Context: an optimization exercise on an open-source flow, tuned for small area. The choices shown serve that exercise and are no tape-out recipe.
At most, simulation tests tie the RTL to the original design; equivalence was not proved.
The series may have gaps, and a smaller design here may also do less where the tests do not look.
No functional check of the RTL was part of runs 3 to 6.

run_1/m2.png
The bar under the picture is 100 um long.
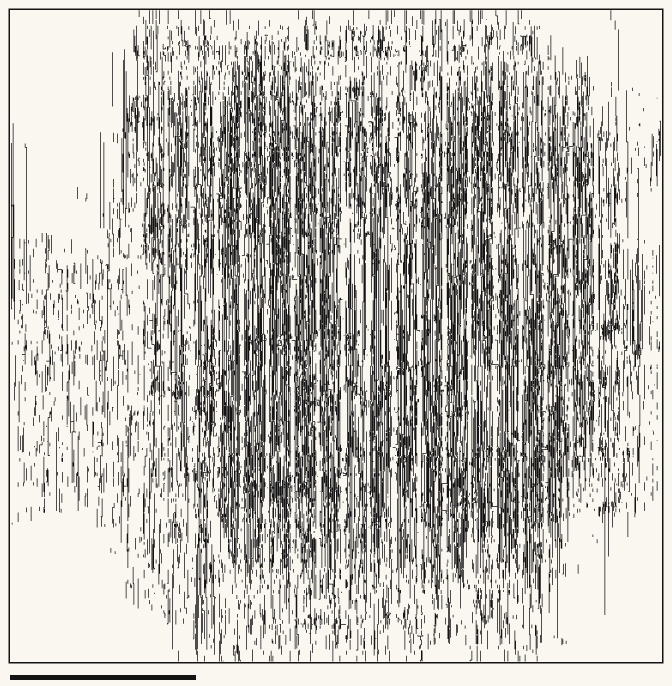
run_1/util_map.png
35 x 35 tiles, from black (low) to pale yellow (high), 0 to 100% covered.
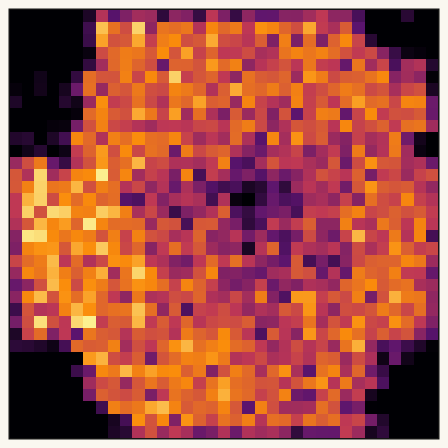
run_1/routed.png
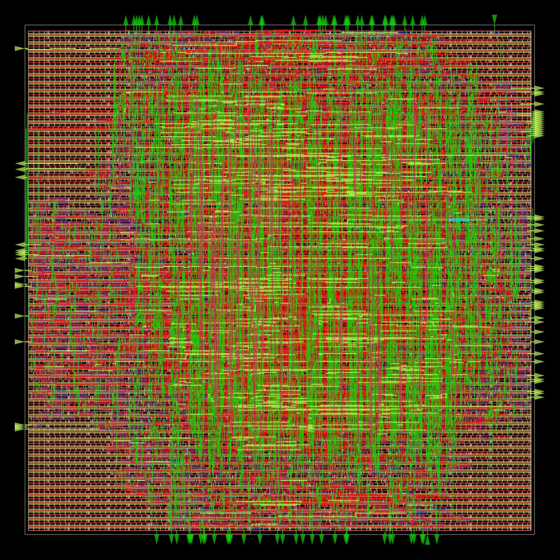
## flow/design.v in outline (module list and top-level ports)
// module Mul_Add: 5155 lines
// module Second_CNN_Sub: 51 lines
// module Second_CNN: 44 lines
module Second_CNN(
clk,
rst_n,
Din_Valid,
Cal_Valid,
Din,
Dout0,
Dout1,
Dout2,
Dout3,
Dout4,
Dout5,
Dout6,
Dout7
);
  // ...
==> flow/run.sh <==
#!/bin/bash
# synth_recipe.tcl (not shown) runs the flow's synth.tcl, then flattens the netlist and writes it again
# the make line also repeats each setting of config.mk as NAME=value (left out here)
make -C /OpenROAD-flow-scripts/flow DESIGN_CONFIG=/design/flow/config.mk WORK_HOME=/design/flow/orfs CLKGATE_MAP_FILE= SYNTH_SCRIPT=/design/flow/synth_recipe.tcl finish
==> flow/config.mk <==
export PLATFORM = sky130hd
export DESIGN_NAME = Second_CNN
export DESIGN_NICKNAME = Second_CNN
export VERILOG_FILES = /design/flow/design.v
export SDC_FILE = /design/flow/constraint.sdc
export NUM_CORES = 4
export LEC_CHECK = 0
export CAP_MARGIN = 20
export CORE_MARGIN = 2
export CORE_UTILIZATION = 40
export SLEW_MARGIN = 20
==> flow/constraint.sdc <==
create_clock -name core_clock -period 8.0 [get_ports {clk}]
set_input_delay 1.6000 -clock core_clock [delete_from_list [all_inputs] [get_ports {clk}]]
set_output_delay 1.6000 -clock core_clock [all_outputs]
set_load 0.01 [all_outputs]
==> run summary, run 1 <==
drt first pass iters 5; max_cap viols 0; Final min period 7.70 ns; Syn Std Cell Area 0.0478 mm^2; Worst Hold Depth 0; dominant synthesized flop cell edfxtp_1; Syn Nets 5005; Gate Count Post-Synth 3665; Die Wd 350 um; first-pass GRT wire length 243000 um; Critical Path AT 8.27 ns; number of synthesized flops with an enable pin 320; Net count, final 5824; GR Util met3 4.93%; max reg flops 320; cell accounting for the most synthesized area fa_1; met1 Usage GRT 40.5%; Most Crowded Layer GR met2; worst r2r path cells 23; initial antenna violation count 3; clk sink count 502; All-Layer GR Usage 29.2%; crit end category flop; top cell type's share of synthesized area 49.8%; proportion of layout cells with a drive suffix above 1 17.4%; syn_area_per_cell 13.0 um^2; Die Height 350 um; status no timing/DRC/antenna violations; Yosys reg bits 502; worst hold path class flop to flop; Critical Path RT 8.57 ns; PnR worst setup slack 0.299 ns; TritonCTS clock tree done; port buffer count 139; Synth cell types 70; Syn. warnings 2; Total Neg Setup Slack 0 ns; Hold Vio Cnt, Final 0
## Picture notes: m2.png
wire length on this layer	77.6 mm
main direction	vertical

## Picture notes: util_map.png
fullest tile	97%
densest ninth of the die	west
tiles over 75% full	7.6%
nearly empty tiles	12%
mean over tiles	46%

## Picture notes: routed.png
WL met2: 77600 um
vias: 29.5k
DRT Wirelength: 170000 um
routed len/inst: 27.9 um

## run 1: cell usage in the layout, fill, tap and decap left out, types with 9 or more instances in the layout
cell / instances
buf_4: 582
a21oi_1: 29
xor2_1: 47
nand2b_1: 9
clkbuf_16: 54
nand2_2: 16
edfxtp_1: 320
clkbuf_1: 10
xnor2_1: 77
inv_1: 1285
nor2b_1: 12
a31oi_1: 11
fa_1: 1182
nand3_1: 19
nor2_1: 36
dfxtp_1: 40
ha_1: 138
nor3_1: 11
clkinv_2: 12
nand2_1: 95
o21ai_0: 28
clkinvlp_4: 13
buf_12: 48
and2_1: 12
clkdlybuf4s50_1: 137
dfrtp_1: 141
## run 1: kinds of logic (layout without fill, tap and decap cells)
family	count (synthesis)	count (layout)	synth area share, %
multiplexers	3	3	0.0628
adder cells (fa/ha/maj)	1328	1328	53.4
other	0	2	0
AND/OR/NAND/NOR	272	272	2.86
buffers and inverters	1305	2170	10.3
AO/OA/AOI/OAI	131	131	1.86
flip-flops	502	502	29.2
XOR/XNOR	124	124	2.27
## run 1: metal layers
| metal | up-vias | share of wire [%] |
|---|---|---|
| li1 | 12161 | - |
| met2 | 1165 | 46 |
| met5 | - | 0.0065 |
| met1 | 15863 | 42 |
| met3 | 339 | 7.1 |
| met4 | 2 | 5.5 |
## run 1: critical path, stage by stage
cell and delay [ns]:
dlymetal6s2s_1 0.26, nand3_1 0.13, buf_4 0.19, a21oi_1 0.12, buf_4 0.22, nand2_2 0.21, buf_4 0.24, fa_1 0.53
inv_1 0.05, fa_1 0.47, inv_1 0.06, fa_1 0.42, fa_1 0.52, inv_1 0.06, fa_1 0.47, fa_1 0.50
inv_1 0.05, fa_1 0.48, fa_1 0.40, inv_1 0.07, fa_1 0.43, nand4b_1 0.29, nor3b_1 0.27, mux2i_1 0.10
o2111ai_1 0.11
## run 1: area by class of cell
| cell class | count | area (um^2) |
|---|---|---|
| inverter | 1299 | 4920 |
| sequential | 502 | 14000 |
| multi-input combinational | 1858 | 29000 |
| fill | 10509 | 59800 |
| tap | 1536 | 1920 |
| timing repair buffer | 769 | 6730 |
| antenna | 2 | 5.00 |
| clock buffer | 72 | 1500 |
| clock inverter | 30 | 330 |
## run 1: per-stage QoR
| step | area, um^2 | hold slack, ns | utilization, % |
|---|---|---|---|
| 6_report | 58400 | 0.318 | 49.4 |
| 5_1_grt | 58400 | 0.310 | 49.4 |
| 4_1_cts | 58400 | 0.326 | 49.4 |
| 3_5_place_dp | 56500 | 0.312 | 47.8 |
| 3_3_place_gp | 56500 | 0.312 | 47.8 |
| 2_1_floorplan | 47900 | 0.310 | - |
## run 1: timing repair
item | 4_1_cts | 5_1_grt
setup buffers | 0 | 0
resized for setup | 3 | 2
setup endpoints to repair | 5 | 27
hold buffers | 0 | 0
run_1/m4.png
The bar under the picture is 100 um long.
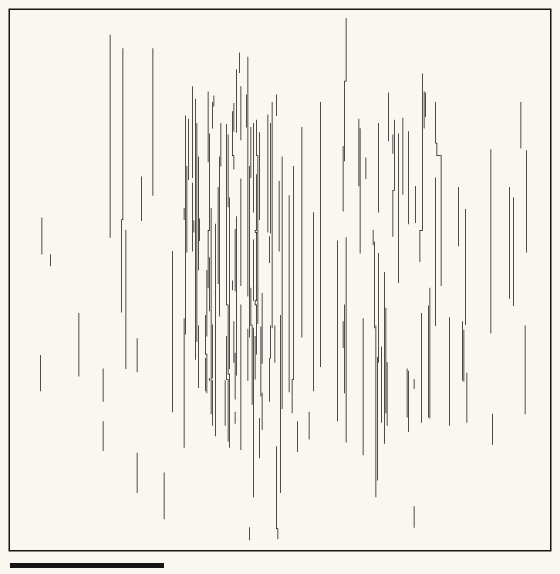

==> run 2, diff against run 1 <==
==> flow/config.mk (replaced) <==
export PLATFORM = sky130hd
export DESIGN_NAME = Second_CNN
export DESIGN_NICKNAME = Second_CNN
export VERILOG_FILES = /design/flow/design.v
export SDC_FILE = /design/flow/constraint.sdc
export NUM_CORES = 4
export LEC_CHECK = 0
export CAP_MARGIN = 0
export CORE_MARGIN = 2
export CORE_UTILIZATION = 55
export GPL_TIMING_DRIVEN = 0
export SLEW_MARGIN = 0
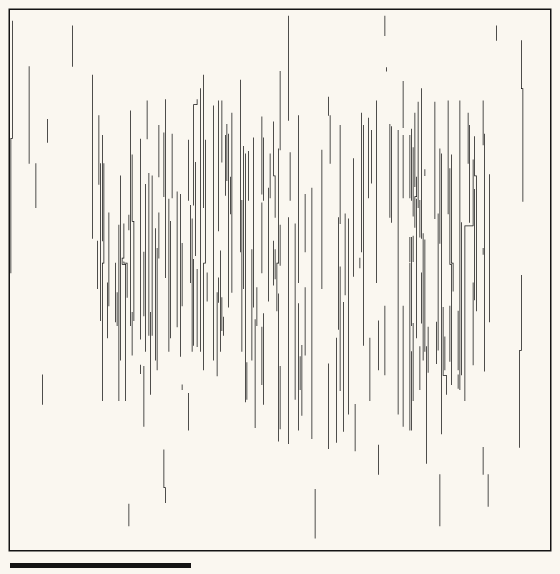
run_2/m4.png
The bar under the picture is 100 um long.
share of all routed wire	7.1%
longest straight run	160 um
main direction	vertical
wire length on this layer	10700 um
nets with wire on the layer	126

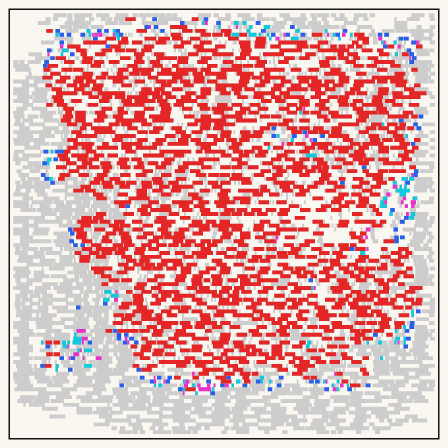
run_2/gates.png
colour	family	cells	most used	where
cyan	aoi and oai cells	108	a21oi_1	widely spread
red	fa/ha/maj cells	1328	fa_1	widely spread
blue	xor and xnor cells	124	xnor2_1	widely spread
magenta	nor cells	74	nor2_1	widely spread

==> run 2 against run 1 <==
Effect of this change:
- via count shrank 4.3%
- critical path type unchanged
- area after synthesis is the same
- non-clock buffer count shrank 329
- maximum frequency shrank 1.7%
- critical path depth shrank 3
- still clean
- global-route usage grew 6.6 points
==> run summary, run 2 <==
highest metal used met5; DRT Wirelength 151000 um (-11%); vias 28.3k (-4.3%); Critical Path RT 8.55 ns (-0.02 ns); drt first pass iters 5 (unchanged); Syn. warnings 2 (unchanged); number of synthesized flops with an enable pin 320 (unchanged); TritonCTS clock tree done; mux cell area share after synthesis 0.0628% (unchanged); All-Layer GR Usage 35.7% (+6.6 points); crit end category flop; adder-cell area share of the yosys netlist 53.4% (unchanged); max reg flops 320 (unchanged); met3 WL 17300 um (+43%); max incr delay on CP 0.53 ns (about the same); Worst Hold Depth 0 (unchanged); Critical Path AT 8.39 ns (+0.12 ns); slowest cell on the critical path fa_1; Gate Count Post-Synth 3665 (unchanged); most frequent cells in the layout 1236 x inv_1, 1179 x fa_1, 320 x edfxtp_1, 253 x buf_4, 141 x dfrtp_1; cell accounting for the most synthesized area fa_1; first-pass GRT wire length 218000 um (-10%); status no timing/DRC/antenna violations; clk sink count 502 (unchanged); top cell type's share of synthesized area 49.8% (unchanged); Die Height 299 um (-15%); Final Util 65.2% (+16 points); Syn Nets 5005 (unchanged); Post-Synth Simple-Gate Area 2.86% (unchanged); DRT met1 WL 55800 um (-21%); Syn Std Cell Area 0.0478 mm^2 (unchanged); dominant synthesized flop cell edfxtp_1; Synth cell types 70 (unchanged); initial antenna violation count 1 (-2); Net count, final 5493 (-5.7%); port buffer count 139 (unchanged); most used cell, CP fa_1; xor and xnor area share after synthesis 2.27% (unchanged); Cell Chain, Critical Path buf_2, nand3_4, nor2_4, nand2_2, clkinvlp_4, buf_4, fa_1, fa_1, fa_1, fa_1, inv_1, fa_1, fa_1, inv_1, fa_1, fa_1, inv_1, fa_1, nand4b_1, nor3b_1, mux2i_1, o2111ai_2; WHS 0.317 ns (-0.00167 ns); most common cell after layout, fill and taps aside inv_1; CTS hold repair buffers 0 (unchanged); Yosys reg bits 502 (unchanged); Total Neg Setup Slack 0 ns (unchanged); max_cap viols 0 (unchanged); Die Wd 299 um (-15%)
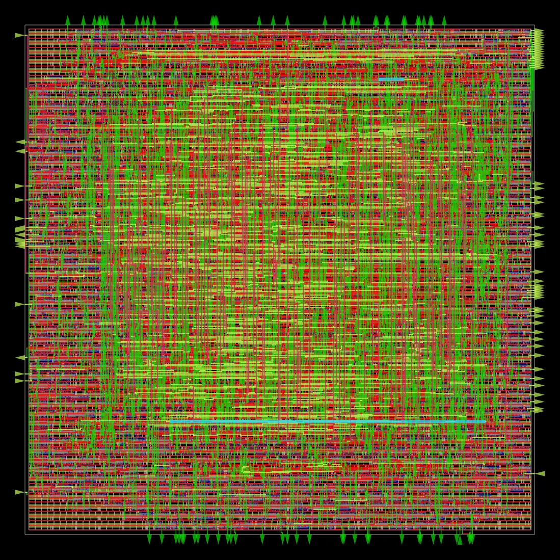
run_2/routed.png
WL met2: 66900 um
routed len/inst: 28.2 um

## run 2: cell counts after synthesis
Identical to the previous run, type by type.
## run 2: logic make-up (layout without fill, tap and decap cells)
kind of cell / after synthesis / count (layout)
other cells: 0 / 1
xor+xnor: 124 / 124
buf+inv: 1305 / 1837
compound gates: 131 / 131
fa+ha+maj: 1328 / 1328
simple gates: 272 / 272
mux: 3 / 3
flops: 502 / 502
## run 2: critical path: cells and delay by family
kind	cells	cell delay, ns
buffers and inverters	6	0.75
AND/OR/NAND/NOR	5	1.51
adder cells (fa/ha/maj)	9	4.23
AO/OA/AOI/OAI	1	0.18
multiplexers	1	0.12
## run 2: metal layers
metal	vias up	track usage [%]
li1	11494	-
met2	1436	52.6
met4	4	19.8
met3	435	11.6
met1	14898	47.5
met5	-	0
## run 2: final cells by class
class | count | area (um^2)
clock inverter | 32 | 470
timing repair buffer | 434 | 4140
sequential | 502 | 14000
tap | 1155 | 1450
inverter | 1299 | 5110
buffer | 6 | 47.5
fill | 6711 | 30100
antenna | 1 | 2.50
multi-input combinational | 1858 | 29800
clock buffer | 66 | 1400
## run 2: metrics by stage
step                worst slack (ns)  area [um^2]
global placement               -3.55        50800
detailed placement             -3.13        51000
global route                 0.00343        56300
floorplan                    -0.0116        47900
CTS                           0.0494        55600
finish                         0.168        56300
## run 2: what timing repair did
| item | 4_1_cts | 5_1_grt |
|---|---|---|
| gates resized for setup | 195 | 34 |
| endpoints found under the hold margin | 0 | 0 |
| buffers inserted | 214 | 72 |
| pin swaps | 8 | 15 |
| setup endpoints to repair | 81 | 26 |
run_2/util_map.png
30 x 30 tiles, from black (low) to pale yellow (high), 0 to 100% covered.
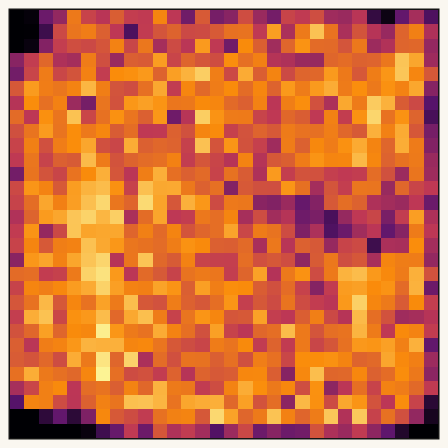

==> run 3: too many edits to list; what changed since run 2 <==
flow/design.v: 5250 -> 3649 lines; modules unchanged: 0
  Mul_Add: edited, 5155 -> 3558 lines
  Second_CNN_Sub: edited, 51 -> 45 lines
  Second_CNN: edited, 44 -> 46 lines
==> module Second_CNN as of run 3 <==
module Second_CNN(
clk,
rst_n,
Din_Valid,
Cal_Valid,
Din,
Dout0,
Dout1,
Dout2,
Dout3,
Dout4,
Dout5,
Dout6,
Dout7
);
parameter WIDTH = 8;
input clk;
input rst_n;
input Din_Valid;
input Cal_Valid;
input signed [WIDTH-1:0] Din;
output reg signed [2*WIDTH-1:0] Dout0,Dout1,Dout2,Dout3,Dout4,Dout5,Dout6,Dout7;
wire [71:0] win;
wire [15:0] S0, S1, S2, S3, S4, S5, S6, S7;
reg [2:0] cc;    
wire ok = Cal_Valid && (cc == 3'd5);
Second_CNN_Sub Second_CNN_Sub(.clk(clk), .rst_n(rst_n), .Din_Valid(Din_Valid),
    .Din(Din), .win(win));
Mul_Add Mul_Add(.x0(win[7:0]), .x1(win[15:8]), .x2(win[23:16]), .x3(win[31:24]),
    .x4(win[39:32]), .x5(win[47:40]), .x6(win[55:48]), .x7(win[63:56]), .x8(win[71:64]),
    .S0(S0), .S1(S1), .S2(S2), .S3(S3), .S4(S4), .S5(S5), .S6(S6), .S7(S7));
always @(posedge clk or negedge rst_n) begin
    if (!rst_n) begin
        cc <= 3'd0;
        Dout0 <= 16'd0; Dout1 <= 16'd0; Dout2 <= 16'd0; Dout3 <= 16'd0;
        Dout4 <= 16'd0; Dout5 <= 16'd0; Dout6 <= 16'd0; Dout7 <= 16'd0;
    end else begin
        if (!Cal_Valid) cc <= 3'd0;
        else if (cc != 3'd5) cc <= cc + 3'd1;
        Dout0 <= ok ? S0 : 16'd0; Dout1 <= ok ? S1 : 16'd0;
        Dout2 <= ok ? S2 : 16'd0; Dout3 <= ok ? S3 : 16'd0;
        Dout4 <= ok ? S4 : 16'd0; Dout5 <= ok ? S5 : 16'd0;
        Dout6 <= ok ? S6 : 16'd0; Dout7 <= ok ? S7 : 16'd0;
    end
end
endmodule
==> module Second_CNN_Sub as of run 3 <==
module Second_CNN_Sub(
    input clk,
    input rst_n,
    input Din_Valid,
    input signed [7:0] Din,
    output [71:0] win
);
    reg [7:0] d1, d2, d3, d4, d5;        
    reg [5:1] v;                         
    reg [319:0] lb;                      
    reg [5:0] cnt;                       
    always @(posedge clk) begin
        d1 <= Din; d2 <= d1; d3 <= d2; d4 <= d3; d5 <= d4;
    end
    always @(posedge clk or negedge rst_n) begin
        if (!rst_n) begin
            v   <= 5'd0;
            cnt <= 6'd0;
        end else begin
            v <= {v[4:1], Din_Valid};
            if (v[5] && cnt != 6'd40) cnt <= cnt + 6'd1;
        end
    end
    always @(posedge clk) begin
        if (v[5]) lb <= {lb[311:0], d5};
    end
    wire m0 = (cnt >= 6'd2);
    assign win[7:0] = lb[15:8] & {8{m0}};
    wire m1 = (cnt >= 6'd3);
    assign win[15:8] = lb[23:16] & {8{m1}};
    wire m2 = (cnt >= 6'd4);
    assign win[23:16] = lb[31:24] & {8{m2}};
    wire m3 = (cnt >= 6'd20);
    assign win[31:24] = lb[159:152] & {8{m3}};
    wire m4 = (cnt >= 6'd21);
    assign win[39:32] = lb[167:160] & {8{m4}};
    wire m5 = (cnt >= 6'd22);
    assign win[47:40] = lb[175:168] & {8{m5}};
    wire m6 = (cnt >= 6'd38);
    assign win[55:48] = lb[303:296] & {8{m6}};
    wire m7 = (cnt >= 6'd39);
    assign win[63:56] = lb[311:304] & {8{m7}};
    wire m8 = (cnt >= 6'd40);
    assign win[71:64] = lb[319:312] & {8{m8}};
endmodule
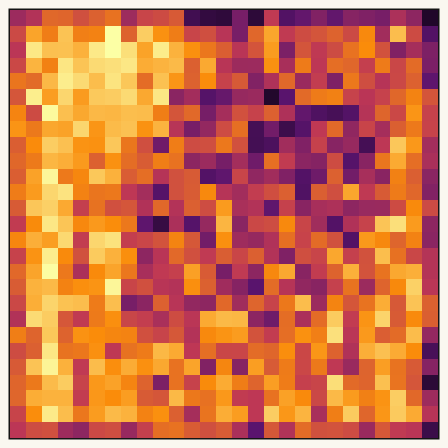
run_3/util_map.png
27 x 27 tiles, from black (low) to pale yellow (high), 0 to 100% covered.
tiles over 75% full	29%
densest ninth of the die	north-west
mean over tiles	62%
fullest tile	100%

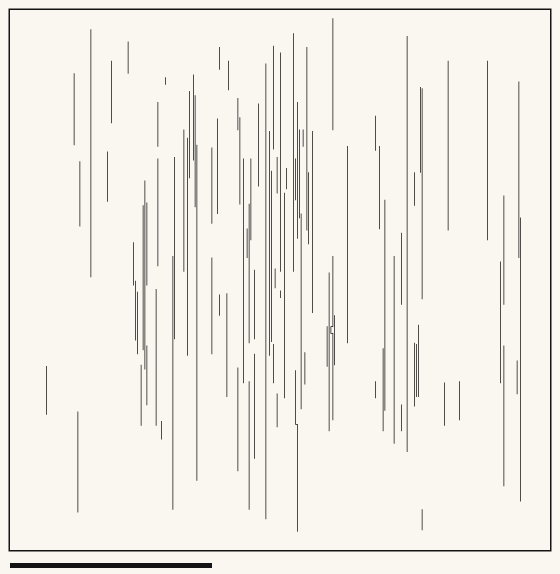
run_3/m4.png
The bar under the picture is 100 um long.
main direction	vertical
nets with wire on the layer	82
share of all routed wire	4.7%
wire length on this layer	5520 um
longest straight run	225 um

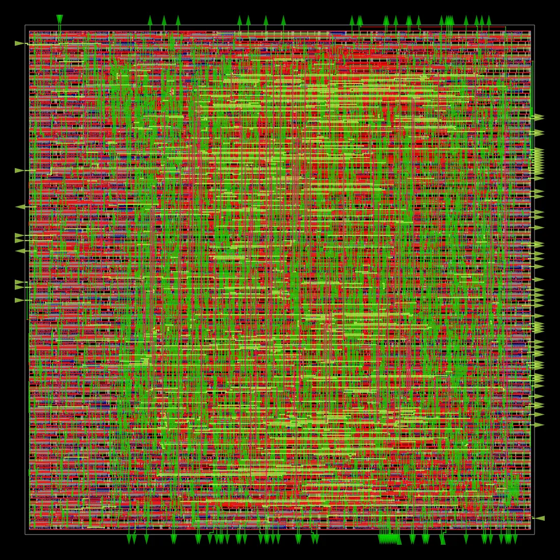
run_3/routed.png
DRT Wirelength: 119000 um
WL met2: 56000 um
vias: 21.7k
DRT met1 WL: 47100 um

==> run 3 against run 2 <==
Effect of this change:
- now fails the layout checks on setup timing
- clock-buffer cell count down 8
- final cell count down 22%
- via count down 23%
- area after synthesis down 20%
- clock skew down 0.0056 ns
- maximum frequency down 19%
- first-iteration DRC count down 36%
- sequential share of layout area up 6.2 points
- synthesized cell count down 23%
- setup slack worse by 1.9 ns
- critical path depth up 14
==> run summary, run 3 <==
max_cap viols 0 (unchanged); SO Viols setup timing; TritonCTS clock tree done; PnR worst setup slack -1.71 ns (-1.88 ns); Die Height 267 um (-11%); most used cell, CP fa_2; Die Wd 267 um (-11%); initial antenna violation count 3 (+2); number of synthesized flops with an enable pin 320 (unchanged); final setup vio count 38; DP Worst Slack -2.97 ns (+0.159 ns); clk sink count 502 (unchanged); port buffer count 139 (unchanged); Synth cell types 42 (-40%); most common cell after layout, fill and taps aside inv_1; area of the multi-input gates 0.0215 mm^2 (-28%); WHS 0.322 ns (+0.00584 ns); Critical Path RT 8.46 ns (-0.09 ns); slowest cell on the critical path fa_2; crit end category flop; count leader, synth inv_1; fillers 5048 (-25%); crit-path leading delay family adder cells; top cell type's share of synthesized area 42.9% (-6.9 points); final design instance area without fill 0.0452 mm^2 (-20%); register area 0.0140 mm^2 (about the same); drt first pass iters 6 (+1); Syn. warnings 2 (unchanged); Yosys reg bits 502 (unchanged); CP Depth 36 (+64%); cell accounting for the most synthesized area fa_1; diodes inserted 0 (-1); Syn Std Cell Area 0.0380 mm^2 (-20%); Worst Hold Depth 0 (unchanged); first-pass GRT wire length 166000 um (-24%); CTS hold repair buffers 0 (unchanged); Gate Count Post-Synth 2830 (-23%); max reg flops 320 (unchanged); placed inst area 0.0409 mm^2 (-20%); routed len/inst 28.5 um (+1.2%); most frequent cells in the layout 872 x inv_1, 654 x fa_1, 320 x edfxtp_1, 161 x fa_2, 147 x buf_4; Syn Nets 3810 (-24%); Total Neg Setup Slack -28.47 ns (-28.47 ns); All-Layer GR Usage 34.8% (-0.96 points); status complete, but fails checks
## run 3: cell families after synthesis
kind of cell / after synthesis / synth area share [%]
compound gates: 40 / 0.704
simple gates: 248 / 3.15
buf+inv: 1010 / 10.0
xor+xnor: 57 / 1.38
fa+ha+maj: 973 / 48.0
flops: 502 / 36.7
## run 3: timing repair
action | CTS | global route
pin swaps | 40 | 108
buffers inserted | 86 | 83
gates resized for setup | 179 | 246
endpoints found under the setup margin | 61 | 48
## run 3: layout make-up
cell class | instances | area share [%]
plain buffers | 20 | 0.288
clock buffers | 58 | 2.79
clock inverters | 31 | 0.837
inverters | 985 | 8.51
multi-input cells | 1318 | 47.6
flip-flops and latches | 502 | 30.9
well taps | 931 | 2.58
repair buffers | 311 | 6.41
## run 3: stage by stage
step | cells | util, %
after floorplan | 2830 | -
after global placement | 3900 | 59.4
final | 4156 | 65.8
after CTS | 4077 | 63.9
after detailed placement | 3905 | 59.7
after global routing | 4156 | 65.8
## run 3: worst register-to-register path, delay by kind of cell, from the launching register on
kind | cells | cell delay [ns]
DFF | 1 | 0.42
buffers and inverters | 11 | 0.76
xor gates and xnor gates | 3 | 0.44
AOI/OAI and AO/OA | 1 | 0.24
and+or+nand+nor | 3 | 0.27
adders and majority gates | 18 | 7.44
## run 3: routing by layer
metal	up-vias	global-route usage, %	part of all wire [%]
li1	8821	-	-
met1	11703	47.7	40
met2	925	54.3	47
met3	222	8.37	8.4
met4	0	13.8	4.7
met5	-	0	0
run_3/gates.png
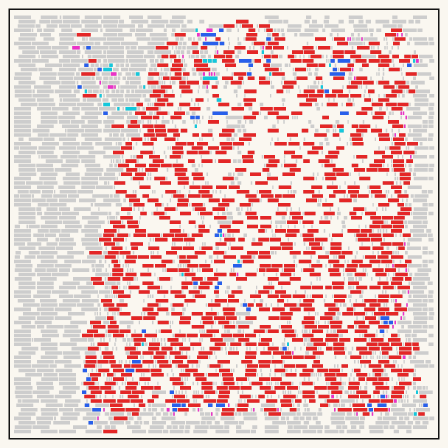

==> run 4, diff against run 3 <==
==> flow/flow/run.sh (new file) <==
#!/bin/bash
# Standard layout, with one extra netlist step between synthesis and floorplan:
# flow/polarity.py removes the inverters Yosys's full-adder extraction leaves
# around the sky130 fa cells (registers and their names are untouched).
set -euo pipefail
R=orfs/results/${FLOW_PLATFORM}/Second_CNN/base
bash standard.sh synth > synth.log 2>&1
cp $R/1_2_yosys.v yosys_netlist_orig.v
python3 flow/polarity.py yosys_netlist_orig.v $R/1_2_yosys.v > polarity.log 2>&1
rm -f $R/1_synth.odb $R/1_synth.sdc
bash standard.sh > layout.log 2>&1
==> flow/flow/polarity.py (new file) <==
#!/usr/bin/env python3
"""Remove inverters around full adders in a Yosys netlist.

A full adder is self-dual: FA(~a, ~b, ~c) = (~sum, ~cout).  Yosys's
extract_fa leaves an inverter on most adder pins.  This pass collapses every
inverter, chooses for each sky130 fa cell whether it computes its signals in
true or complemented form, and then puts back one inverter for each signal
that some reader needs in the other polarity.  The function of every output
and register input is unchanged; no register is touched.

usage: polarity.py IN.v OUT.v
"""
import re, sys, random

src = open(sys.argv[1]).read()

INV_RE = re.compile(r'^sky130_fd_sc_hd__(inv|clkinv)_\d+$')
FA_RE = re.compile(r'^sky130_fd_sc_hd__fa_\d+$')
OUT_PINS = {'X', 'Y', 'Q', 'Q_N', 'SUM', 'COUT', 'HI', 'LO'}

m = re.search(r'^module\s+(\S+)\s*\(', src, re.M)
body_start = src.index(';', m.end()) + 1
end = src.rindex('endmodule')

# instances: "  TYPE NAME (\n    .PIN(NET),\n ... );"
inst_re = re.compile(r'^  (sky130_fd_sc_hd__\w+)\s+(\S+)\s*\((.*?)\);\n', re.M | re.S)
pin_re = re.compile(r'\.(\w+)\(\s*(.*?)\s*\)\s*(?:,|$)', re.S)
cells = []
for mm in inst_re.finditer(src, body_start, end):
    pins = {}
    for p, n in pin_re.findall(mm.group(3)):
        pins[p] = n
    cells.append({'type': mm.group(1), 'name': mm.group(2), 'pins': pins,
                  'span': (mm.start(), mm.end())})

ports = set()
for mm in re.finditer(r'^\s*(input|output|inout)\s+(\[[^\]]*\]\s*)?(\S+);', src[:end], re.M):
    ports.add(mm.group(3))
assigns = re.findall(r'^\s*assign\s+(.*?)\s*=\s*(.*?);', src[body_start:end], re.M)
assign_nets = set()
for a, b in assigns:
    for x in (a, b):
        assign_nets.add(x.strip())

def is_port_net(n):
    base = n.split('[')[0].strip()
    return base in ports or n in assign_nets or base in assign_nets

def is_const(n):
    return "'" in n

drv = {}
for c in cells:
    for p, n in c['pins'].items():
        if p in OUT_PINS:
            drv[n] = c

# collapsible inverters: input a plain net, output not a port / assign
invs = {}
for c in cells:
    if INV_RE.match(c['type']):
        a, y = c['pins'].get('A'), c['pins'].get('Y')
        if a is None or y is None or is_const(a) or is_port_net(y):
            continue
        invs[y] = c

def root(n):
    par = 0
    seen = 0
    while n in invs and seen < 100:
        n = invs[n]['pins']['A']; par ^= 1; seen += 1
    return n, par

# consumers: (cell, pin, base, parity) for every non-removed input pin
fas = [c for c in cells if FA_RE.match(c['type'])]
fa_idx = {id(c): i for i, c in enumerate(fas)}
cons = []           # list of [cellid or None, pin, base, parity, fa index or -1]
sig_cons = {}       # base -> list of consumer indices
for c in cells:
    if INV_RE.match(c['type']) and c['pins'].get('Y') in invs:
        continue
    for p, n in c['pins'].items():
        if p in OUT_PINS or is_const(n):
            continue
        b, par = root(n)
        fi = fa_idx.get(id(c), -1)
        cons.append((c, p, b, par, fi))
        sig_cons.setdefault(b, []).append(len(cons) - 1)
# a flipped adder output read by a port or an assign would change it: never flip those
fixed_fa = set()
for n in list(drv):
    if is_port_net(n) and id(drv[n]) in fa_idx:
        fixed_fa.add(fa_idx[id(drv[n])])

# FA-driven bases: which fa drives the base
base_drv_fa = {}
for b in sig_cons:
    d = drv.get(b)
    if d is not None and id(d) in fa_idx:
        base_drv_fa[b] = fa_idx[id(d)]

f = [0] * len(fas)
fa_in = [[] for _ in fas]     # bases read by fa
fa_out = [[] for _ in fas]    # bases driven by fa (in sig_cons)
for b, lst in sig_cons.items():
    for ci in lst:
        fi = cons[ci][4]
        if fi >= 0 and b not in fa_in[fi]:
            fa_in[fi].append(b)
    if b in base_drv_fa:
        fa_out[base_drv_fa[b]].append(b)

def cost(b):
    pd = f[base_drv_fa[b]] if b in base_drv_fa else 0
    for ci in sig_cons[b]:
        _, _, _, par, fi = cons[ci]
        r = par ^ (f[fi] if fi >= 0 else 0)
        if r != pd:
            return 1
    return 0

def local_cost(i):
    bs = set(fa_in[i]) | set(fa_out[i])
    return sum(cost(b) for b in bs)

before = sum(cost(b) for b in sig_cons)
random.seed(1)
for it in range(50):
    changed = 0
    order = list(range(len(fas)))
    random.shuffle(order)
    for i in order:
        if i in fixed_fa:
            continue
        c0 = local_cost(i)
        f[i] ^= 1
        c1 = local_cost(i)
        if c1 < c0 or (c1 == c0 and random.random() < 0.1 and it < 30):
            changed += (c1 < c0)
        else:
            f[i] ^= 1
    if changed == 0 and it >= 30:
        break
after = sum(cost(b) for b in sig_cons)
sys.stderr.write(f'polarity: {len(invs)} inverters collapsed, {len(fas)} adders, '
                 f'{sum(f)} flipped, inverters needed {before} -> {after}\n')

# rebuild
newpins = {}        # (id(cell), pin) -> net
new_inv = []
new_wires = []
k = 0
for b, lst in sig_cons.items():
    pd = f[base_drv_fa[b]] if b in base_drv_fa else 0
    inv_net = None
    for ci in lst:
        c, p, _, par, fi = cons[ci]
        r = par ^ (f[fi] if fi >= 0 else 0)
        if r == pd:
            newpins[(id(c), p)] = b
        else:
            if inv_net is None:
                k += 1
                inv_net = f'pol_n{k}'
                new_wires.append(inv_net)
                new_inv.append((f'pol_inv{k}', b, inv_net))
            newpins[(id(c), p)] = inv_net

removed = set(id(c) for c in invs.values())
out = []
pos = 0
for c in cells:
    s, e = c['span']
    out.append(src[pos:s]); pos = e
    if id(c) in removed:
        continue
    pins = c['pins']
    lines = [f"  {c['type']} {c['name']} ("]
    items = []
    for p, n in pins.items():
        nn = newpins.get((id(c), p), n)
        if nn.startswith('\\'):
            nn += ' '
        items.append(f'    .{p}({nn})')
    lines.append(',\n'.join(items))
    lines.append('  );\n')
    out.append('\n'.join(lines))
rest = src[pos:]
ei = rest.rindex('endmodule')
add = ''.join(f'  wire {w};\n' for w in new_wires)
add += ''.join(f'  sky130_fd_sc_hd__inv_1 {n} (\n    .A({a}{" " if a.startswith(chr(92)) else ""}),\n    .Y({y})\n  );\n' for n, a, y in new_inv)
out.append(rest[:ei] + add + rest[ei:])
open(sys.argv[2], 'w').write(''.join(out))
==> flow/standard.sh (new file) <==
#!/bin/bash
# synth_recipe.tcl (not shown) runs the flow's synth.tcl, then flattens the netlist and writes it again
# the make line also repeats each setting of config.mk as NAME=value (left out here)
make -C /OpenROAD-flow-scripts/flow DESIGN_CONFIG=/design/flow/config.mk WORK_HOME=/design/flow/orfs CLKGATE_MAP_FILE= SYNTH_SCRIPT=/design/flow/synth_recipe.tcl "${@:-finish}"
removed: flow/run.sh
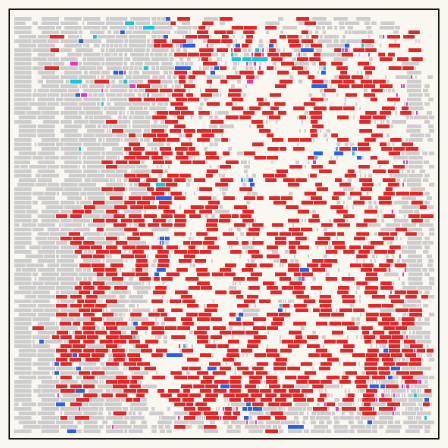
run_4/gates.png
colour	family	cells	most used
magenta	nor cells	60	nor2_1
cyan	aoi and oai cells	29	a21oi_1
blue	xor and xnor cells	57	xnor2_1
red	fa/ha/maj cells	973	fa_1

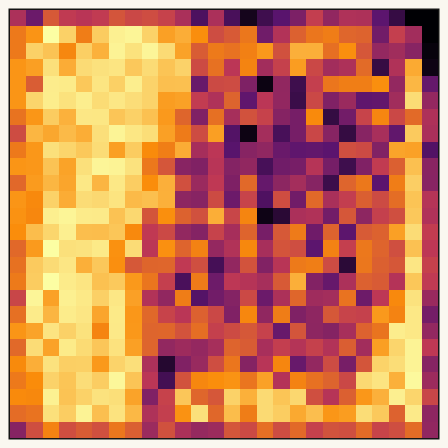
run_4/util_map.png
26 x 26 tiles, from black (low) to pale yellow (high), 0 to 100% covered.
fullest tile	100%
tiles over 75% full	38%
mean over tiles	64%
nearly empty tiles	0.60%

==> run 4 against run 3 <==
Effect of this change:
- the layout still fails its checks (setup timing)
- area after synthesis decreased by 5.5%
- hold slack gained 0.0089 ns
- cell area down 2.4%
- via count is 2.1% lower
- routed wire length rose by 15%
- critical path depth is 9 lower
- critical path type unchanged
- critical endpoint is now Dout4[15]
- largest cell class unchanged
==> run summary, run 4 <==
vias in the first global route 23.5k; Clock Skews 0.0520 ns; latest clock arrival within the worst-skew pair 0.65 ns; Avg Vias per Cell 5.94; Root Driver clkbuf_16; Post-route DRC 0; vias 21.2k (-2.1%); area delta synth->final 22.5%; htree depth 2; crit end category flop; max_cap viols 0 (unchanged); Antenna Violating Nets Remaining 0; initial antenna violation count 10 (+7); final setup vio count 41 (+7.9%); worst-margin pin slew 1.36 ns; max incr delay on CP 0.59 ns; DRT Wirelength 136000 um (+15%); slowest cell on the critical path fa_1; Critical Path RT 8.42 ns (-0.04 ns); TritonCTS clock tree done; Syn Std Cell Area 0.0359 mm^2 (-5.5%); Final min period 9.83 ns; Slew Limit Fails 0; SO Viols setup timing; FMAX 0.102 GHz; Slew headroom 9.58%; max reg flops 320 (unchanged); GPL Wtd Cong 0.997; routed len/inst 38.1 um (+33%); largest net degree at the start of global routing 83; Reg2Reg Setup Slack -1.83 ns; most frequent cells in the layout 569 x fa_1, 347 x inv_1, 320 x edfxtp_1, 246 x fa_2, 169 x buf_4; IO Pins 140; syn_area_per_cell 15.8 um^2; status complete, but fails checks; port buffer count 139 (unchanged); WHS 0.331 ns (+0.00891 ns); Clock transition at path regs 0.08 ns; Gate Count Post-Synth 2271 (-20%); Critical Path AT 10.25 ns; drt first pass iters 7 (+1); die area 0.0674 mm^2; core region area 0.0646 mm^2; startpoint types flop; CTS max path bufs 3; Net count, final 3648; Hold Vio Cnt, Final 0; worst r2r path cells 27; crit-path max FO 6; Worst Hold Depth 0 (unchanged); PnR worst setup slack -1.83 ns (-0.121 ns); most common cell after layout, fill and taps aside fa_1; worst hold path class flop to flop; clk sink count 502 (unchanged); first-pass GRT wire length 184000 um (+10%); crit path kind flop to flop; GR Overflow Total 0; most used cell, CP fa_1; period utilisation layout 123%; Syn. warnings 2 (unchanged); Final Util 68.2% (+2.4 points); Num CTS Buffers 49; proportion of layout cells with a drive suffix above 1 28.5%; Die Wd 260 um (-2.8%); Die Height 260 um (-2.8%); All-Layer GR Usage 41.3% (+6.6 points); RSZ-0062 raised after global routing yes; Row Count 93; DP HPWL 102000 um; Starting Density 55.7%; First DRT Iteration DRCs 2773; Syn Nets 3251 (-15%)
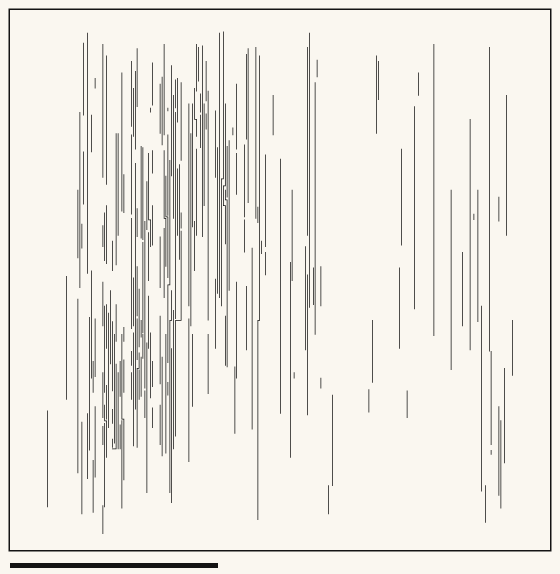
run_4/m4.png
The bar under the picture is 100 um long.
nets with wire on the layer	165
longest straight run	146 um
share of all routed wire	6.4%
wire length on this layer	8670 um
main direction	vertical

## run 4: cell type report
type | instances | area (um^2)
antenna | 6 | 15.0
buffer | 20 | 133
clock buffer | 63 | 1350
clock inverter | 28 | 367
fill | 4091 | 20500
inverter | 426 | 1770
multi-input combinational | 1318 | 22000
sequential | 502 | 14000
tap | 855 | 1070
timing repair buffer | 351 | 3340
## run 4: timing repair
| item | 4_1_cts | 5_1_grt |
|---|---|---|
| pin swaps | 165 | 115 |
| hold buffers | 0 | 0 |
| hold endpoints to repair | 0 | 0 |
| endpoints found under the setup margin | 62 | 45 |
| gates resized for setup | 418 | 110 |
| setup buffers | 162 | 48 |
## run 4: routing by layer
layer | wire length [um] | vias up | global-route usage [%]
met5 | 49 | - | 0
met4 | 8670 | 8 | 17.5
met3 | 14200 | 442 | 11.5
met2 | 63000 | 1514 | 64.5
met1 | 50000 | 11449 | 55.4
li1 | - | 7804 | -
## run 4: per-stage QoR
step | setup TNS [ns] | instances | setup slack (ns) | instance area, um^2
after floorplan | -12.13 | 2271 | -1.32 | 36200
after global placement | -74.64 | 3265 | -2.64 | 38700
after detailed placement | -77.80 | 3270 | -2.98 | 38800
after CTS | -31.87 | 3520 | -1.88 | 43400
after global routing | -38.30 | 3563 | -1.96 | 44000
final | -35.06 | 3569 | -1.83 | 44000
## run 4: worst max-delay path, delay by kind of cell, from the launching register on
kind | cells | cell delay (ns)
adders and majority gates | 16 | 7.16
and+or+nand+nor | 3 | 0.73
buffers and inverters | 5 | 0.74
xor gates and xnor gates | 3 | 0.55
DFF | 1 | 0.43
run_4/routed.png
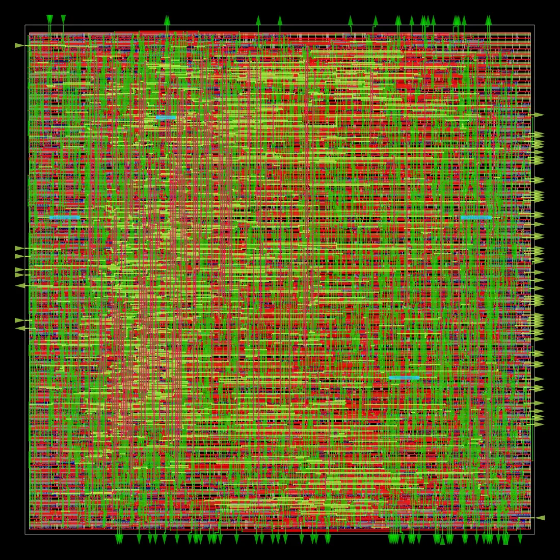

## Run 5: large edit since run 4, in outline
flow/design.v: 3649 -> 3388 lines; modules unchanged: 1
  Mul_Add: edited, 3558 -> 3294 lines
  Second_CNN_Sub: edited, 45 -> 48 lines
==> module Second_CNN_Sub as of run 5 <==
module Second_CNN_Sub(
    input clk,
    input rst_n,
    input Din_Valid,
    input signed [7:0] Din,
    output [71:0] win
);
    reg [7:0] d1, d2, d3, d4, d5;        
    reg [5:1] v;                         
    reg [319:0] lb;                      
    reg [5:0] cnt;                       
    reg [8:0] m;                         
    wire [5:0] cnt_n = (v[5] && cnt != 6'd40) ? cnt + 6'd1 : cnt;
    always @(posedge clk) begin
        d1 <= Din; d2 <= d1; d3 <= d2; d4 <= d3; d5 <= d4;
    end
    always @(posedge clk or negedge rst_n) begin
        if (!rst_n) begin
            v   <= 5'd0;
            cnt <= 6'd0;
            m   <= 9'd0;
        end else begin
            v <= {v[4:1], Din_Valid};
            cnt <= cnt_n;
            m[0] <= (cnt_n >= 6'd2);
            m[1] <= (cnt_n >= 6'd3);
            m[2] <= (cnt_n >= 6'd4);
            m[3] <= (cnt_n >= 6'd20);
            m[4] <= (cnt_n >= 6'd21);
            m[5] <= (cnt_n >= 6'd22);
            m[6] <= (cnt_n >= 6'd38);
            m[7] <= (cnt_n >= 6'd39);
            m[8] <= (cnt_n >= 6'd40);
        end
    end
    always @(posedge clk) begin
        if (v[5]) lb <= {lb[311:0], d5};
    end
    assign win[7:0] = lb[15:8] & {8{m[0]}};
    assign win[15:8] = lb[23:16] & {8{m[1]}};
    assign win[23:16] = lb[31:24] & {8{m[2]}};
    assign win[31:24] = lb[159:152] & {8{m[3]}};
    assign win[39:32] = lb[167:160] & {8{m[4]}};
    assign win[47:40] = lb[175:168] & {8{m[5]}};
    assign win[55:48] = lb[303:296] & {8{m[6]}};
    assign win[63:56] = lb[311:304] & {8{m[7]}};
    assign win[71:64] = lb[319:312] & {8{m[8]}};
endmodule
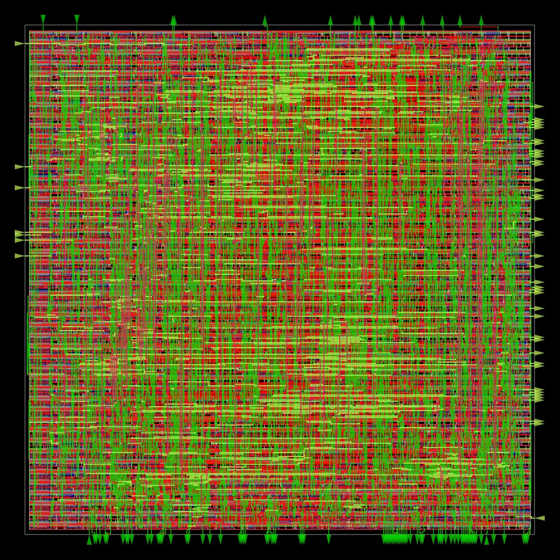
run_5/routed.png
DRT met1 WL: 52900 um
WL met2: 64500 um

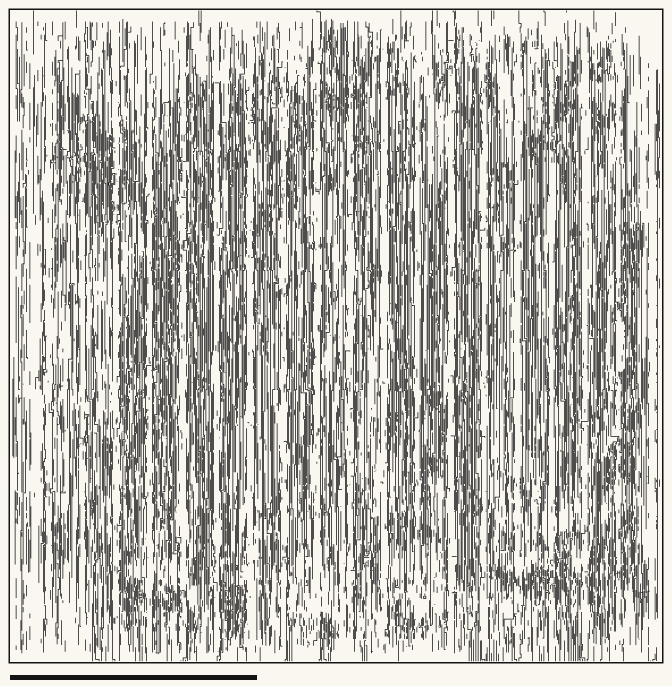
run_5/m2.png
The bar under the picture is 100 um long.
longest straight run	222 um
share of all routed wire	47%
main direction	vertical
nets with wire on the layer	3509

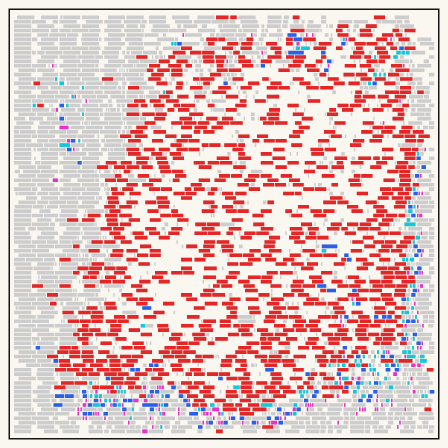
run_5/gates.png
colour	family	cells	most used	where
cyan	aoi and oai cells	118	a21oi_1	widely spread
red	fa/ha/maj cells	940	fa_1	widely spread
blue	xor and xnor cells	117	xnor2_1	widely spread
magenta	nor cells	142	nor2_1	widely spread

==> run 5 against run 4 <==
Effect of this change:
- the layout still fails its checks (setup timing)
- synthesized cell count is 11% higher
- via count grew 5.6%
- area after synthesis rose by 3.7%
- clock-buffer cell count is 1 higher
- setup slack better by 1.4 ns
- sequential cell count grew 9
- global-route usage is 1.2 points lower
- critical endpoint unchanged
==> run summary, run 5 <==
status complete, but fails checks; SO Viols setup timing; Num CTS Buffers 48 (-2.0%); crit-path max FO 5 (-1); CTS max path bufs 3 (unchanged); DP Worst Slack -1.90 ns (+1.08 ns); Clock Skews 0.0660 ns (+0.0140 ns); most common cell after layout, fill and taps aside fa_1; worst r2r path cells 30 (+11%); max_cap viols 0 (unchanged); Starting Density 55.5% (-0.17 points); register area 0.0142 mm^2 (+1.6%); proportion of layout cells with a drive suffix above 1 20.3% (-8.2 points); Hold Vio Cnt, Final 0 (unchanged); Antenna Violating Nets Remaining 0 (unchanged); Critical Path RT 8.42 ns (about the same); highest metal used met4; Slew Limit Fails 0 (unchanged); Critical Path AT 8.85 ns (-1.40 ns); port buffer count 139 (unchanged); final setup vio count 8 (-80%); max reg flops 320 (unchanged); first-pass GRT wire length 187000 um (+1.9%); TritonCTS clock tree done; WHS 0.293 ns (-0.0380 ns); max incr delay on CP 0.63 ns (+0.04 ns); most used cell, CP fa_2; First DRT Iteration DRCs 2332 (-16%); Final Non-Filler Cells 3772 (+5.7%); Avg Vias per Cell 5.94 (about the same); Die Wd 264 um (+1.8%); Syn Std Cell Area 0.0373 mm^2 (+3.7%); crit path kind flop to flop; worst-margin pin slew 1.33 ns (-0.0222 ns); crit end category flop; All-Layer GR Usage 40.2% (-1.2 points); met3 WL 11500 um (-19%); initial antenna violation count 0 (-10); Post-route DRC 0 (unchanged); Gate Count Post-Synth 2526 (+11%); largest net degree at the start of global routing 83 (unchanged); Slew headroom 11.1% (+1.5 points); fillers 4625 (+13%); slowest cell on the critical path fa_2; drt first pass iters 5 (-2); CTS hold repair buffers 0 (unchanged); Final min period 8.43 ns (-1.40 ns); vias 22.4k (+5.6%); syn_area_per_cell 14.8 um^2 (-6.8%); die area 0.0699 mm^2 (+3.6%); htree depth 2 (unchanged); period utilisation layout 105% (-18 points); IO Pins 140 (unchanged); area of the multi-input gates 0.0226 mm^2 (+2.7%); DRT Wirelength 136000 um (+0.14%); Net count, final 3807 (+4.4%); startpoint types flop; latest clock arrival within the worst-skew pair 0.65 ns (about the same); FMAX 0.119 GHz (+17%); most frequent cells in the layout 607 x fa_1, 368 x inv_1, 320 x edfxtp_1, 170 x fa_2, 147 x dfrtp_1; Reg2Reg Setup Slack -0.43 ns (+1.40 ns); Root Driver clkbuf_16; core region area 0.0672 mm^2 (+4.0%); Syn Nets 3474 (+6.9%); Syn. warnings 2 (unchanged); routed len/inst 36.1 um (-5.3%); GR Overflow Total 0 (unchanged); DP HPWL 109000 um (+6.7%); vias in the first global route 24.5k (+4.2%); PnR worst setup slack -0.427 ns (+1.40 ns); diodes inserted 0 (-6); Row Count 95 (+2.2%); RSZ-0062 raised after global routing yes; worst hold path class flop to flop
==> run 5: worst max-delay path: cells and delay by family, from the launching register on <==
family,cells,cell delay [ns]
fa+ha+maj,17,6.16
simple gates,4,0.44
xor+xnor,3,0.58
flops,1,0.39
buf+inv,4,0.37
compound gates,2,0.29
==> run 5: timing repair <==
item / 4_1_cts / 5_1_grt
pin swaps: 86 / 109
endpoints found under the setup margin: 55 / 26
resized for setup: 275 / 132
buffers inserted: 90 / 56
==> run 5: cell type report <==
cell class / count / area share, %
plain buffers: 22 / 0.405
clock buffers: 64 / 3.08
clock inverters: 26 / 0.680
inverters: 420 / 3.85
multi-input cells: 1570 / 51.2
flip-flops and latches: 511 / 32.1
well taps: 873 / 2.47
repair buffers: 286 / 6.15
==> run 5: through the flow <==
stage	utilization [%]	setup TNS, ns	area (um^2)
global placement	59.3	-91.31	39800
detailed placement	59.5	-47.80	40000
global route	65.8	-2.59	44200
CTS	64.5	-1.24	43300
floorplan	-	0	37300
finish	65.8	-1.33	44200
==> run 5: metal layers <==
| metal | vias to the layer above | global-route usage, % |
|---|---|---|
| met1 | 12249 | 55.1 |
| met3 | 294 | 8.59 |
| met2 | 1179 | 63.5 |
| li1 | 8681 | - |
| met4 | 0 | 16.3 |
| met5 | - | 0 |
run_5/util_map.png
26 x 26 tiles, from black (low) to pale yellow (high), 0 to 100% covered.
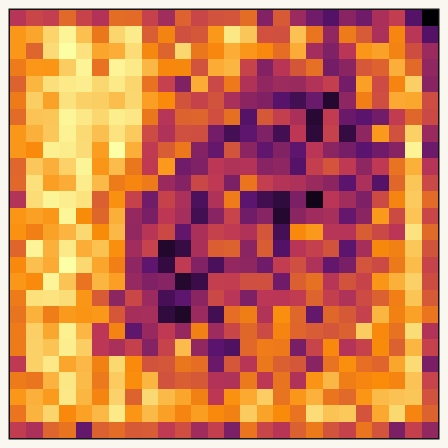

--- run 6: outline of the changes from run 5 ---
flow/design.v: 3388 -> 3433 lines; modules unchanged: 2
  Mul_Add: edited, 3294 -> 3339 lines
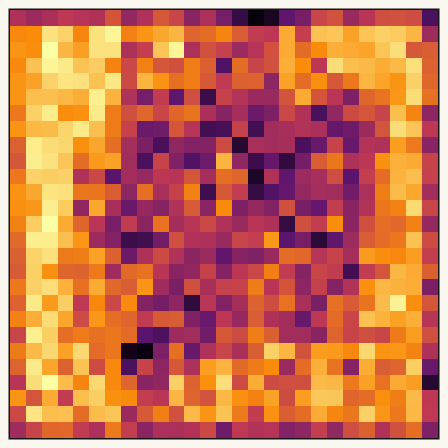
run_6/util_map.png
27 x 27 tiles, from black (low) to pale yellow (high), 0 to 100% covered.
tiles over 75% full	30%
mean over tiles	61%
fullest tile	100%

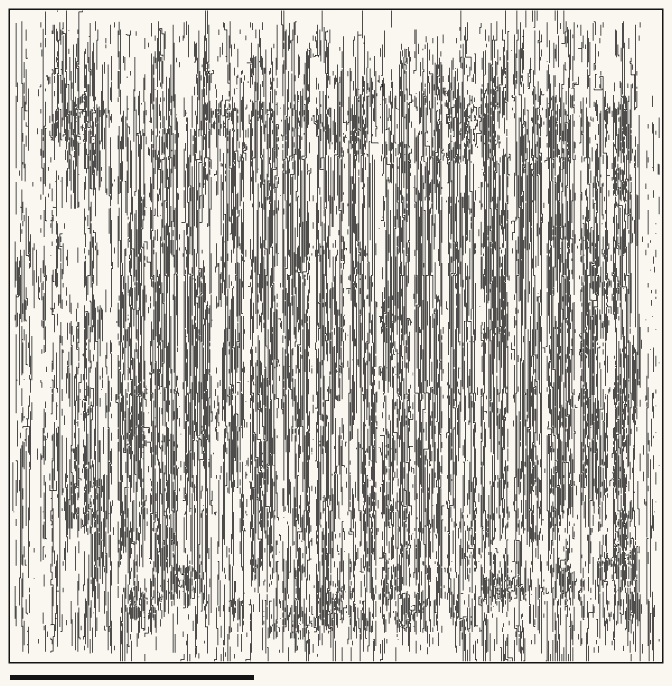
run_6/m2.png
The bar under the picture is 100 um long.
share of all routed wire	47%
wire length on this layer	62.2 mm
nets with wire on the layer	3596
main direction	vertical

==> run 6 against run 5 <==
Effect of this change:
- still fails the layout checks on setup timing
- critical path depth shrank 7
- global-route usage shrank 1.5 points
- sequential share of layout area shrank 0.26 points
- final cell count grew 4.2%
- largest cell class unchanged
- sequential cell count is the same
- via count grew 3.4%
==> run summary, run 6 <==
initial antenna violation count 3 (+3); Slew Limit Fails 0 (unchanged); max incr delay on CP 0.59 ns (-0.04 ns); RSZ-0062 raised after global routing yes; worst r2r path cells 23 (-23%); Avg Vias per Cell 5.89 (-0.80%); Antenna Violating Nets Remaining 0 (unchanged); slowest cell on the critical path fa_2; Gate Count Post-Synth 2661 (+5.3%); most used cell, CP fa_2; GR Overflow Total 0 (unchanged); Hold Vio Cnt, Final 0 (unchanged); FMAX 0.125 GHz (+5.2%); crit-path max FO 4 (-1); WHS 0.291 ns (-0.00206 ns); drt first pass iters 5 (unchanged); Syn Nets 3639 (+4.7%); status complete, but fails checks; placed inst area 0.0410 mm^2 (+2.5%); Reg2Reg Setup Slack -0.008 ns (+0.42 ns); most frequent cells in the layout 672 x fa_1, 376 x inv_1, 320 x edfxtp_1, 173 x ha_1, 141 x dfrtp_1; vias 23.2k (+3.4%); Net count, final 3935 (+3.4%); IO Pins 140 (unchanged); core region area 0.0687 mm^2 (+2.3%); syn_area_per_cell 14.4 um^2 (-2.6%); fillers 4962 (+7.3%); htree depth 2 (unchanged); CTS max path bufs 3 (unchanged); crit path kind flop to flop; Syn. warnings 2 (unchanged); DP HPWL 110000 um (+0.55%); proportion of layout cells with a drive suffix above 1 15.1% (-5.1 points); period utilisation layout 100% (-5.2 points); Num CTS Buffers 51 (+6.3%); latest clock arrival within the worst-skew pair 0.66 ns (about the same); final setup vio count 1 (-7); CTS hold repair buffers 0 (unchanged); vias in the first global route 25.4k (+3.4%); Clock Skews 0.0503 ns (-0.0157 ns); First DRT Iteration DRCs 2086 (-11%); Syn Std Cell Area 0.0382 mm^2 (+2.6%); crit end category flop; Row Count 96 (+1.1%); Die Wd 268 um (+1.3%); DRT Wirelength 134000 um (-1.8%); PnR worst setup slack -0.00769 ns (+0.420 ns); Critical Path AT 8.47 ns (-0.38 ns); Critical Path RT 8.46 ns (+0.04 ns); TritonCTS clock tree done; SO Viols setup timing; first-pass GRT wire length 186000 um (-0.60%); Root Driver clkbuf_16; Starting Density 55.7% (+0.18 points); max reg flops 320 (unchanged); final design instance area without fill 0.0446 mm^2 (+0.91%)
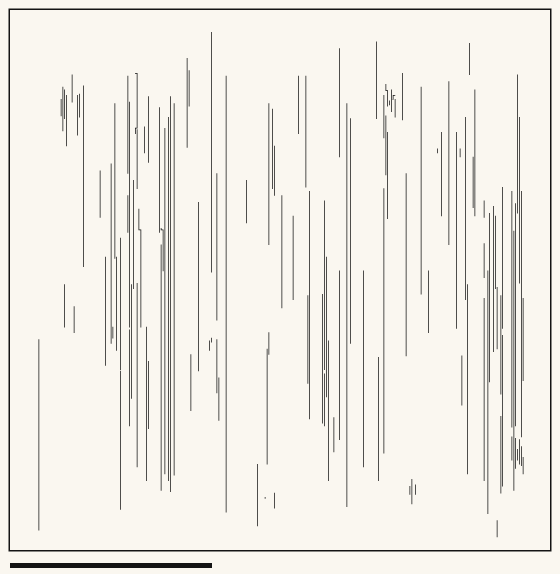
run_6/m4.png
The bar under the picture is 100 um long.
longest straight run	216 um
main direction	vertical
wire length on this layer	7110 um
share of all routed wire	5.3%

## run 6: layout make-up
type                            instances  area [um^2]  share of cell area, %
Clock inverter                         33          423                  0.948
Sequential cell                       511        14200                   31.9
Inverter                              412         1650                   3.70
Tap cell                              931         1160                   2.61
Buffer                                 17         67.6                  0.152
Timing Repair Buffer                  253         2440                   5.47
Clock buffer                           63         1390                   3.12
Multi-Input combinational cell       1711        23200                   52.1
## run 6: what timing repair did
item,in CTS,in global routing
gates resized for setup,183,95
setup endpoints to repair,62,24
setup buffers,71,38
pin swaps,35,49
## run 6: per-stage QoR
step	setup slack [ns]	instances
2_1_floorplan	0.00484	2661
3_3_place_gp	-2.17	3731
3_5_place_dp	-2.18	3736
4_1_cts	-0.0157	3894
5_1_grt	-0.110	3931
6_report	-0.00769	3931
## run 6: per-layer routing
metal	wire length [um]	GRT usage [%]
met1	51900	51.7
met2	62200	60.6
met3	12200	10.6
met4	7110	16.0
met5	113	0
## run 6: worst max-delay path: cells and delay by family (launching register included)
kind	cells	cell delay, ns
buffers and inverters	3	0.44
XOR/XNOR	1	0.20
adder cells (fa/ha/maj)	14	5.79
AND/OR/NAND/NOR	4	0.53
AO/OA/AOI/OAI	1	0.32
flip-flops	1	0.55
run_6/routed.png
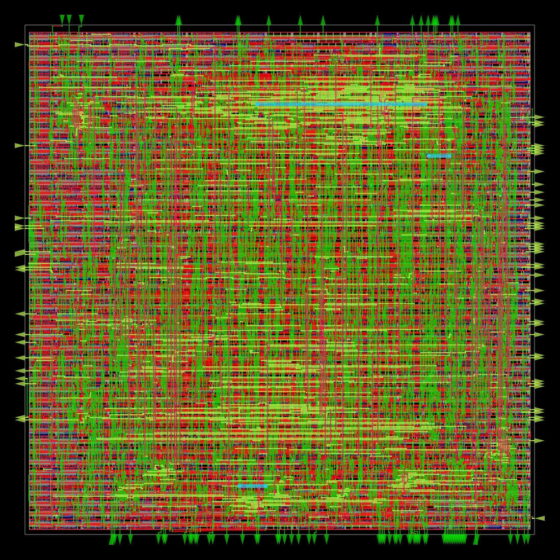

--- run 7: outline of the changes from run 6 ---
flow/design.v: 3433 -> 3433 lines; modules unchanged: 2
  Mul_Add: edited, 3339 -> 3339 lines
--- a/flow/config.mk
+++ b/flow/config.mk
@@ -6,7 +6,7 @@
 export NUM_CORES = 4
 export LEC_CHECK = 0
-export CAP_MARGIN = 0
+export CAP_MARGIN = 20
 export CORE_MARGIN = 2
 export CORE_UTILIZATION = 55
-export GPL_TIMING_DRIVEN = 0
-export SLEW_MARGIN = 0
+export SETUP_SLACK_MARGIN = 0.2
+export SLEW_MARGIN = 20
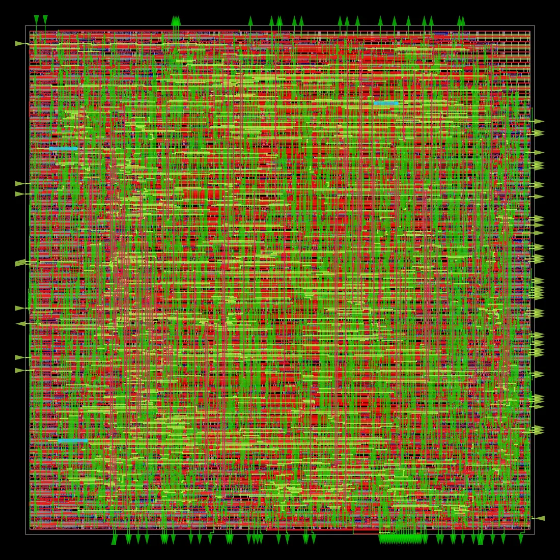
run_7/routed.png
highest metal used: met5
All-Layer GR Usage: 41.3%
met3 WL: 13300 um

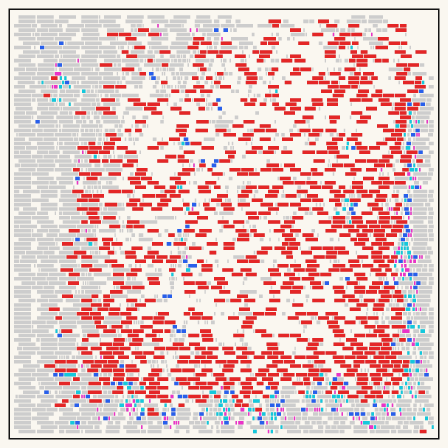
run_7/gates.png
colour	family	cells	most used	where
magenta	nor cells	134	nor2_1	widely spread
red	fa/ha/maj cells	954	fa_1	widely spread
cyan	aoi and oai cells	145	a21oi_1	widely spread
blue	xor and xnor cells	114	xnor2_1	widely spread

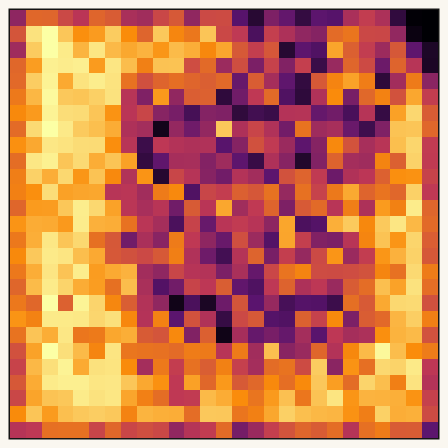
run_7/util_map.png
27 x 27 tiles, from black (low) to pale yellow (high), 0 to 100% covered.
tiles over 75% full	34%
mean over tiles	62%
fullest tile	100%
nearly empty tiles	0.40%

==> run 7 against run 6 <==
Effect of this change:
- now clean on timing, DRC and antenna
- clock skew is 0.0063 ns higher
- hold slack about the same
- cell area increased by 1.5%
- sequential cell count unchanged
- sequential share of layout area shrank 0.50 points
- maximum frequency rose by 2.1%
- area after synthesis decreased by 0.64%
- clock-buffer cell count up 3
- critical endpoint unchanged
==> run summary, run 7 <==
status no timing/DRC/antenna violations; DP HPWL 118000 um (+7.9%); Clock Skews 0.0566 ns (+0.00633 ns); crit-path leading delay family adder cells; TritonCTS clock tree done; CP Depth 22 (-4.3%); crit end category flop; max incr delay on CP 0.58 ns (about the same); Num CTS Buffers 51 (unchanged); Syn. warnings 2 (unchanged); GR Overflow Total 0 (unchanged); IO Pins 140 (unchanged); most frequent cells in the layout 697 x fa_1, 410 x inv_1, 326 x buf_4, 320 x edfxtp_1, 153 x ha_1; placed inst area 0.0429 mm^2 (+4.7%); Row Count 96 (unchanged); latest clock arrival within the worst-skew pair 0.65 ns (about the same); DRT Wirelength 142000 um (+6.6%); First DRT Iteration DRCs 2908 (+39%); DP Worst Slack -0.230 ns (+1.94 ns); fillers 4722 (-4.8%); Critical Path RT 8.45 ns (about the same); core region area 0.0685 mm^2 (-0.35%); final design instance area without fill 0.0452 mm^2 (+1.5%); register area 0.0142 mm^2 (-0.13%); slowest cell on the critical path fa_2; initial antenna violation count 5 (+2); crit path kind flop to flop; Die Wd 267 um (-0.32%); drt first pass iters 6 (+1); Hold Vio Cnt, Final 0 (unchanged); syn_area_per_cell 14.5 um^2 (+0.72%); Root Driver clkbuf_16; CTS hold repair buffers 0 (unchanged); Syn Nets 3586 (-1.5%); Critical Path AT 8.29 ns (-0.18 ns); Net count, final 4093 (+4.0%); worst r2r path cells 22 (-4.3%); most used cell, CP fa_2; crit-path max FO 2 (-2); Antenna Violating Nets Remaining 0 (unchanged); period utilisation layout 98.0% (-2.1 points); Starting Density 55.5% (-0.16 points); vias in the first global route 26.4k (+4.3%); Syn Std Cell Area 0.0380 mm^2 (-0.64%); proportion of layout cells with a drive suffix above 1 18.9% (+3.8 points)
run 7: layer usage:
metal / up-vias / wire length, um / track usage, % / part of all wire, %
met4: 6 / 7380 / 15.7 / 5.2
met5: - / 37 / 0 / 0.026
li1: 9420 / - / - / -
met2: 1489 / 66900 / 65.8 / 47
met3: 354 / 13300 / 9.34 / 9.3
met1: 13002 / 54800 / 55.9 / 38
run 7: metrics by stage:
step,instances,hold WS (ns)
after detailed placement,3932,0.312
after global routing,4056,0.309
after floorplan,2625,0.310
after CTS,4037,0.304
final,4057,0.291
after global placement,3932,0.313
run 7: worst register-to-register path: stages, from the launching register on:
cell	delay, ns
edfxtp_1	0.45
nand2_4	0.12
inv_2	0.05
fa_1	0.51
fa_2	0.36
fa_1	0.50
inv_1	0.06
fa_1	0.46
fa_1	0.54
fa_1	0.45
fa_2	0.43
fa_2	0.41
fa_2	0.37
fa_2	0.38
fa_1	0.47
fa_2	0.37
fa_2	0.58
ha_4	0.21
a41o_1	0.20
a31o_2	0.28
a21oi_2	0.14
xor2_1	0.25
nor2_1	0.11
run 7: repair_timing:
item,in CTS,in global routing
endpoints found under the setup margin,22,23
gates resized for setup,61,112
hold endpoints to repair,0,0
pin swaps,15,48
buffers inserted,10,19
run 7: area by class of cell:
class	count	area share (%)
clock inverter	29	0.611
clock buffer	66	3.01
multi-input combinational	1653	49.9
sequential	511	31.4
antenna	1	0.00553
timing repair buffer	482	9.01
inverter	433	3.64
tap	882	2.44
run_7/m2.png
The bar under the picture is 100 um long.
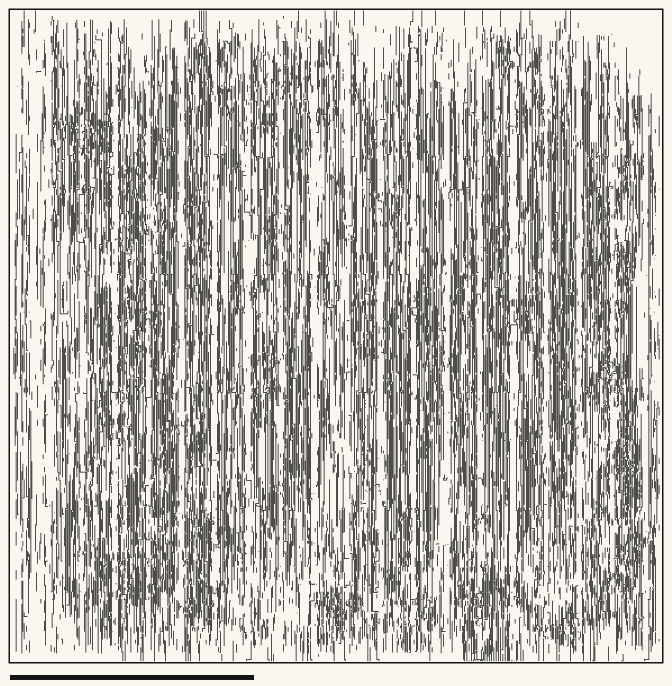

==> run 8, diff against run 7 <==
==> flow/flow/run.sh (replaced) <==
#!/bin/bash
# Standard layout, with one extra netlist step between synthesis and floorplan:
# flow/polarity.py removes the inverters Yosys's full-adder extraction leaves
# around the sky130 fa cells (registers and their names are untouched).
# Port buffers are the small buf_1 instead of the default choice.
set -euo pipefail
R=orfs/results/${FLOW_PLATFORM}/Second_CNN/base
bash standard.sh synth > synth.log 2>&1
cp $R/1_2_yosys.v yosys_netlist_orig.v
python3 flow/polarity.py yosys_netlist_orig.v $R/1_2_yosys.v > polarity.log 2>&1
rm -f $R/1_synth.odb $R/1_synth.sdc
export BUFFER_PORTS_ARGS="-buffer_cell sky130_fd_sc_hd__buf_1"
bash standard.sh > layout.log 2>&1
--- a/flow/flow/polarity.py
+++ b/flow/flow/polarity.py
@@ -141,6 +141,26 @@
             f[i] ^= 1
     if changed == 0 and it >= 30:
         break
+# simulated annealing on top of the greedy result
+import math
+cur = sum(cost(b) for b in sig_cons)
+best_f, best_c = list(f), cur
+free = [i for i in range(len(fas)) if i not in fixed_fa]
+steps = 3000000
+for st in range(steps):
+    T = 1.5 * (1 - st / steps) + 0.02
+    i = random.choice(free)
+    c0 = local_cost(i)
+    f[i] ^= 1
+    c1 = local_cost(i)
+    dlt = c1 - c0
+    if dlt <= 0 or random.random() < math.exp(-dlt / T):
+        cur += dlt
+        if cur < best_c:
+            best_c, best_f = cur, list(f)
+    else:
+        f[i] ^= 1
+f[:] = best_f
 after = sum(cost(b) for b in sig_cons)
 sys.stderr.write(f'polarity: {len(invs)} inverters collapsed, {len(fas)} adders, '
                  f'{sum(f)} flipped, inverters needed {before} -> {after}\n')
--- a/flow/config.mk
+++ b/flow/config.mk
@@ -8,5 +8,6 @@
 export CAP_MARGIN = 20
 export CORE_MARGIN = 2
 export CORE_UTILIZATION = 55
+export CTS_BUF_LIST = sky130_fd_sc_hd__clkbuf_4 sky130_fd_sc_hd__clkbuf_8
 export SETUP_SLACK_MARGIN = 0.2
 export SLEW_MARGIN = 20
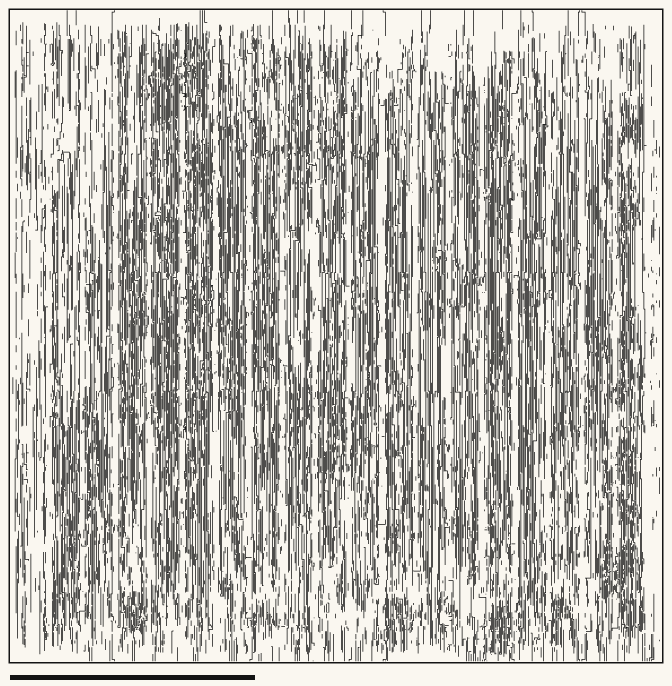
run_8/m2.png
The bar under the picture is 100 um long.
nets with wire on the layer	3754
wire length on this layer	63.7 mm

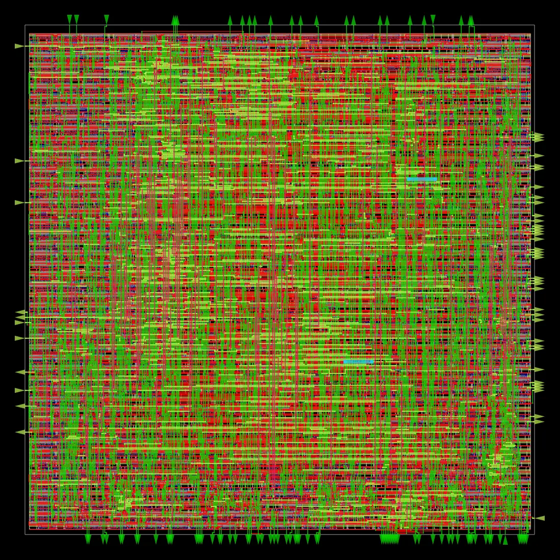
run_8/routed.png
routed len/inst: 33.6 um
DRT Wirelength: 136000 um
All-Layer GR Usage: 40.1%
DRT met1 WL: 52500 um

==> run 8 against run 7 <==
Effect of this change:
- still clean on timing, DRC and antenna
- final cell count about the same
- synthesized cell count down 3.4%
- critical path depth up 2
- non-clock buffer count up 43
- first-iteration DRC count down 5.5%
- maximum frequency up 1.4%
- clock-buffer cell count up 57
- register-to-register slack better by 0.11 ns
- cell area down 1.9%
- global-route usage down 1.2 points
- setup slack better by 0.11 ns
- critical endpoint unchanged
==> run summary, run 8 <==
status no timing/DRC/antenna violations; FMAX 0.129 GHz; largest net degree at the start of global routing 77; crit-path max FO 4 (+2); worst hold path class flop to flop; drt first pass iters 5 (-1); first-pass GRT wire length 190000 um; latest clock arrival within the worst-skew pair 0.74 ns (+0.09 ns); Syn Std Cell Area 0.0377 mm^2 (-0.89%); die area 0.0706 mm^2; proportion of layout cells with a drive suffix above 1 21.7% (+2.7 points); DP HPWL 116000 um (-1.8%); CTS hold repair buffers 0 (unchanged); initial antenna violation count 4 (-1); core region area 0.0675 mm^2 (-1.4%); most frequent cells in the layout 704 x fa_1, 379 x buf_4, 325 x inv_1, 320 x edfxtp_1, 153 x ha_1; port buffer count 139; htree depth 3; worst-margin pin slew 1.16 ns; Net count, final 4075 (-0.44%); Slew headroom 22.7%; Reg2Reg Setup Slack 0.27 ns; Starting Density 55.8% (+0.28 points); Hold Vio Cnt, Final 0 (unchanged); GR Overflow Total 0 (unchanged); max reg flops 320; startpoint types flop; crit path kind flop to flop; max_cap viols 0; RSZ-0062 raised after global routing yes; crit end category flop; period utilisation layout 96.7% (-1.4 points); Num CTS Buffers 80 (+57%); Die Height 266 um; Syn. warnings 2 (unchanged); Die Wd 266 um (-0.44%); GPL Wtd Cong 1.07; WHS 0.320 ns (+0.0285 ns); worst r2r path cells 24 (+9.1%); Antenna Violating Nets Remaining 0 (unchanged); Critical Path AT 8.31 ns (+0.02 ns); Gate Count Post-Synth 2535; Total Neg Setup Slack 0 ns; Worst Hold Depth 0; Syn Nets 3496 (-2.5%); Clock transition at path regs 0.07 ns; most common cell after layout, fill and taps aside fa_1; CTS max path bufs 3; area delta synth->final 17.8%; Avg Vias per Cell 5.91; IO Pins 140 (unchanged); Final min period 7.73 ns; First DRT Iteration DRCs 2748 (-5.5%); vias 24.0k; Critical Path RT 8.57 ns (+0.12 ns); Row Count 95 (-1.0%); vias in the first global route 26.1k (-1.1%); Clock Skews 0.0462 ns (-0.0105 ns); Post-route DRC 0; TritonCTS clock tree done; final setup vio count 0; Root Driver clkbuf_8; clk sink count 511; Slew Limit Fails 0; syn_area_per_cell 14.9 um^2 (+2.6%)
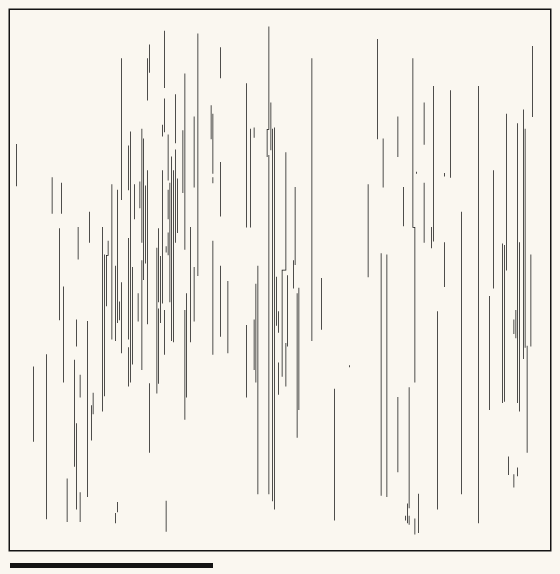
run_8/m4.png
The bar under the picture is 100 um long.
share of all routed wire	5.1%
nets with wire on the layer	116
main direction	vertical
wire length on this layer	7010 um
longest straight run	215 um

[run 8: stage by stage]
step	setup WS (ns)	instances	util, %	area (um^2)
6_report	0.268	4055	65.7	44400
5_1_grt	0.108	4053	65.7	44400
4_1_cts	0.193	4033	65.1	43900
2_1_floorplan	0.205	2535	-	37700
3_5_place_dp	-0.168	3885	62.2	42000
3_3_place_gp	0.0225	3885	62.2	42000
[run 8: routing by layer]
layer	share of wire [%]	track usage (%)	wire length (um)
met1	39	54.7	52500
met3	9.6	9.66	13000
met5	0.020	0	27
met2	47	62.6	63700
met4	5.1	16.8	7010
[run 8: critical path, cell delays in order, from the launching register on]
cell	delay (ns)
edfxtp_1	0.43
nand2_4	0.12
inv_4	0.03
ha_1	0.21
fa_2	0.44
fa_2	0.44
fa_2	0.57
buf_6	0.15
clkinvlp_4	0.09
buf_4	0.15
fa_1	0.56
fa_1	0.44
fa_2	0.40
fa_2	0.38
fa_2	0.43
fa_1	0.41
fa_2	0.39
fa_2	0.38
fa_1	0.53
ha_4	0.21
a41o_1	0.20
a31o_2	0.27
a21oi_2	0.15
xor2_1	0.17
nor2_1	0.06
[run 8: cell type report]
type | count | area, um^2
flip-flops and latches | 511 | 14200
clock buffers | 123 | 1560
well taps | 873 | 1090
repair buffers | 525 | 3460
inverters | 343 | 1310
diodes | 3 | 7.51
fillers | 4739 | 23100
multi-input cells | 1653 | 22500
clock inverters | 24 | 282
[run 8: timing repair]
item | CTS | global route
buffers inserted | 1 | 19
pin swaps | 6 | 43
resized for setup | 45 | 90
setup endpoints to repair | 16 | 25
endpoints found under the hold margin | 0 | 0
run_8/util_map.png
27 x 27 tiles, from black (low) to pale yellow (high), 0 to 100% covered.
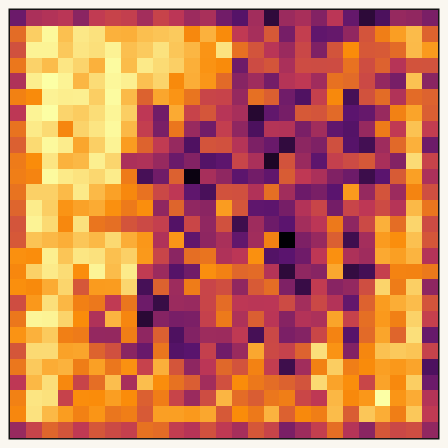

==> run 9, diff against run 8 <==
--- a/flow/config.mk
+++ b/flow/config.mk
@@ -7,7 +7,8 @@
 export LEC_CHECK = 0
 export CAP_MARGIN = 20
 export CORE_MARGIN = 2
-export CORE_UTILIZATION = 55
-export CTS_BUF_LIST = sky130_fd_sc_hd__clkbuf_4 sky130_fd_sc_hd__clkbuf_8
+export CORE_UTILIZATION = 75
+export CTS_BUF_LIST = sky130_fd_sc_hd__clkbuf_4
+export GPL_TIMING_DRIVEN = 1
 export SETUP_SLACK_MARGIN = 0.2
 export SLEW_MARGIN = 20
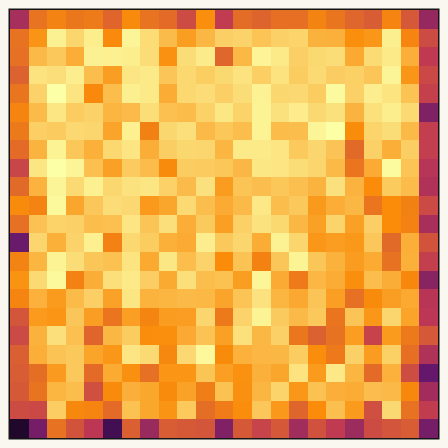
run_9/util_map.png
23 x 23 tiles, from black (low) to pale yellow (high), 0 to 100% covered.
tiles over 75% full	72%
mean over tiles	80%
fullest tile	100%

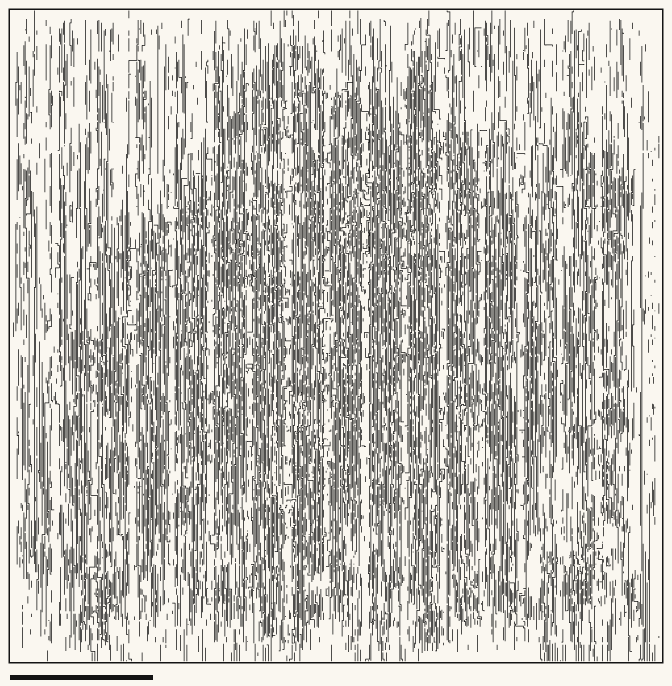
run_9/m2.png
The bar under the picture is 50 um long.
main direction	vertical
nets with wire on the layer	3632
longest straight run	132 um
wire length on this layer	49.4 mm
share of all routed wire	42%

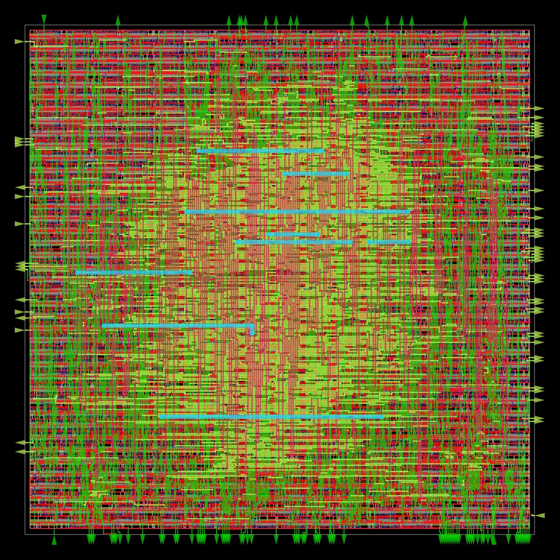
run_9/routed.png
DRT met1 WL: 36500 um
vias: 24.7k

==> run 9 against run 8 <==
Effect of this change:
- sequential cell count unchanged
- synthesized cell count unchanged
- die area decreased by 26%
- routed wire length decreased by 15%
- still clean on timing, DRC and antenna
- setup slack got worse by 0.077 ns
- clock skew increased by 0.045 ns
- via count increased by 2.9%
- global-route usage increased by 6.1 points
- sequential share of layout area increased by 1.3 points
- largest cell class unchanged
==> run summary, run 9 <==
period utilisation layout 97.6% (+0.96 points); Reg2Reg Setup Slack 0.19 ns (-0.08 ns); IO Pins 140 (unchanged); CTS max path bufs 3 (unchanged); placed inst area 0.0404 mm^2 (-3.7%); Final min period 7.81 ns (+0.0769 ns); area delta synth->final 13.1%; most common cell after layout, fill and taps aside fa_1; Die Height 228 um (-14%); status no timing/DRC/antenna violations; port buffer count 139 (unchanged); final setup vio count 0 (unchanged); most frequent cells in the layout 719 x fa_1, 327 x inv_1, 320 x edfxtp_1, 204 x buf_4, 172 x clkbuf_4; routed len/inst 31.0 um (-7.7%); Gate Count Post-Synth 2535 (unchanged); Row Count 82 (-14%); CTS hold repair buffers 0 (unchanged); FMAX 0.128 GHz (-0.99%); worst r2r path cells 21 (-13%); crit end category flop; max_cap viols 0 (unchanged); Syn Nets 3496 (unchanged); Critical Path AT 8.66 ns (+0.35 ns); drt first pass iters 12 (+7); Post-route DRC 0 (unchanged); largest net degree at the start of global routing 158 (+110%); All-Layer GR Usage 46.2% (+6.1 points); latest clock arrival within the worst-skew pair 1.01 ns (+0.27 ns); Hold Vio Cnt, Final 0 (unchanged); Clock transition at path regs 0.08 ns (about the same); Critical Path RT 8.85 ns (+0.28 ns); Starting Density 75.5% (+20 points); Net count, final 3939 (-3.3%); Num CTS Buffers 118 (+48%); initial antenna violation count 6 (+2); proportion of layout cells with a drive suffix above 1 17.9% (-3.7 points); Syn Std Cell Area 0.0377 mm^2 (unchanged); RSZ-0062 raised after global routing yes; worst-margin pin slew 1.11 ns (-0.0474 ns); htree depth 3 (unchanged); max reg flops 320 (unchanged); GR Overflow Total 0 (unchanged); core region area 0.0499 mm^2 (-26%); crit-path max FO 3 (-1); startpoint types flop; Syn. warnings 2 (unchanged); worst hold path class flop to flop; Root Driver clkbuf_4; syn_area_per_cell 14.9 um^2 (unchanged); max incr delay on CP 0.63 ns (+0.06 ns); DRT Wirelength 116000 um (-15%); first-pass GRT wire length 167000 um (-12%); Avg Vias per Cell 6.57 (+11%); First DRT Iteration DRCs 3595 (+31%); Slew headroom 25.9% (+3.2 points); Antenna Violating Nets Remaining 0 (unchanged); die area 0.0520 mm^2 (-26%); crit path kind flop to flop; GPL Wtd Cong 1.30 (+22%); most used cell, CP fa_1; Worst Hold Depth 0 (unchanged); final design instance area without fill 0.0426 mm^2 (-4.0%); DP HPWL 92600 um (-20%); clk sink count 511 (unchanged); slowest cell on the critical path fa_1; vias in the first global route 26.6k (+1.7%); Total Neg Setup Slack 0 ns (unchanged); Cell Chain, Critical Path nand2_2, inv_1, ha_1, fa_1, buf_4, fa_1, fa_1, fa_1, fa_1, fa_1, fa_1, fa_1, fa_1, fa_1, fa_2, ha_4, and2_4, a22o_1, a31o_2, and4b_1, or3_1; Die Wd 228 um (-14%); Slew Limit Fails 0 (unchanged); Clock Skews 0.0914 ns (+0.0452 ns); TritonCTS clock tree done
run 9: repair_timing:
action                     CTS  global route
pin swaps                    2            30
buffers inserted             2            19
resized for setup           22           101
gates cloned                 0             0
setup endpoints to repair   10            26
run 9: final cells by class:
type | instances | area, um^2
Sequential cell | 511 | 14200
Clock inverter | 50 | 325
Antenna cell | 6 | 15.0
Timing Repair Buffer | 351 | 2160
Multi-Input combinational cell | 1653 | 22500
Tap cell | 672 | 841
Inverter | 343 | 1300
Clock buffer | 171 | 1280
Fill cell | 2409 | 7260
run 9: stage by stage:
stage	utilization [%]	worst slack, ns	std cells	hold slack (ns)
global placement	81.1	0.129	3509	0.310
finish	85.4	0.191	3757	0.329
detailed placement	81.1	-0.0517	3509	0.312
global route	85.4	0.133	3756	0.307
floorplan	-	0.205	2535	0.310
CTS	84.4	0.205	3732	0.318
run 9: routing by layer:
metal / global-route usage, % / wire, um / part of all wire [%] / up-vias
met4: 31.5 / 10900 / 9.4 / 18
met2: 64.0 / 49400 / 42 / 2261
met5: 6.71 / 491 / 0.42 / -
met1: 54.7 / 36500 / 31 / 12377
met3: 25.9 / 19200 / 16 / 823
li1: - / - / - / 9195
run 9: worst max-delay path: cells and delay by family (launching register included):
kind	cells	cell delay (ns)
AOI/OAI and AO/OA	2	0.43
adders and majority gates	13	5.77
DFF	1	0.42
buffers and inverters	2	0.27
and+or+nand+nor	4	0.81
run_9/m4.png
The bar under the picture is 50 um long.
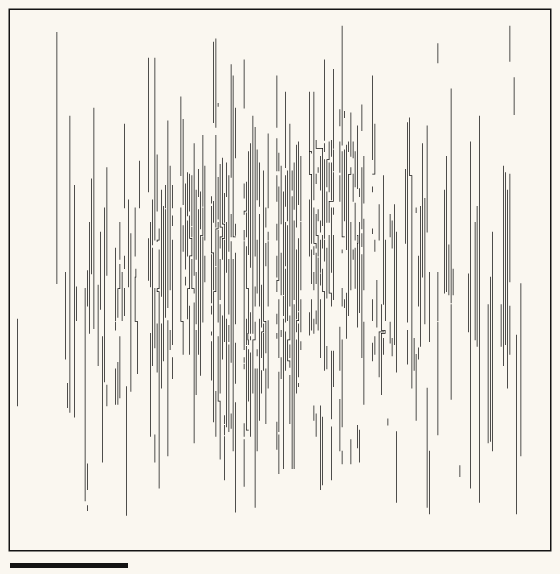

==> run 10, diff against run 9 <==
--- a/flow/config.mk
+++ b/flow/config.mk
@@ -7,7 +7,7 @@
 export LEC_CHECK = 0
 export CAP_MARGIN = 20
 export CORE_MARGIN = 2
-export CORE_UTILIZATION = 75
+export CORE_UTILIZATION = 65
 export CTS_BUF_LIST = sky130_fd_sc_hd__clkbuf_4
 export GPL_TIMING_DRIVEN = 1
 export SETUP_SLACK_MARGIN = 0.2
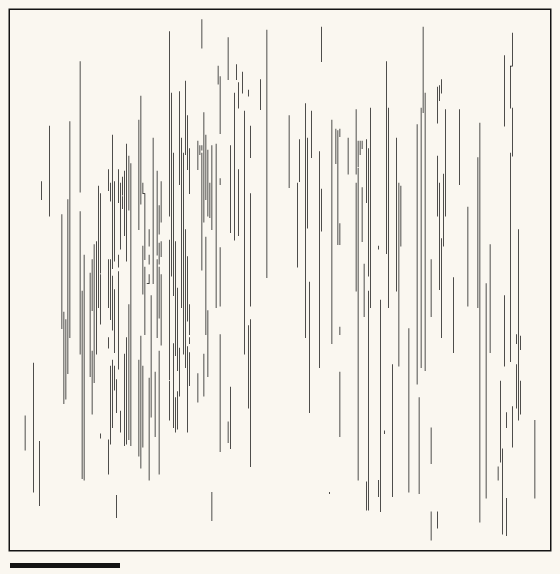
run_10/m4.png
The bar under the picture is 50 um long.
wire length on this layer	8450 um
share of all routed wire	6.4%
main direction	vertical
longest straight run	181 um

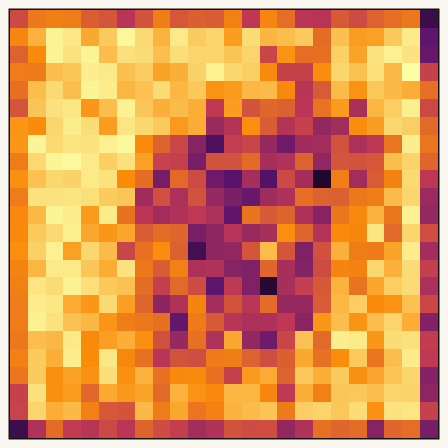
run_10/util_map.png
24 x 24 tiles, from black (low) to pale yellow (high), 0 to 100% covered.
fullest tile	100%
mean over tiles	71%
tiles over 75% full	48%

==> run 10 against run 9 <==
Effect of this change:
- still clean
- clock-buffer cell count is the same
- routed wire length rose by 14%
- setup slack better by 0.11 ns
==> run summary, run 10 <==
status no timing/DRC/antenna violations; IO Pins 140 (unchanged); Slew headroom 20.9% (-5.0 points); routed len/inst 33.6 um (+8.4%); GR Overflow Total 0 (unchanged); crit end category flop; Syn Nets 3496 (unchanged); Num CTS Buffers 117 (-0.85%); most frequent cells in the layout 725 x fa_1, 328 x inv_1, 320 x edfxtp_1, 290 x buf_4, 172 x clkbuf_4; Worst Hold Depth 0 (unchanged); syn_area_per_cell 14.9 um^2 (unchanged); Critical Path RT 8.83 ns (-0.02 ns); FMAX 0.130 GHz (+1.4%); Clock Skews 0.191 ns (+0.0992 ns); TritonCTS clock tree done; Starting Density 65.5% (-10 points); GPL Wtd Cong 1.12 (-14%); Die Wd 245 um (+7.3%); port buffer count 139 (unchanged); area of the multi-input gates 0.0224 mm^2 (-0.42%); clk sink count 511 (unchanged); most common cell after layout, fill and taps aside fa_1; Antenna Violating Nets Remaining 0 (unchanged); First DRT Iteration DRCs 2875 (-20%); Post-route DRC 0 (unchanged); vias 24.6k (-0.30%); RSZ-0062 raised after global routing yes; drt first pass iters 6 (-6); Gate Count Post-Synth 2535 (unchanged); placed inst area 0.0412 mm^2 (+1.9%); worst r2r path cells 20 (-4.8%); Syn Std Cell Area 0.0377 mm^2 (unchanged); Avg Vias per Cell 6.25 (-4.9%); first-pass GRT wire length 186000 um (+12%); Slew Limit Fails 0 (unchanged); max reg flops 320 (unchanged); largest net degree at the start of global routing 178 (+13%); Final min period 7.70 ns (-0.109 ns); Final Util 75.3% (-10 points); Root Driver clkbuf_4; Net count, final 4023 (+2.1%); max_cap viols 0 (unchanged); Critical Path AT 8.53 ns (-0.13 ns); latest clock arrival within the worst-skew pair 1.12 ns (+0.11 ns); area delta synth->final 14.9%; DRT Wirelength 132000 um (+14%); Row Count 88 (+7.3%); vias in the first global route 27.0k (+1.6%); worst-margin pin slew 1.19 ns (+0.0754 ns); htree depth 3 (unchanged); DP HPWL 109000 um (+18%); initial antenna violation count 7 (+1); Reg2Reg Setup Slack 0.30 ns (+0.11 ns); Clock transition at path regs 0.08 ns (about the same)
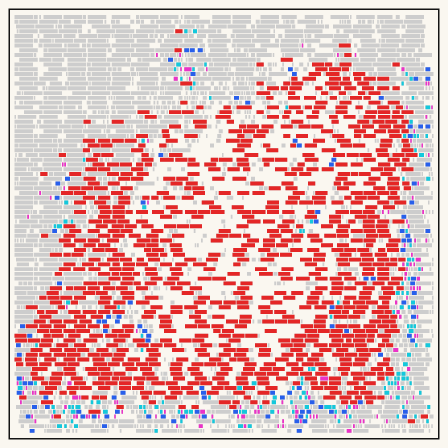
run_10/gates.png
colour	family	cells	most used
cyan	aoi and oai cells	145	a21oi_1
magenta	nor cells	134	nor2_1
red	fa/ha/maj cells	954	fa_1
blue	xor and xnor cells	114	xnor2_1

-- run 10: per-stage QoR --
step	worst slack (ns)	setup TNS (ns)	hold slack, ns	cells
2_1_floorplan	0.205	0	0.310	2535
3_3_place_gp	0.0384	0	0.311	3689
3_5_place_dp	-0.114	-0.235	0.313	3689
4_1_cts	0.204	0	0.272	3919
5_1_grt	0.175	0	0.309	3936
6_report	0.300	0	0.277	3937
-- run 10: layer usage --
| metal | GRT usage (%) | part of all wire, % | wire (um) |
|---|---|---|---|
| met1 | 59.2 | 35 | 46200 |
| met2 | 69.1 | 45 | 59900 |
| met3 | 17.9 | 13 | 17500 |
| met4 | 23.3 | 6.4 | 8440 |
| met5 | 0 | 0.13 | 175 |
-- run 10: cell type report --
| class | instances | share of cell area (%) |
|---|---|---|
| Sequential cell | 511 | 32.8 |
| Tap cell | 765 | 2.21 |
| Inverter | 343 | 3.02 |
| Multi-Input combinational cell | 1653 | 51.8 |
| Timing Repair Buffer | 436 | 6.47 |
| Clock inverter | 52 | 0.729 |
| Clock buffer | 171 | 2.97 |
| Antenna cell | 6 | 0.0347 |
-- run 10: timing repair --
| action | in CTS | in global routing |
|---|---|---|
| cloned | 0 | 0 |
| resized for setup | 47 | 62 |
| setup buffers | 7 | 12 |
| setup endpoints to repair | 16 | 25 |
| pin swaps | 20 | 14 |
-- run 10: critical path: stages (launching register included) --
cell and delay, ns:
edfxtp_1 0.44, nand2_1 0.26, clkinvlp_4 0.40, fa_1 0.56, fa_1 0.50, fa_1 0.45
fa_1 0.42, fa_1 0.50, fa_1 0.47, fa_1 0.42, fa_2 0.36, fa_1 0.48
fa_1 0.51, inv_1 0.05, fa_1 0.43, ha_1 0.33, a211o_1 0.32, a311o_1 0.35
o22ai_1 0.16, xnor2_1 0.14, nor2_1 0.05
run_10/m2.png
The bar under the picture is 50 um long.
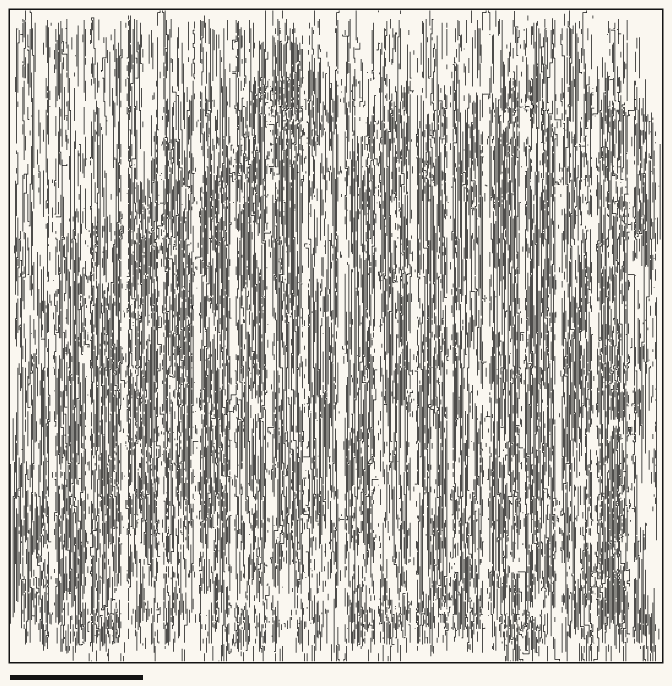

==> run 11, diff against run 10 <==
--- a/flow/config.mk
+++ b/flow/config.mk
@@ -7,8 +7,10 @@
 export LEC_CHECK = 0
 export CAP_MARGIN = 20
 export CORE_MARGIN = 2
-export CORE_UTILIZATION = 65
-export CTS_BUF_LIST = sky130_fd_sc_hd__clkbuf_4
+export CORE_UTILIZATION = 75
+export CTS_BUF_LIST = sky130_fd_sc_hd__clkbuf_16
+export CTS_CLUSTER_DIAMETER = 60
+export CTS_CLUSTER_SIZE = 24
 export GPL_TIMING_DRIVEN = 1
 export SETUP_SLACK_MARGIN = 0.2
 export SLEW_MARGIN = 20
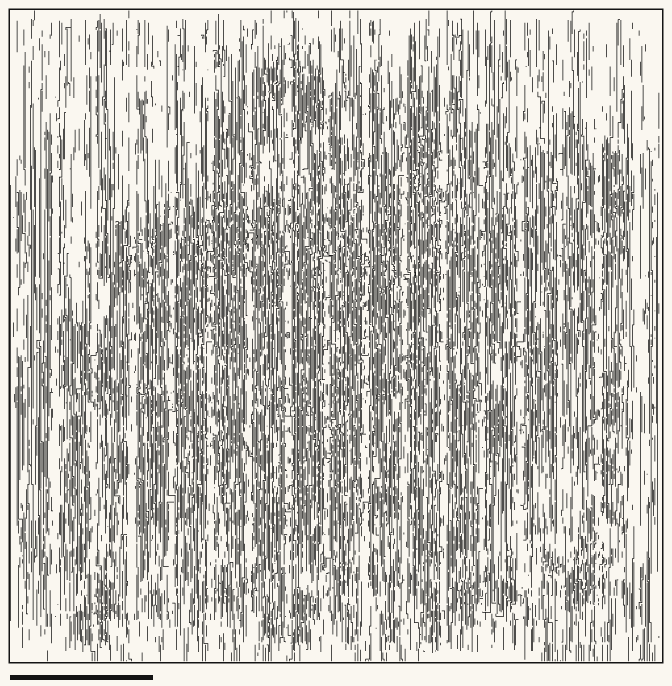
run_11/m2.png
The bar under the picture is 50 um long.
wire length on this layer	50.3 mm
nets with wire on the layer	3573
share of all routed wire	43%
longest straight run	152 um

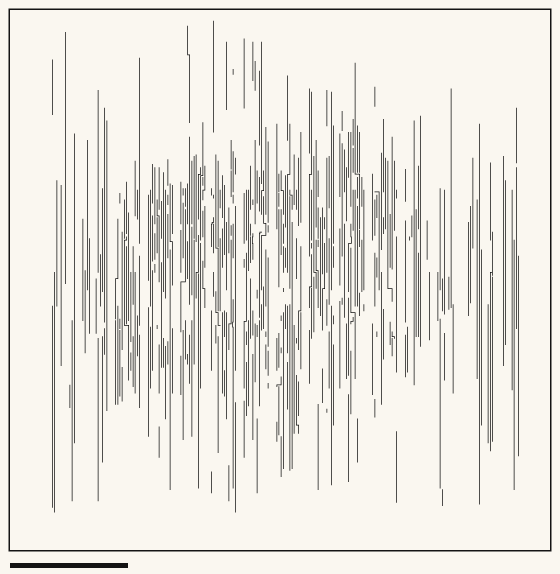
run_11/m4.png
The bar under the picture is 50 um long.
wire length on this layer	11100 um
longest straight run	161 um
nets with wire on the layer	282

==> run 11 against run 10 <==
Effect of this change:
- critical endpoint is now Dout7[15]
- still clean
- cell area shrank 2.8%
- via count shrank 2.1%
- final cell count shrank 8.8%
- maximum frequency shrank 1.3%
==> run summary, run 11 <==
first-pass GRT wire length 166000 um (-11%); final setup vio count 0; Syn Std Cell Area 0.0377 mm^2 (unchanged); Starting Density 75.5% (+10 points); RSZ-0062 raised after global routing yes; Syn. warnings 2; worst hold path class flop to flop; Hold Vio Cnt, Final 0; latest clock arrival within the worst-skew pair 0.66 ns (-0.46 ns); period utilisation layout 97.5%; Post-route DRC 0 (unchanged); routed len/inst 32.8 um (-2.4%); GR Overflow Total 0 (unchanged); Critical Path RT 8.51 ns (-0.32 ns); largest net degree at the start of global routing 158 (-11%); Worst Hold Depth 0 (unchanged); crit-path max FO 8; status no timing/DRC/antenna violations; Gate Count Post-Synth 2535 (unchanged); Die Height 228 um; die area 0.0520 mm^2; FMAX 0.128 GHz (-1.3%); max incr delay on CP 0.61 ns (+0.05 ns); most used cell, CP fa_1; CTS hold repair buffers 0; clk sink count 511 (unchanged); IO Pins 140 (unchanged); TritonCTS clock tree done; crit path kind flop to flop; max_cap viols 0 (unchanged); port buffer count 139 (unchanged); DRT Wirelength 118000 um (-11%); Reg2Reg Setup Slack 0.20 ns (-0.10 ns); slowest cell on the critical path fa_1; placed inst area 0.0404 mm^2 (-1.9%); core region area 0.0499 mm^2; All-Layer GR Usage 45.9%; Syn Nets 3496 (unchanged); Net count, final 3855 (-4.2%); DP HPWL 92600 um (-15%); startpoint types flop; Clock transition at path regs 0.12 ns (+0.04 ns); worst-margin pin slew 1.09 ns (-0.0945 ns); Row Count 82 (-6.8%); Slew Limit Fails 0 (unchanged); First DRT Iteration DRCs 3470 (+21%); proportion of layout cells with a drive suffix above 1 14.8%; vias 24.1k (-2.1%); syn_area_per_cell 14.9 um^2 (unchanged); most common cell after layout, fill and taps aside fa_1; GPL Wtd Cong 1.30 (+16%); Root Driver clkbuf_16; area delta synth->final 11.7%; max reg flops 320 (unchanged); Die Wd 228 um (-6.8%); Final min period 7.80 ns (+0.101 ns); Critical Path AT 8.31 ns (-0.22 ns); worst r2r path cells 19 (-5.0%); drt first pass iters 7 (+1); initial antenna violation count 1 (-6); DP Worst Slack -0.0517 ns (+0.0618 ns); CTS max path bufs 3; crit end category flop; Num CTS Buffers 30 (-74%); PnR worst setup slack 0.198 ns (-0.101 ns); Antenna Violating Nets Remaining 0 (unchanged); Cell Chain, Critical Path nand2_1, inv_1, fa_1, fa_1, fa_1, fa_1, fa_1, fa_1, fa_1, fa_1, fa_1, fa_1, fa_1, ha_1, and3_1, and3_1, o21ai_0, nand2_1, a311oi_1; htree depth 1 (-2); final design instance area without fill 0.0421 mm^2; Avg Vias per Cell 6.71 (+7.3%); most frequent cells in the layout 710 x fa_1, 333 x inv_1, 320 x edfxtp_1, 207 x buf_4, 153 x ha_1; vias in the first global route 25.7k (-4.8%); Slew headroom 27.2% (+6.3 points); Clock Skews 0.0377 ns (-0.153 ns)
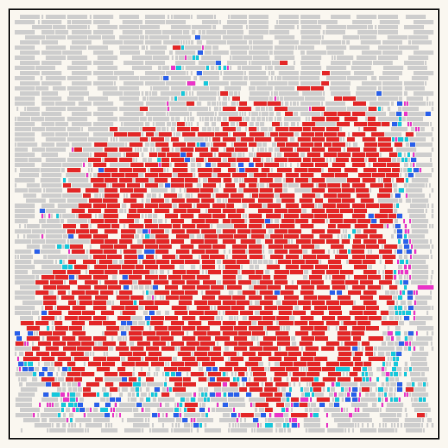
run_11/gates.png
colour	family	cells	most used
blue	xor and xnor cells	114	xnor2_1
red	fa/ha/maj cells	954	fa_1
cyan	aoi and oai cells	145	a21oi_1
magenta	nor cells	134	nor2_1

## run 11: layout make-up
type / count / area, um^2
Antenna cell: 1 / 2.50
Clock buffer: 30 / 751
Clock inverter: 26 / 244
Fill cell: 2428 / 7800
Inverter: 343 / 1320
Multi-Input combinational cell: 1653 / 22500
Sequential cell: 511 / 14200
Tap cell: 672 / 841
Timing Repair Buffer: 355 / 2190
## run 11: critical path: cells and delay by family, from the launching register on
kind | cells | cell delay (ns)
compound gates | 2 | 0.46
flops | 1 | 0.48
simple gates | 4 | 0.94
buf+inv | 1 | 0.24
fa+ha+maj | 12 | 5.52
## run 11: metal layers
metal  global-route usage [%]  vias to the layer above  wire [um]
li1                         -                     8931          -
met4                     27.8                        7      11100
met1                     55.1                    12153      36000
met3                     25.5                      782      20100
met5                     5.51                        -        180
met2                     64.8                     2212      50300
## run 11: what timing repair did
item                       in CTS  in global routing
pin swaps                       8                 31
setup buffers                   4                 21
setup endpoints to repair      12                 29
gates resized for setup        30                116
## run 11: stage by stage
step                utilization [%]  instances  hold slack, ns  setup TNS (ns)
CTS                            83.3       3569           0.334               0
detailed placement             81.1       3509           0.312         -0.0517
floorplan                         -       2535           0.310               0
global placement               81.1       3509           0.310               0
global route                   84.4       3591           0.323               0
finish                         84.4       3591           0.308               0
run_11/util_map.png
23 x 23 tiles, from black (low) to pale yellow (high), 0 to 100% covered.
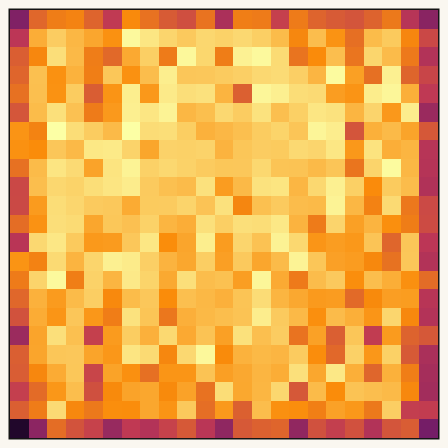

==> run 12, diff against run 11 <==
--- a/flow/config.mk
+++ b/flow/config.mk
@@ -8,9 +8,9 @@
 export CAP_MARGIN = 20
 export CORE_MARGIN = 2
 export CORE_UTILIZATION = 75
-export CTS_BUF_LIST = sky130_fd_sc_hd__clkbuf_16
-export CTS_CLUSTER_DIAMETER = 60
-export CTS_CLUSTER_SIZE = 24
+export CTS_BUF_LIST = sky130_fd_sc_hd__clkbuf_8
+export CTS_CLUSTER_DIAMETER = 50
+export CTS_CLUSTER_SIZE = 14
 export GPL_TIMING_DRIVEN = 1
 export SETUP_SLACK_MARGIN = 0.2
 export SLEW_MARGIN = 20
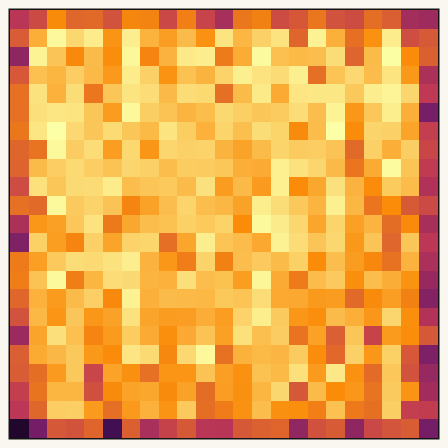
run_12/util_map.png
23 x 23 tiles, from black (low) to pale yellow (high), 0 to 100% covered.
mean over tiles	79%
tiles over 75% full	71%
fullest tile	100%

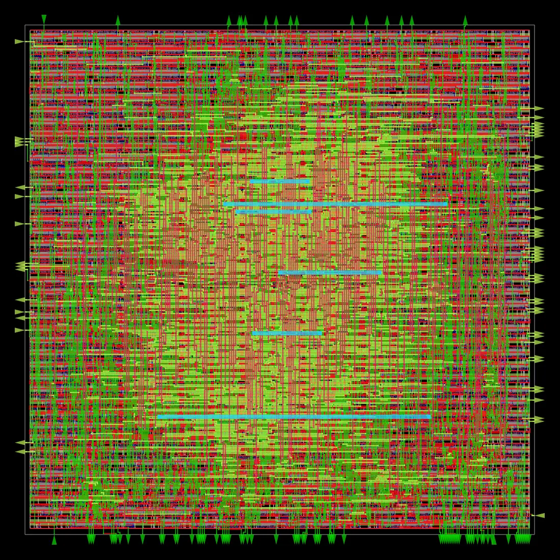
run_12/routed.png
DRT Wirelength: 113000 um
WL met2: 47900 um
met3 WL: 18900 um
DRT met1 WL: 35500 um

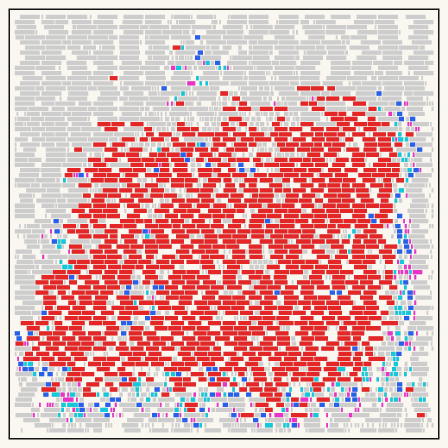
run_12/gates.png
colour	family	cells	most used
cyan	aoi and oai cells	145	a21oi_1
magenta	nor cells	134	nor2_1
red	fa/ha/maj cells	954	fa_1
blue	xor and xnor cells	114	xnor2_1

==> run 12 against run 11 <==
Effect of this change:
- still clean
- first-iteration DRC count fell by 9.9%
- sequential share of layout area increased by 0.16 points
- cell area shrank 0.48%
- maximum frequency increased by 0.49%
- final cell count grew 0.78%
- register-to-register slack better by 0.04 ns
- routed wire length fell by 4.1%
- sequential cell count did not move
- critical endpoint is now Dout5[15]
- largest cell class unchanged
==> run summary, run 12 <==
most used cell, CP fa_1; drt first pass iters 14 (+7); area delta synth->final 11.2%; clk sink count 511 (unchanged); Avg Vias per Cell 6.59 (-1.8%); largest net degree at the start of global routing 158 (unchanged); slowest cell on the critical path fa_2; TritonCTS clock tree done; CP Buf/Inv Count 2 (+1); period utilisation layout 97.1% (-0.47 points); proportion of layout cells with a drive suffix above 1 14.3% (-0.51 points); DP HPWL 92600 um (unchanged); Reg2Reg Setup Slack 0.24 ns (+0.04 ns); Syn Nets 3496 (unchanged); GR Util met3 25.2% (-0.23 points); crit end category flop; Hold Vio Cnt, Final 0 (unchanged); Final Util 84.0% (-0.40 points); Die Height 228 um (unchanged); Starting Density 75.5% (unchanged); Num CTS Buffers 46 (+53%); final setup vio count 0 (unchanged); worst r2r path cells 21 (+2); core region area 0.0499 mm^2 (unchanged); Critical Path AT 8.38 ns (+0.07 ns); RSZ-0062 raised after global routing yes; Row Count 82 (unchanged); max incr delay on CP 0.65 ns (+0.04 ns); Worst Hold Depth 0 (unchanged); met2 Usage GRT 61.9% (-2.9 points); syn_area_per_cell 14.9 um^2 (unchanged); Critical Path RT 8.61 ns (+0.10 ns); Final min period 7.76 ns (-0.0377 ns); startpoint types flop; Post-route DRC 0 (unchanged); latest clock arrival within the worst-skew pair 0.74 ns (+0.08 ns); crit path kind flop to flop; FMAX 0.129 GHz (+0.49%); Gate Count Post-Synth 2535 (unchanged); vias 23.8k (-1.0%); Root Driver clkbuf_8; port buffer count 139 (unchanged); worst hold path class flop to flop; Syn. warnings 2 (unchanged); GR Overflow Total 0 (unchanged); Syn Std Cell Area 0.0377 mm^2 (unchanged); Most Crowded Layer GR met2; max_cap viols 0 (unchanged); most frequent cells in the layout 728 x fa_1, 351 x inv_1, 320 x edfxtp_1, 207 x buf_4, 151 x ha_1; first-pass GRT wire length 161000 um (-2.7%); Cell Chain, Critical Path and2_4, ha_1, fa_1, fa_2, inv_1, fa_1, fa_2, fa_2, inv_1, xnor2_1, xnor2_1, fa_1, fa_1, fa_1, fa_1, fa_1, ha_1, and3b_1, a31oi_2, nor4b_1, a211o_1; max reg flops 320 (unchanged); most common cell after layout, fill and taps aside fa_1; CP Depth 21 (+2); Clock Skews 0.0912 ns (+0.0534 ns); Slew Limit Fails 0 (unchanged); die area 0.0520 mm^2 (unchanged); vias in the first global route 25.4k (-1.3%); crit-path leading delay family adder cells; WHS 0.305 ns (-0.00327 ns); Net count, final 3868 (+0.34%); CTS max path bufs 3 (unchanged); initial antenna violation count 3 (+2); First DRT Iteration DRCs 3128 (-9.9%); GPL Wtd Cong 1.30 (unchanged); Slew headroom 27.2% (about the same); All-Layer GR Usage 44.7% (-1.2 points); status no timing/DRC/antenna violations; IO Pins 140 (unchanged); Die Wd 228 um (unchanged); Clock transition at path regs 0.10 ns (-0.02 ns); met1 Usage GRT 53.9% (-1.2 points); crit-path max FO 5 (-3); htree depth 2 (+1); routed len/inst 31.2 um (-4.8%); CTS hold repair buffers 0 (unchanged); worst-margin pin slew 1.09 ns (-0.000115 ns); Antenna Violating Nets Remaining 0 (unchanged)
[run 12: timing repair]
item,4_1_cts,5_1_grt
resized for setup,20,97
pin swaps,2,26
setup endpoints to repair,11,26
buffers inserted,3,19
[run 12: worst reg2reg max path, stage by stage, from the launching register on]
cell and delay (ns):
edfxtp_1 0.41, and2_4 0.22, ha_1 0.20, fa_1 0.41, fa_2 0.57, inv_1 0.10
fa_1 0.47, fa_2 0.65, fa_2 0.53, inv_1 0.15, xnor2_1 0.10, xnor2_1 0.33
fa_1 0.53, fa_1 0.49, fa_1 0.42, fa_1 0.47, fa_1 0.41, ha_1 0.31
and3b_1 0.22, a31oi_2 0.26, nor4b_1 0.10, a211o_1 0.30
[run 12: metal layers]
layer	vias to the layer above	wire [um]
met5	-	349
met4	12	10200
met3	720	18900
met1	12003	35500
met2	2127	47900
li1	8972	-
[run 12: per-stage QoR]
stage | setup TNS, ns | std cells | worst slack [ns] | area [um^2]
2_1_floorplan | 0 | 2535 | 0.205 | 37700
4_1_cts | 0 | 3598 | 0.151 | 41400
6_report | 0 | 3619 | 0.236 | 41900
3_3_place_gp | 0 | 3509 | 0.129 | 40400
3_5_place_dp | -0.0517 | 3509 | -0.0517 | 40400
5_1_grt | 0 | 3617 | 0.0495 | 41900
[run 12: layout make-up]
type                            instances  area, um^2
Tap cell                              672         841
Clock buffer                           50         688
Timing Repair Buffer                  352        2160
Inverter                              343        1310
Fill cell                            2527        8000
Clock inverter                         36         201
Sequential cell                       511       14200
Multi-Input combinational cell       1653       22500
Antenna cell                            2        5.00
run_12/m2.png
The bar under the picture is 50 um long.
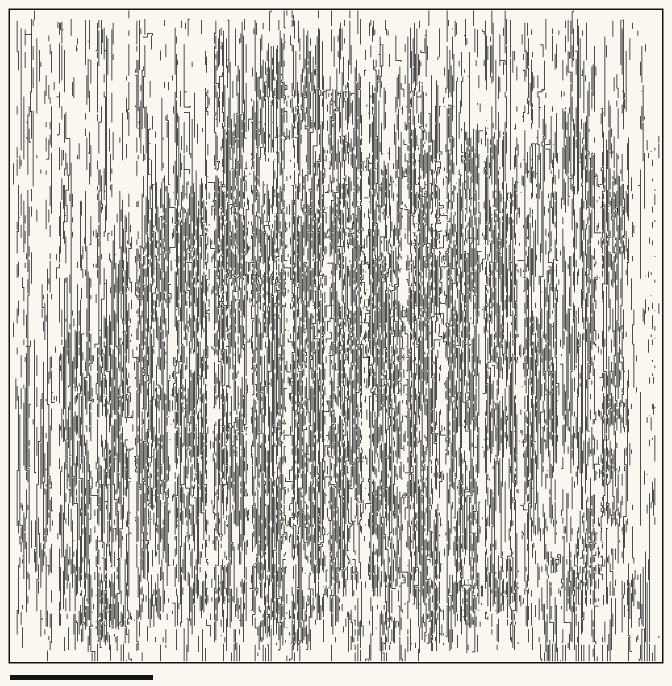

--- run 13: outline of the changes from run 12 ---
flow/design.v: 3433 -> 3545 lines; modules unchanged: 2
  Mul_Add: edited, 3339 -> 3451 lines
--- a/flow/config.mk
+++ b/flow/config.mk
@@ -13,4 +13,4 @@
 export CTS_CLUSTER_SIZE = 14
 export GPL_TIMING_DRIVEN = 1
-export SETUP_SLACK_MARGIN = 0.2
+export SETUP_SLACK_MARGIN = 0.3
 export SLEW_MARGIN = 20
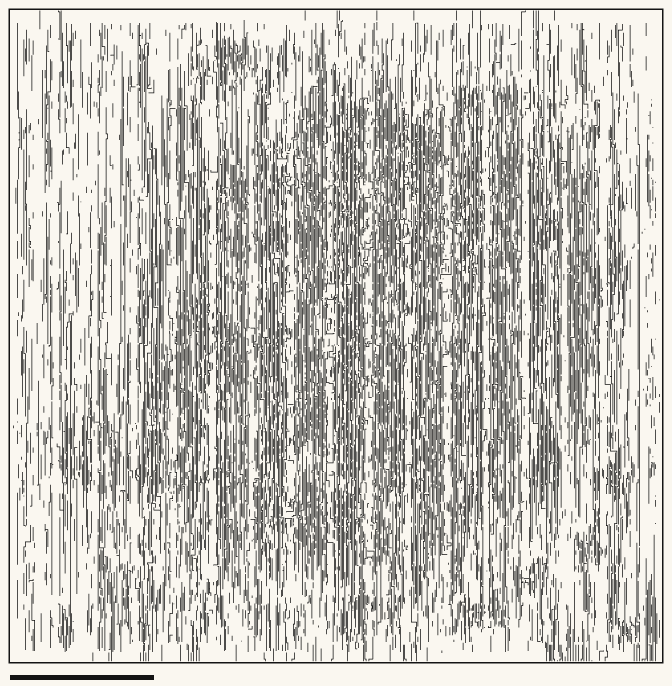
run_13/m2.png
The bar under the picture is 50 um long.
wire length on this layer	45.3 mm
main direction	vertical
share of all routed wire	42%
nets with wire on the layer	3377
longest straight run	139 um

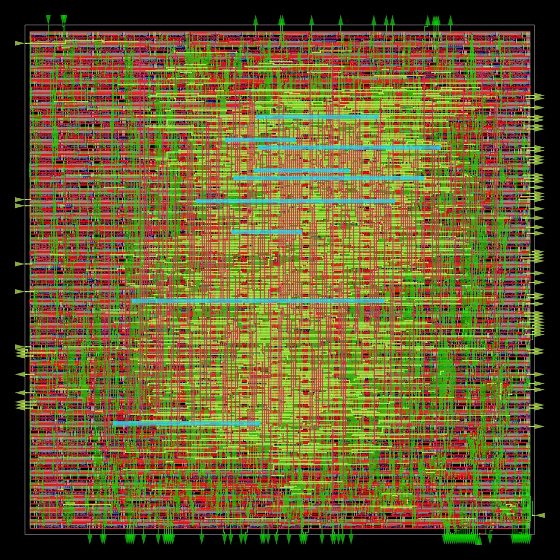
run_13/routed.png
DRT met1 WL: 34600 um
WL met2: 45300 um

==> run 13 against run 12 <==
Effect of this change:
- still clean
- die area is 1.8% lower
- first-iteration DRC count down 7.4%
- sequential cell count did not move
- final cell count shrank 5.2%
- hold slack better by 0.022 ns
==> run summary, run 13 <==
GR Overflow Total 0 (unchanged); Row Count 81 (-1.2%); port buffer count 139 (unchanged); Starting Density 75.7% (+0.17 points); Final Non-Filler Cells 3432 (-5.2%); worst-margin pin slew 1.03 ns (-0.0590 ns); IO Pins 140 (unchanged); status no timing/DRC/antenna violations; Syn Std Cell Area 0.0370 mm^2 (-1.8%); First DRT Iteration DRCs 2897 (-7.4%); Slew Limit Fails 0 (unchanged); Post-route DRC 0 (unchanged); clk sink count 511 (unchanged); fillers 2415 (-4.4%); final setup vio count 0 (unchanged); latest clock arrival within the worst-skew pair 0.73 ns (about the same); Root Driver clkbuf_8; Clock transition at path regs 0.09 ns (about the same); vias in the first global route 23.9k (-6.1%); drt first pass iters 10 (-4); max_cap viols 0 (unchanged); Net count, final 3706 (-4.2%); Critical Path AT 8.22 ns (-0.16 ns); Syn Nets 3371 (-3.6%); Clock Skews 0.0463 ns (-0.0449 ns); placed inst area 0.0394 mm^2 (-2.4%); Die Wd 226 um (-0.89%); routed len/inst 31.4 um (+0.70%); register area 0.0142 mm^2 (about the same); crit-path max FO 5 (unchanged); RSZ-0062 raised after global routing yes; FMAX 0.131 GHz (+1.4%); area delta synth->final 10.9%; DRT Wirelength 108000 um (-4.5%); proportion of layout cells with a drive suffix above 1 14.1% (-0.20 points); initial antenna violation count 3 (unchanged); All-Layer GR Usage 44.9% (+0.23 points); Reg2Reg Setup Slack 0.34 ns (+0.11 ns); crit path kind flop to flop; area of the multi-input gates 0.0218 mm^2 (-3.0%)
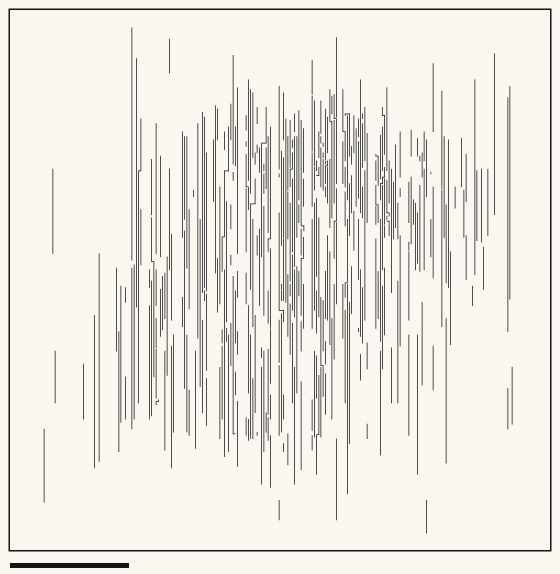
run_13/m4.png
The bar under the picture is 50 um long.
main direction	vertical
share of all routed wire	8.8%
nets with wire on the layer	238
longest straight run	104 um
wire length on this layer	9490 um

==> run 13: cell count changes in the layout (fill, tap and decap cells not counted), sizes merged, moves of 15 or more <==
| cell | delta |
|---|---|
| a21o | -17 |
| a21oi | -29 |
| and2 | +24 |
| buf | -41 |
| fa | +17 |
| inv | +15 |
| nand2 | -20 |
| nor2 | -15 |
==> run 13: metrics by stage <==
step	hold WS [ns]	util [%]	setup WS, ns	TNS [ns]
global route	0.326	84.0	0.232	0
finish	0.327	84.0	0.343	0
detailed placement	0.312	80.7	-0.0257	-0.0257
CTS	0.331	83.0	0.303	0
global placement	0.311	80.7	0.185	0
floorplan	0.310	-	0.346	0
==> run 13: cell type report <==
class                   count  share of cell area [%]
well taps                 664                    2.03
clock inverters            39                   0.823
multi-input cells        1499                    53.1
clock buffers              47                    1.58
repair buffers            311                    4.47
inverters                 359                    3.34
flip-flops and latches    511                    34.6
diodes                      2                  0.0122
==> run 13: repair_timing <==
| action | in CTS | in global routing |
|---|---|---|
| pin swaps | 12 | 30 |
| gates resized for setup | 27 | 91 |
| hold endpoints to repair | 0 | 0 |
| endpoints found under the setup margin | 18 | 27 |
| setup buffers | 9 | 16 |
==> run 13: metal layers <==
layer | up-vias | GRT usage, % | share of wire (%)
met5 | - | 4.59 | 0.53
met4 | 18 | 27.7 | 8.8
met3 | 687 | 28.2 | 17
met2 | 1933 | 61.5 | 42
met1 | 11192 | 53.2 | 32
li1 | 8257 | - | -
==> run 13: worst max-delay path: stages (launching register included) <==
cell and delay (ns):
dfrtp_1 0.44, buf_4 0.17, nand2_1 0.10, buf_4 0.20
inv_1 0.46, ha_1 0.36, fa_1 0.47, fa_1 0.48
fa_1 0.50, fa_1 0.39, fa_2 0.38, fa_1 0.45
fa_1 0.46, fa_1 0.39, fa_1 0.52, inv_1 0.06
fa_1 0.44, ha_1 0.32, a21o_1 0.20, a221o_1 0.31
a41oi_2 0.18, xnor2_1 0.15, nor2_1 0.06

port drivers added, routing unchanged:
Ports are ideal in the flow. The routed layouts listed here were re-timed in OpenROAD.
Step 1: set_driving_cell puts a clkbuf_16 on clk and a buf_2 on each other input, an assumption about the parent block.
Step 2 also shifts input and output timing later by t, the mid clock arrival at the registers, as if the neighbouring blocks saw the same clock.
Slacks: ideal ports / drivers / drivers and shift; pairs: ideal ports / drivers.
run	shift t [ns]	slack for setup (ns)	slew at the worst register clock pin (ns)	worst slew at a driven data input, ns	pins driven straight from the clock port
run 1	0.731	0.299 / 0.319 / -0.412	0.07 / 0.07	0.05	1
run 2	0.718	0.168 / 0.211 / -0.506	0.08 / 0.08	0.04	1
run 3	0.679	-1.710 / -1.710 / -1.710	0.08 / 0.08	0.05	1
run 4	0.694	-1.831 / -1.831 / -1.831	0.09 / 0.09	0.05	1
run 5	0.688	-0.427 / -0.427 / -0.427	0.08 / 0.08	0.06	1
run 6	0.703	-0.008 / -0.008 / -0.008	0.07 / 0.07	0.05	1
run 7	0.689	0.160 / 0.160 / 0.160	0.08 / 0.08	0.04	1
run 8	0.780	0.268 / 0.268 / 0.268	0.08 / 0.08	0.04	1
run 9	1.021	0.191 / 0.191 / 0.191	0.11 / 0.11	0.03	1
run 10	1.082	0.300 / 0.300 / 0.300	0.10 / 0.10	0.04	1
run 11	0.696	0.198 / 0.198 / 0.198	0.12 / 0.12	0.03	1
run 12	0.754	0.236 / 0.236 / 0.236	0.10 / 0.10	0.03	1
run 13	0.763	0.343 / 0.343 / 0.343	0.10 / 0.10	0.04	1
Met with ideal ports but missed after step 2: setup timing in run 1 and run 2. For run 1, which loses most, drivers alone change the setup slack by +0.020 ns; drivers and shift together by -0.711 ns.
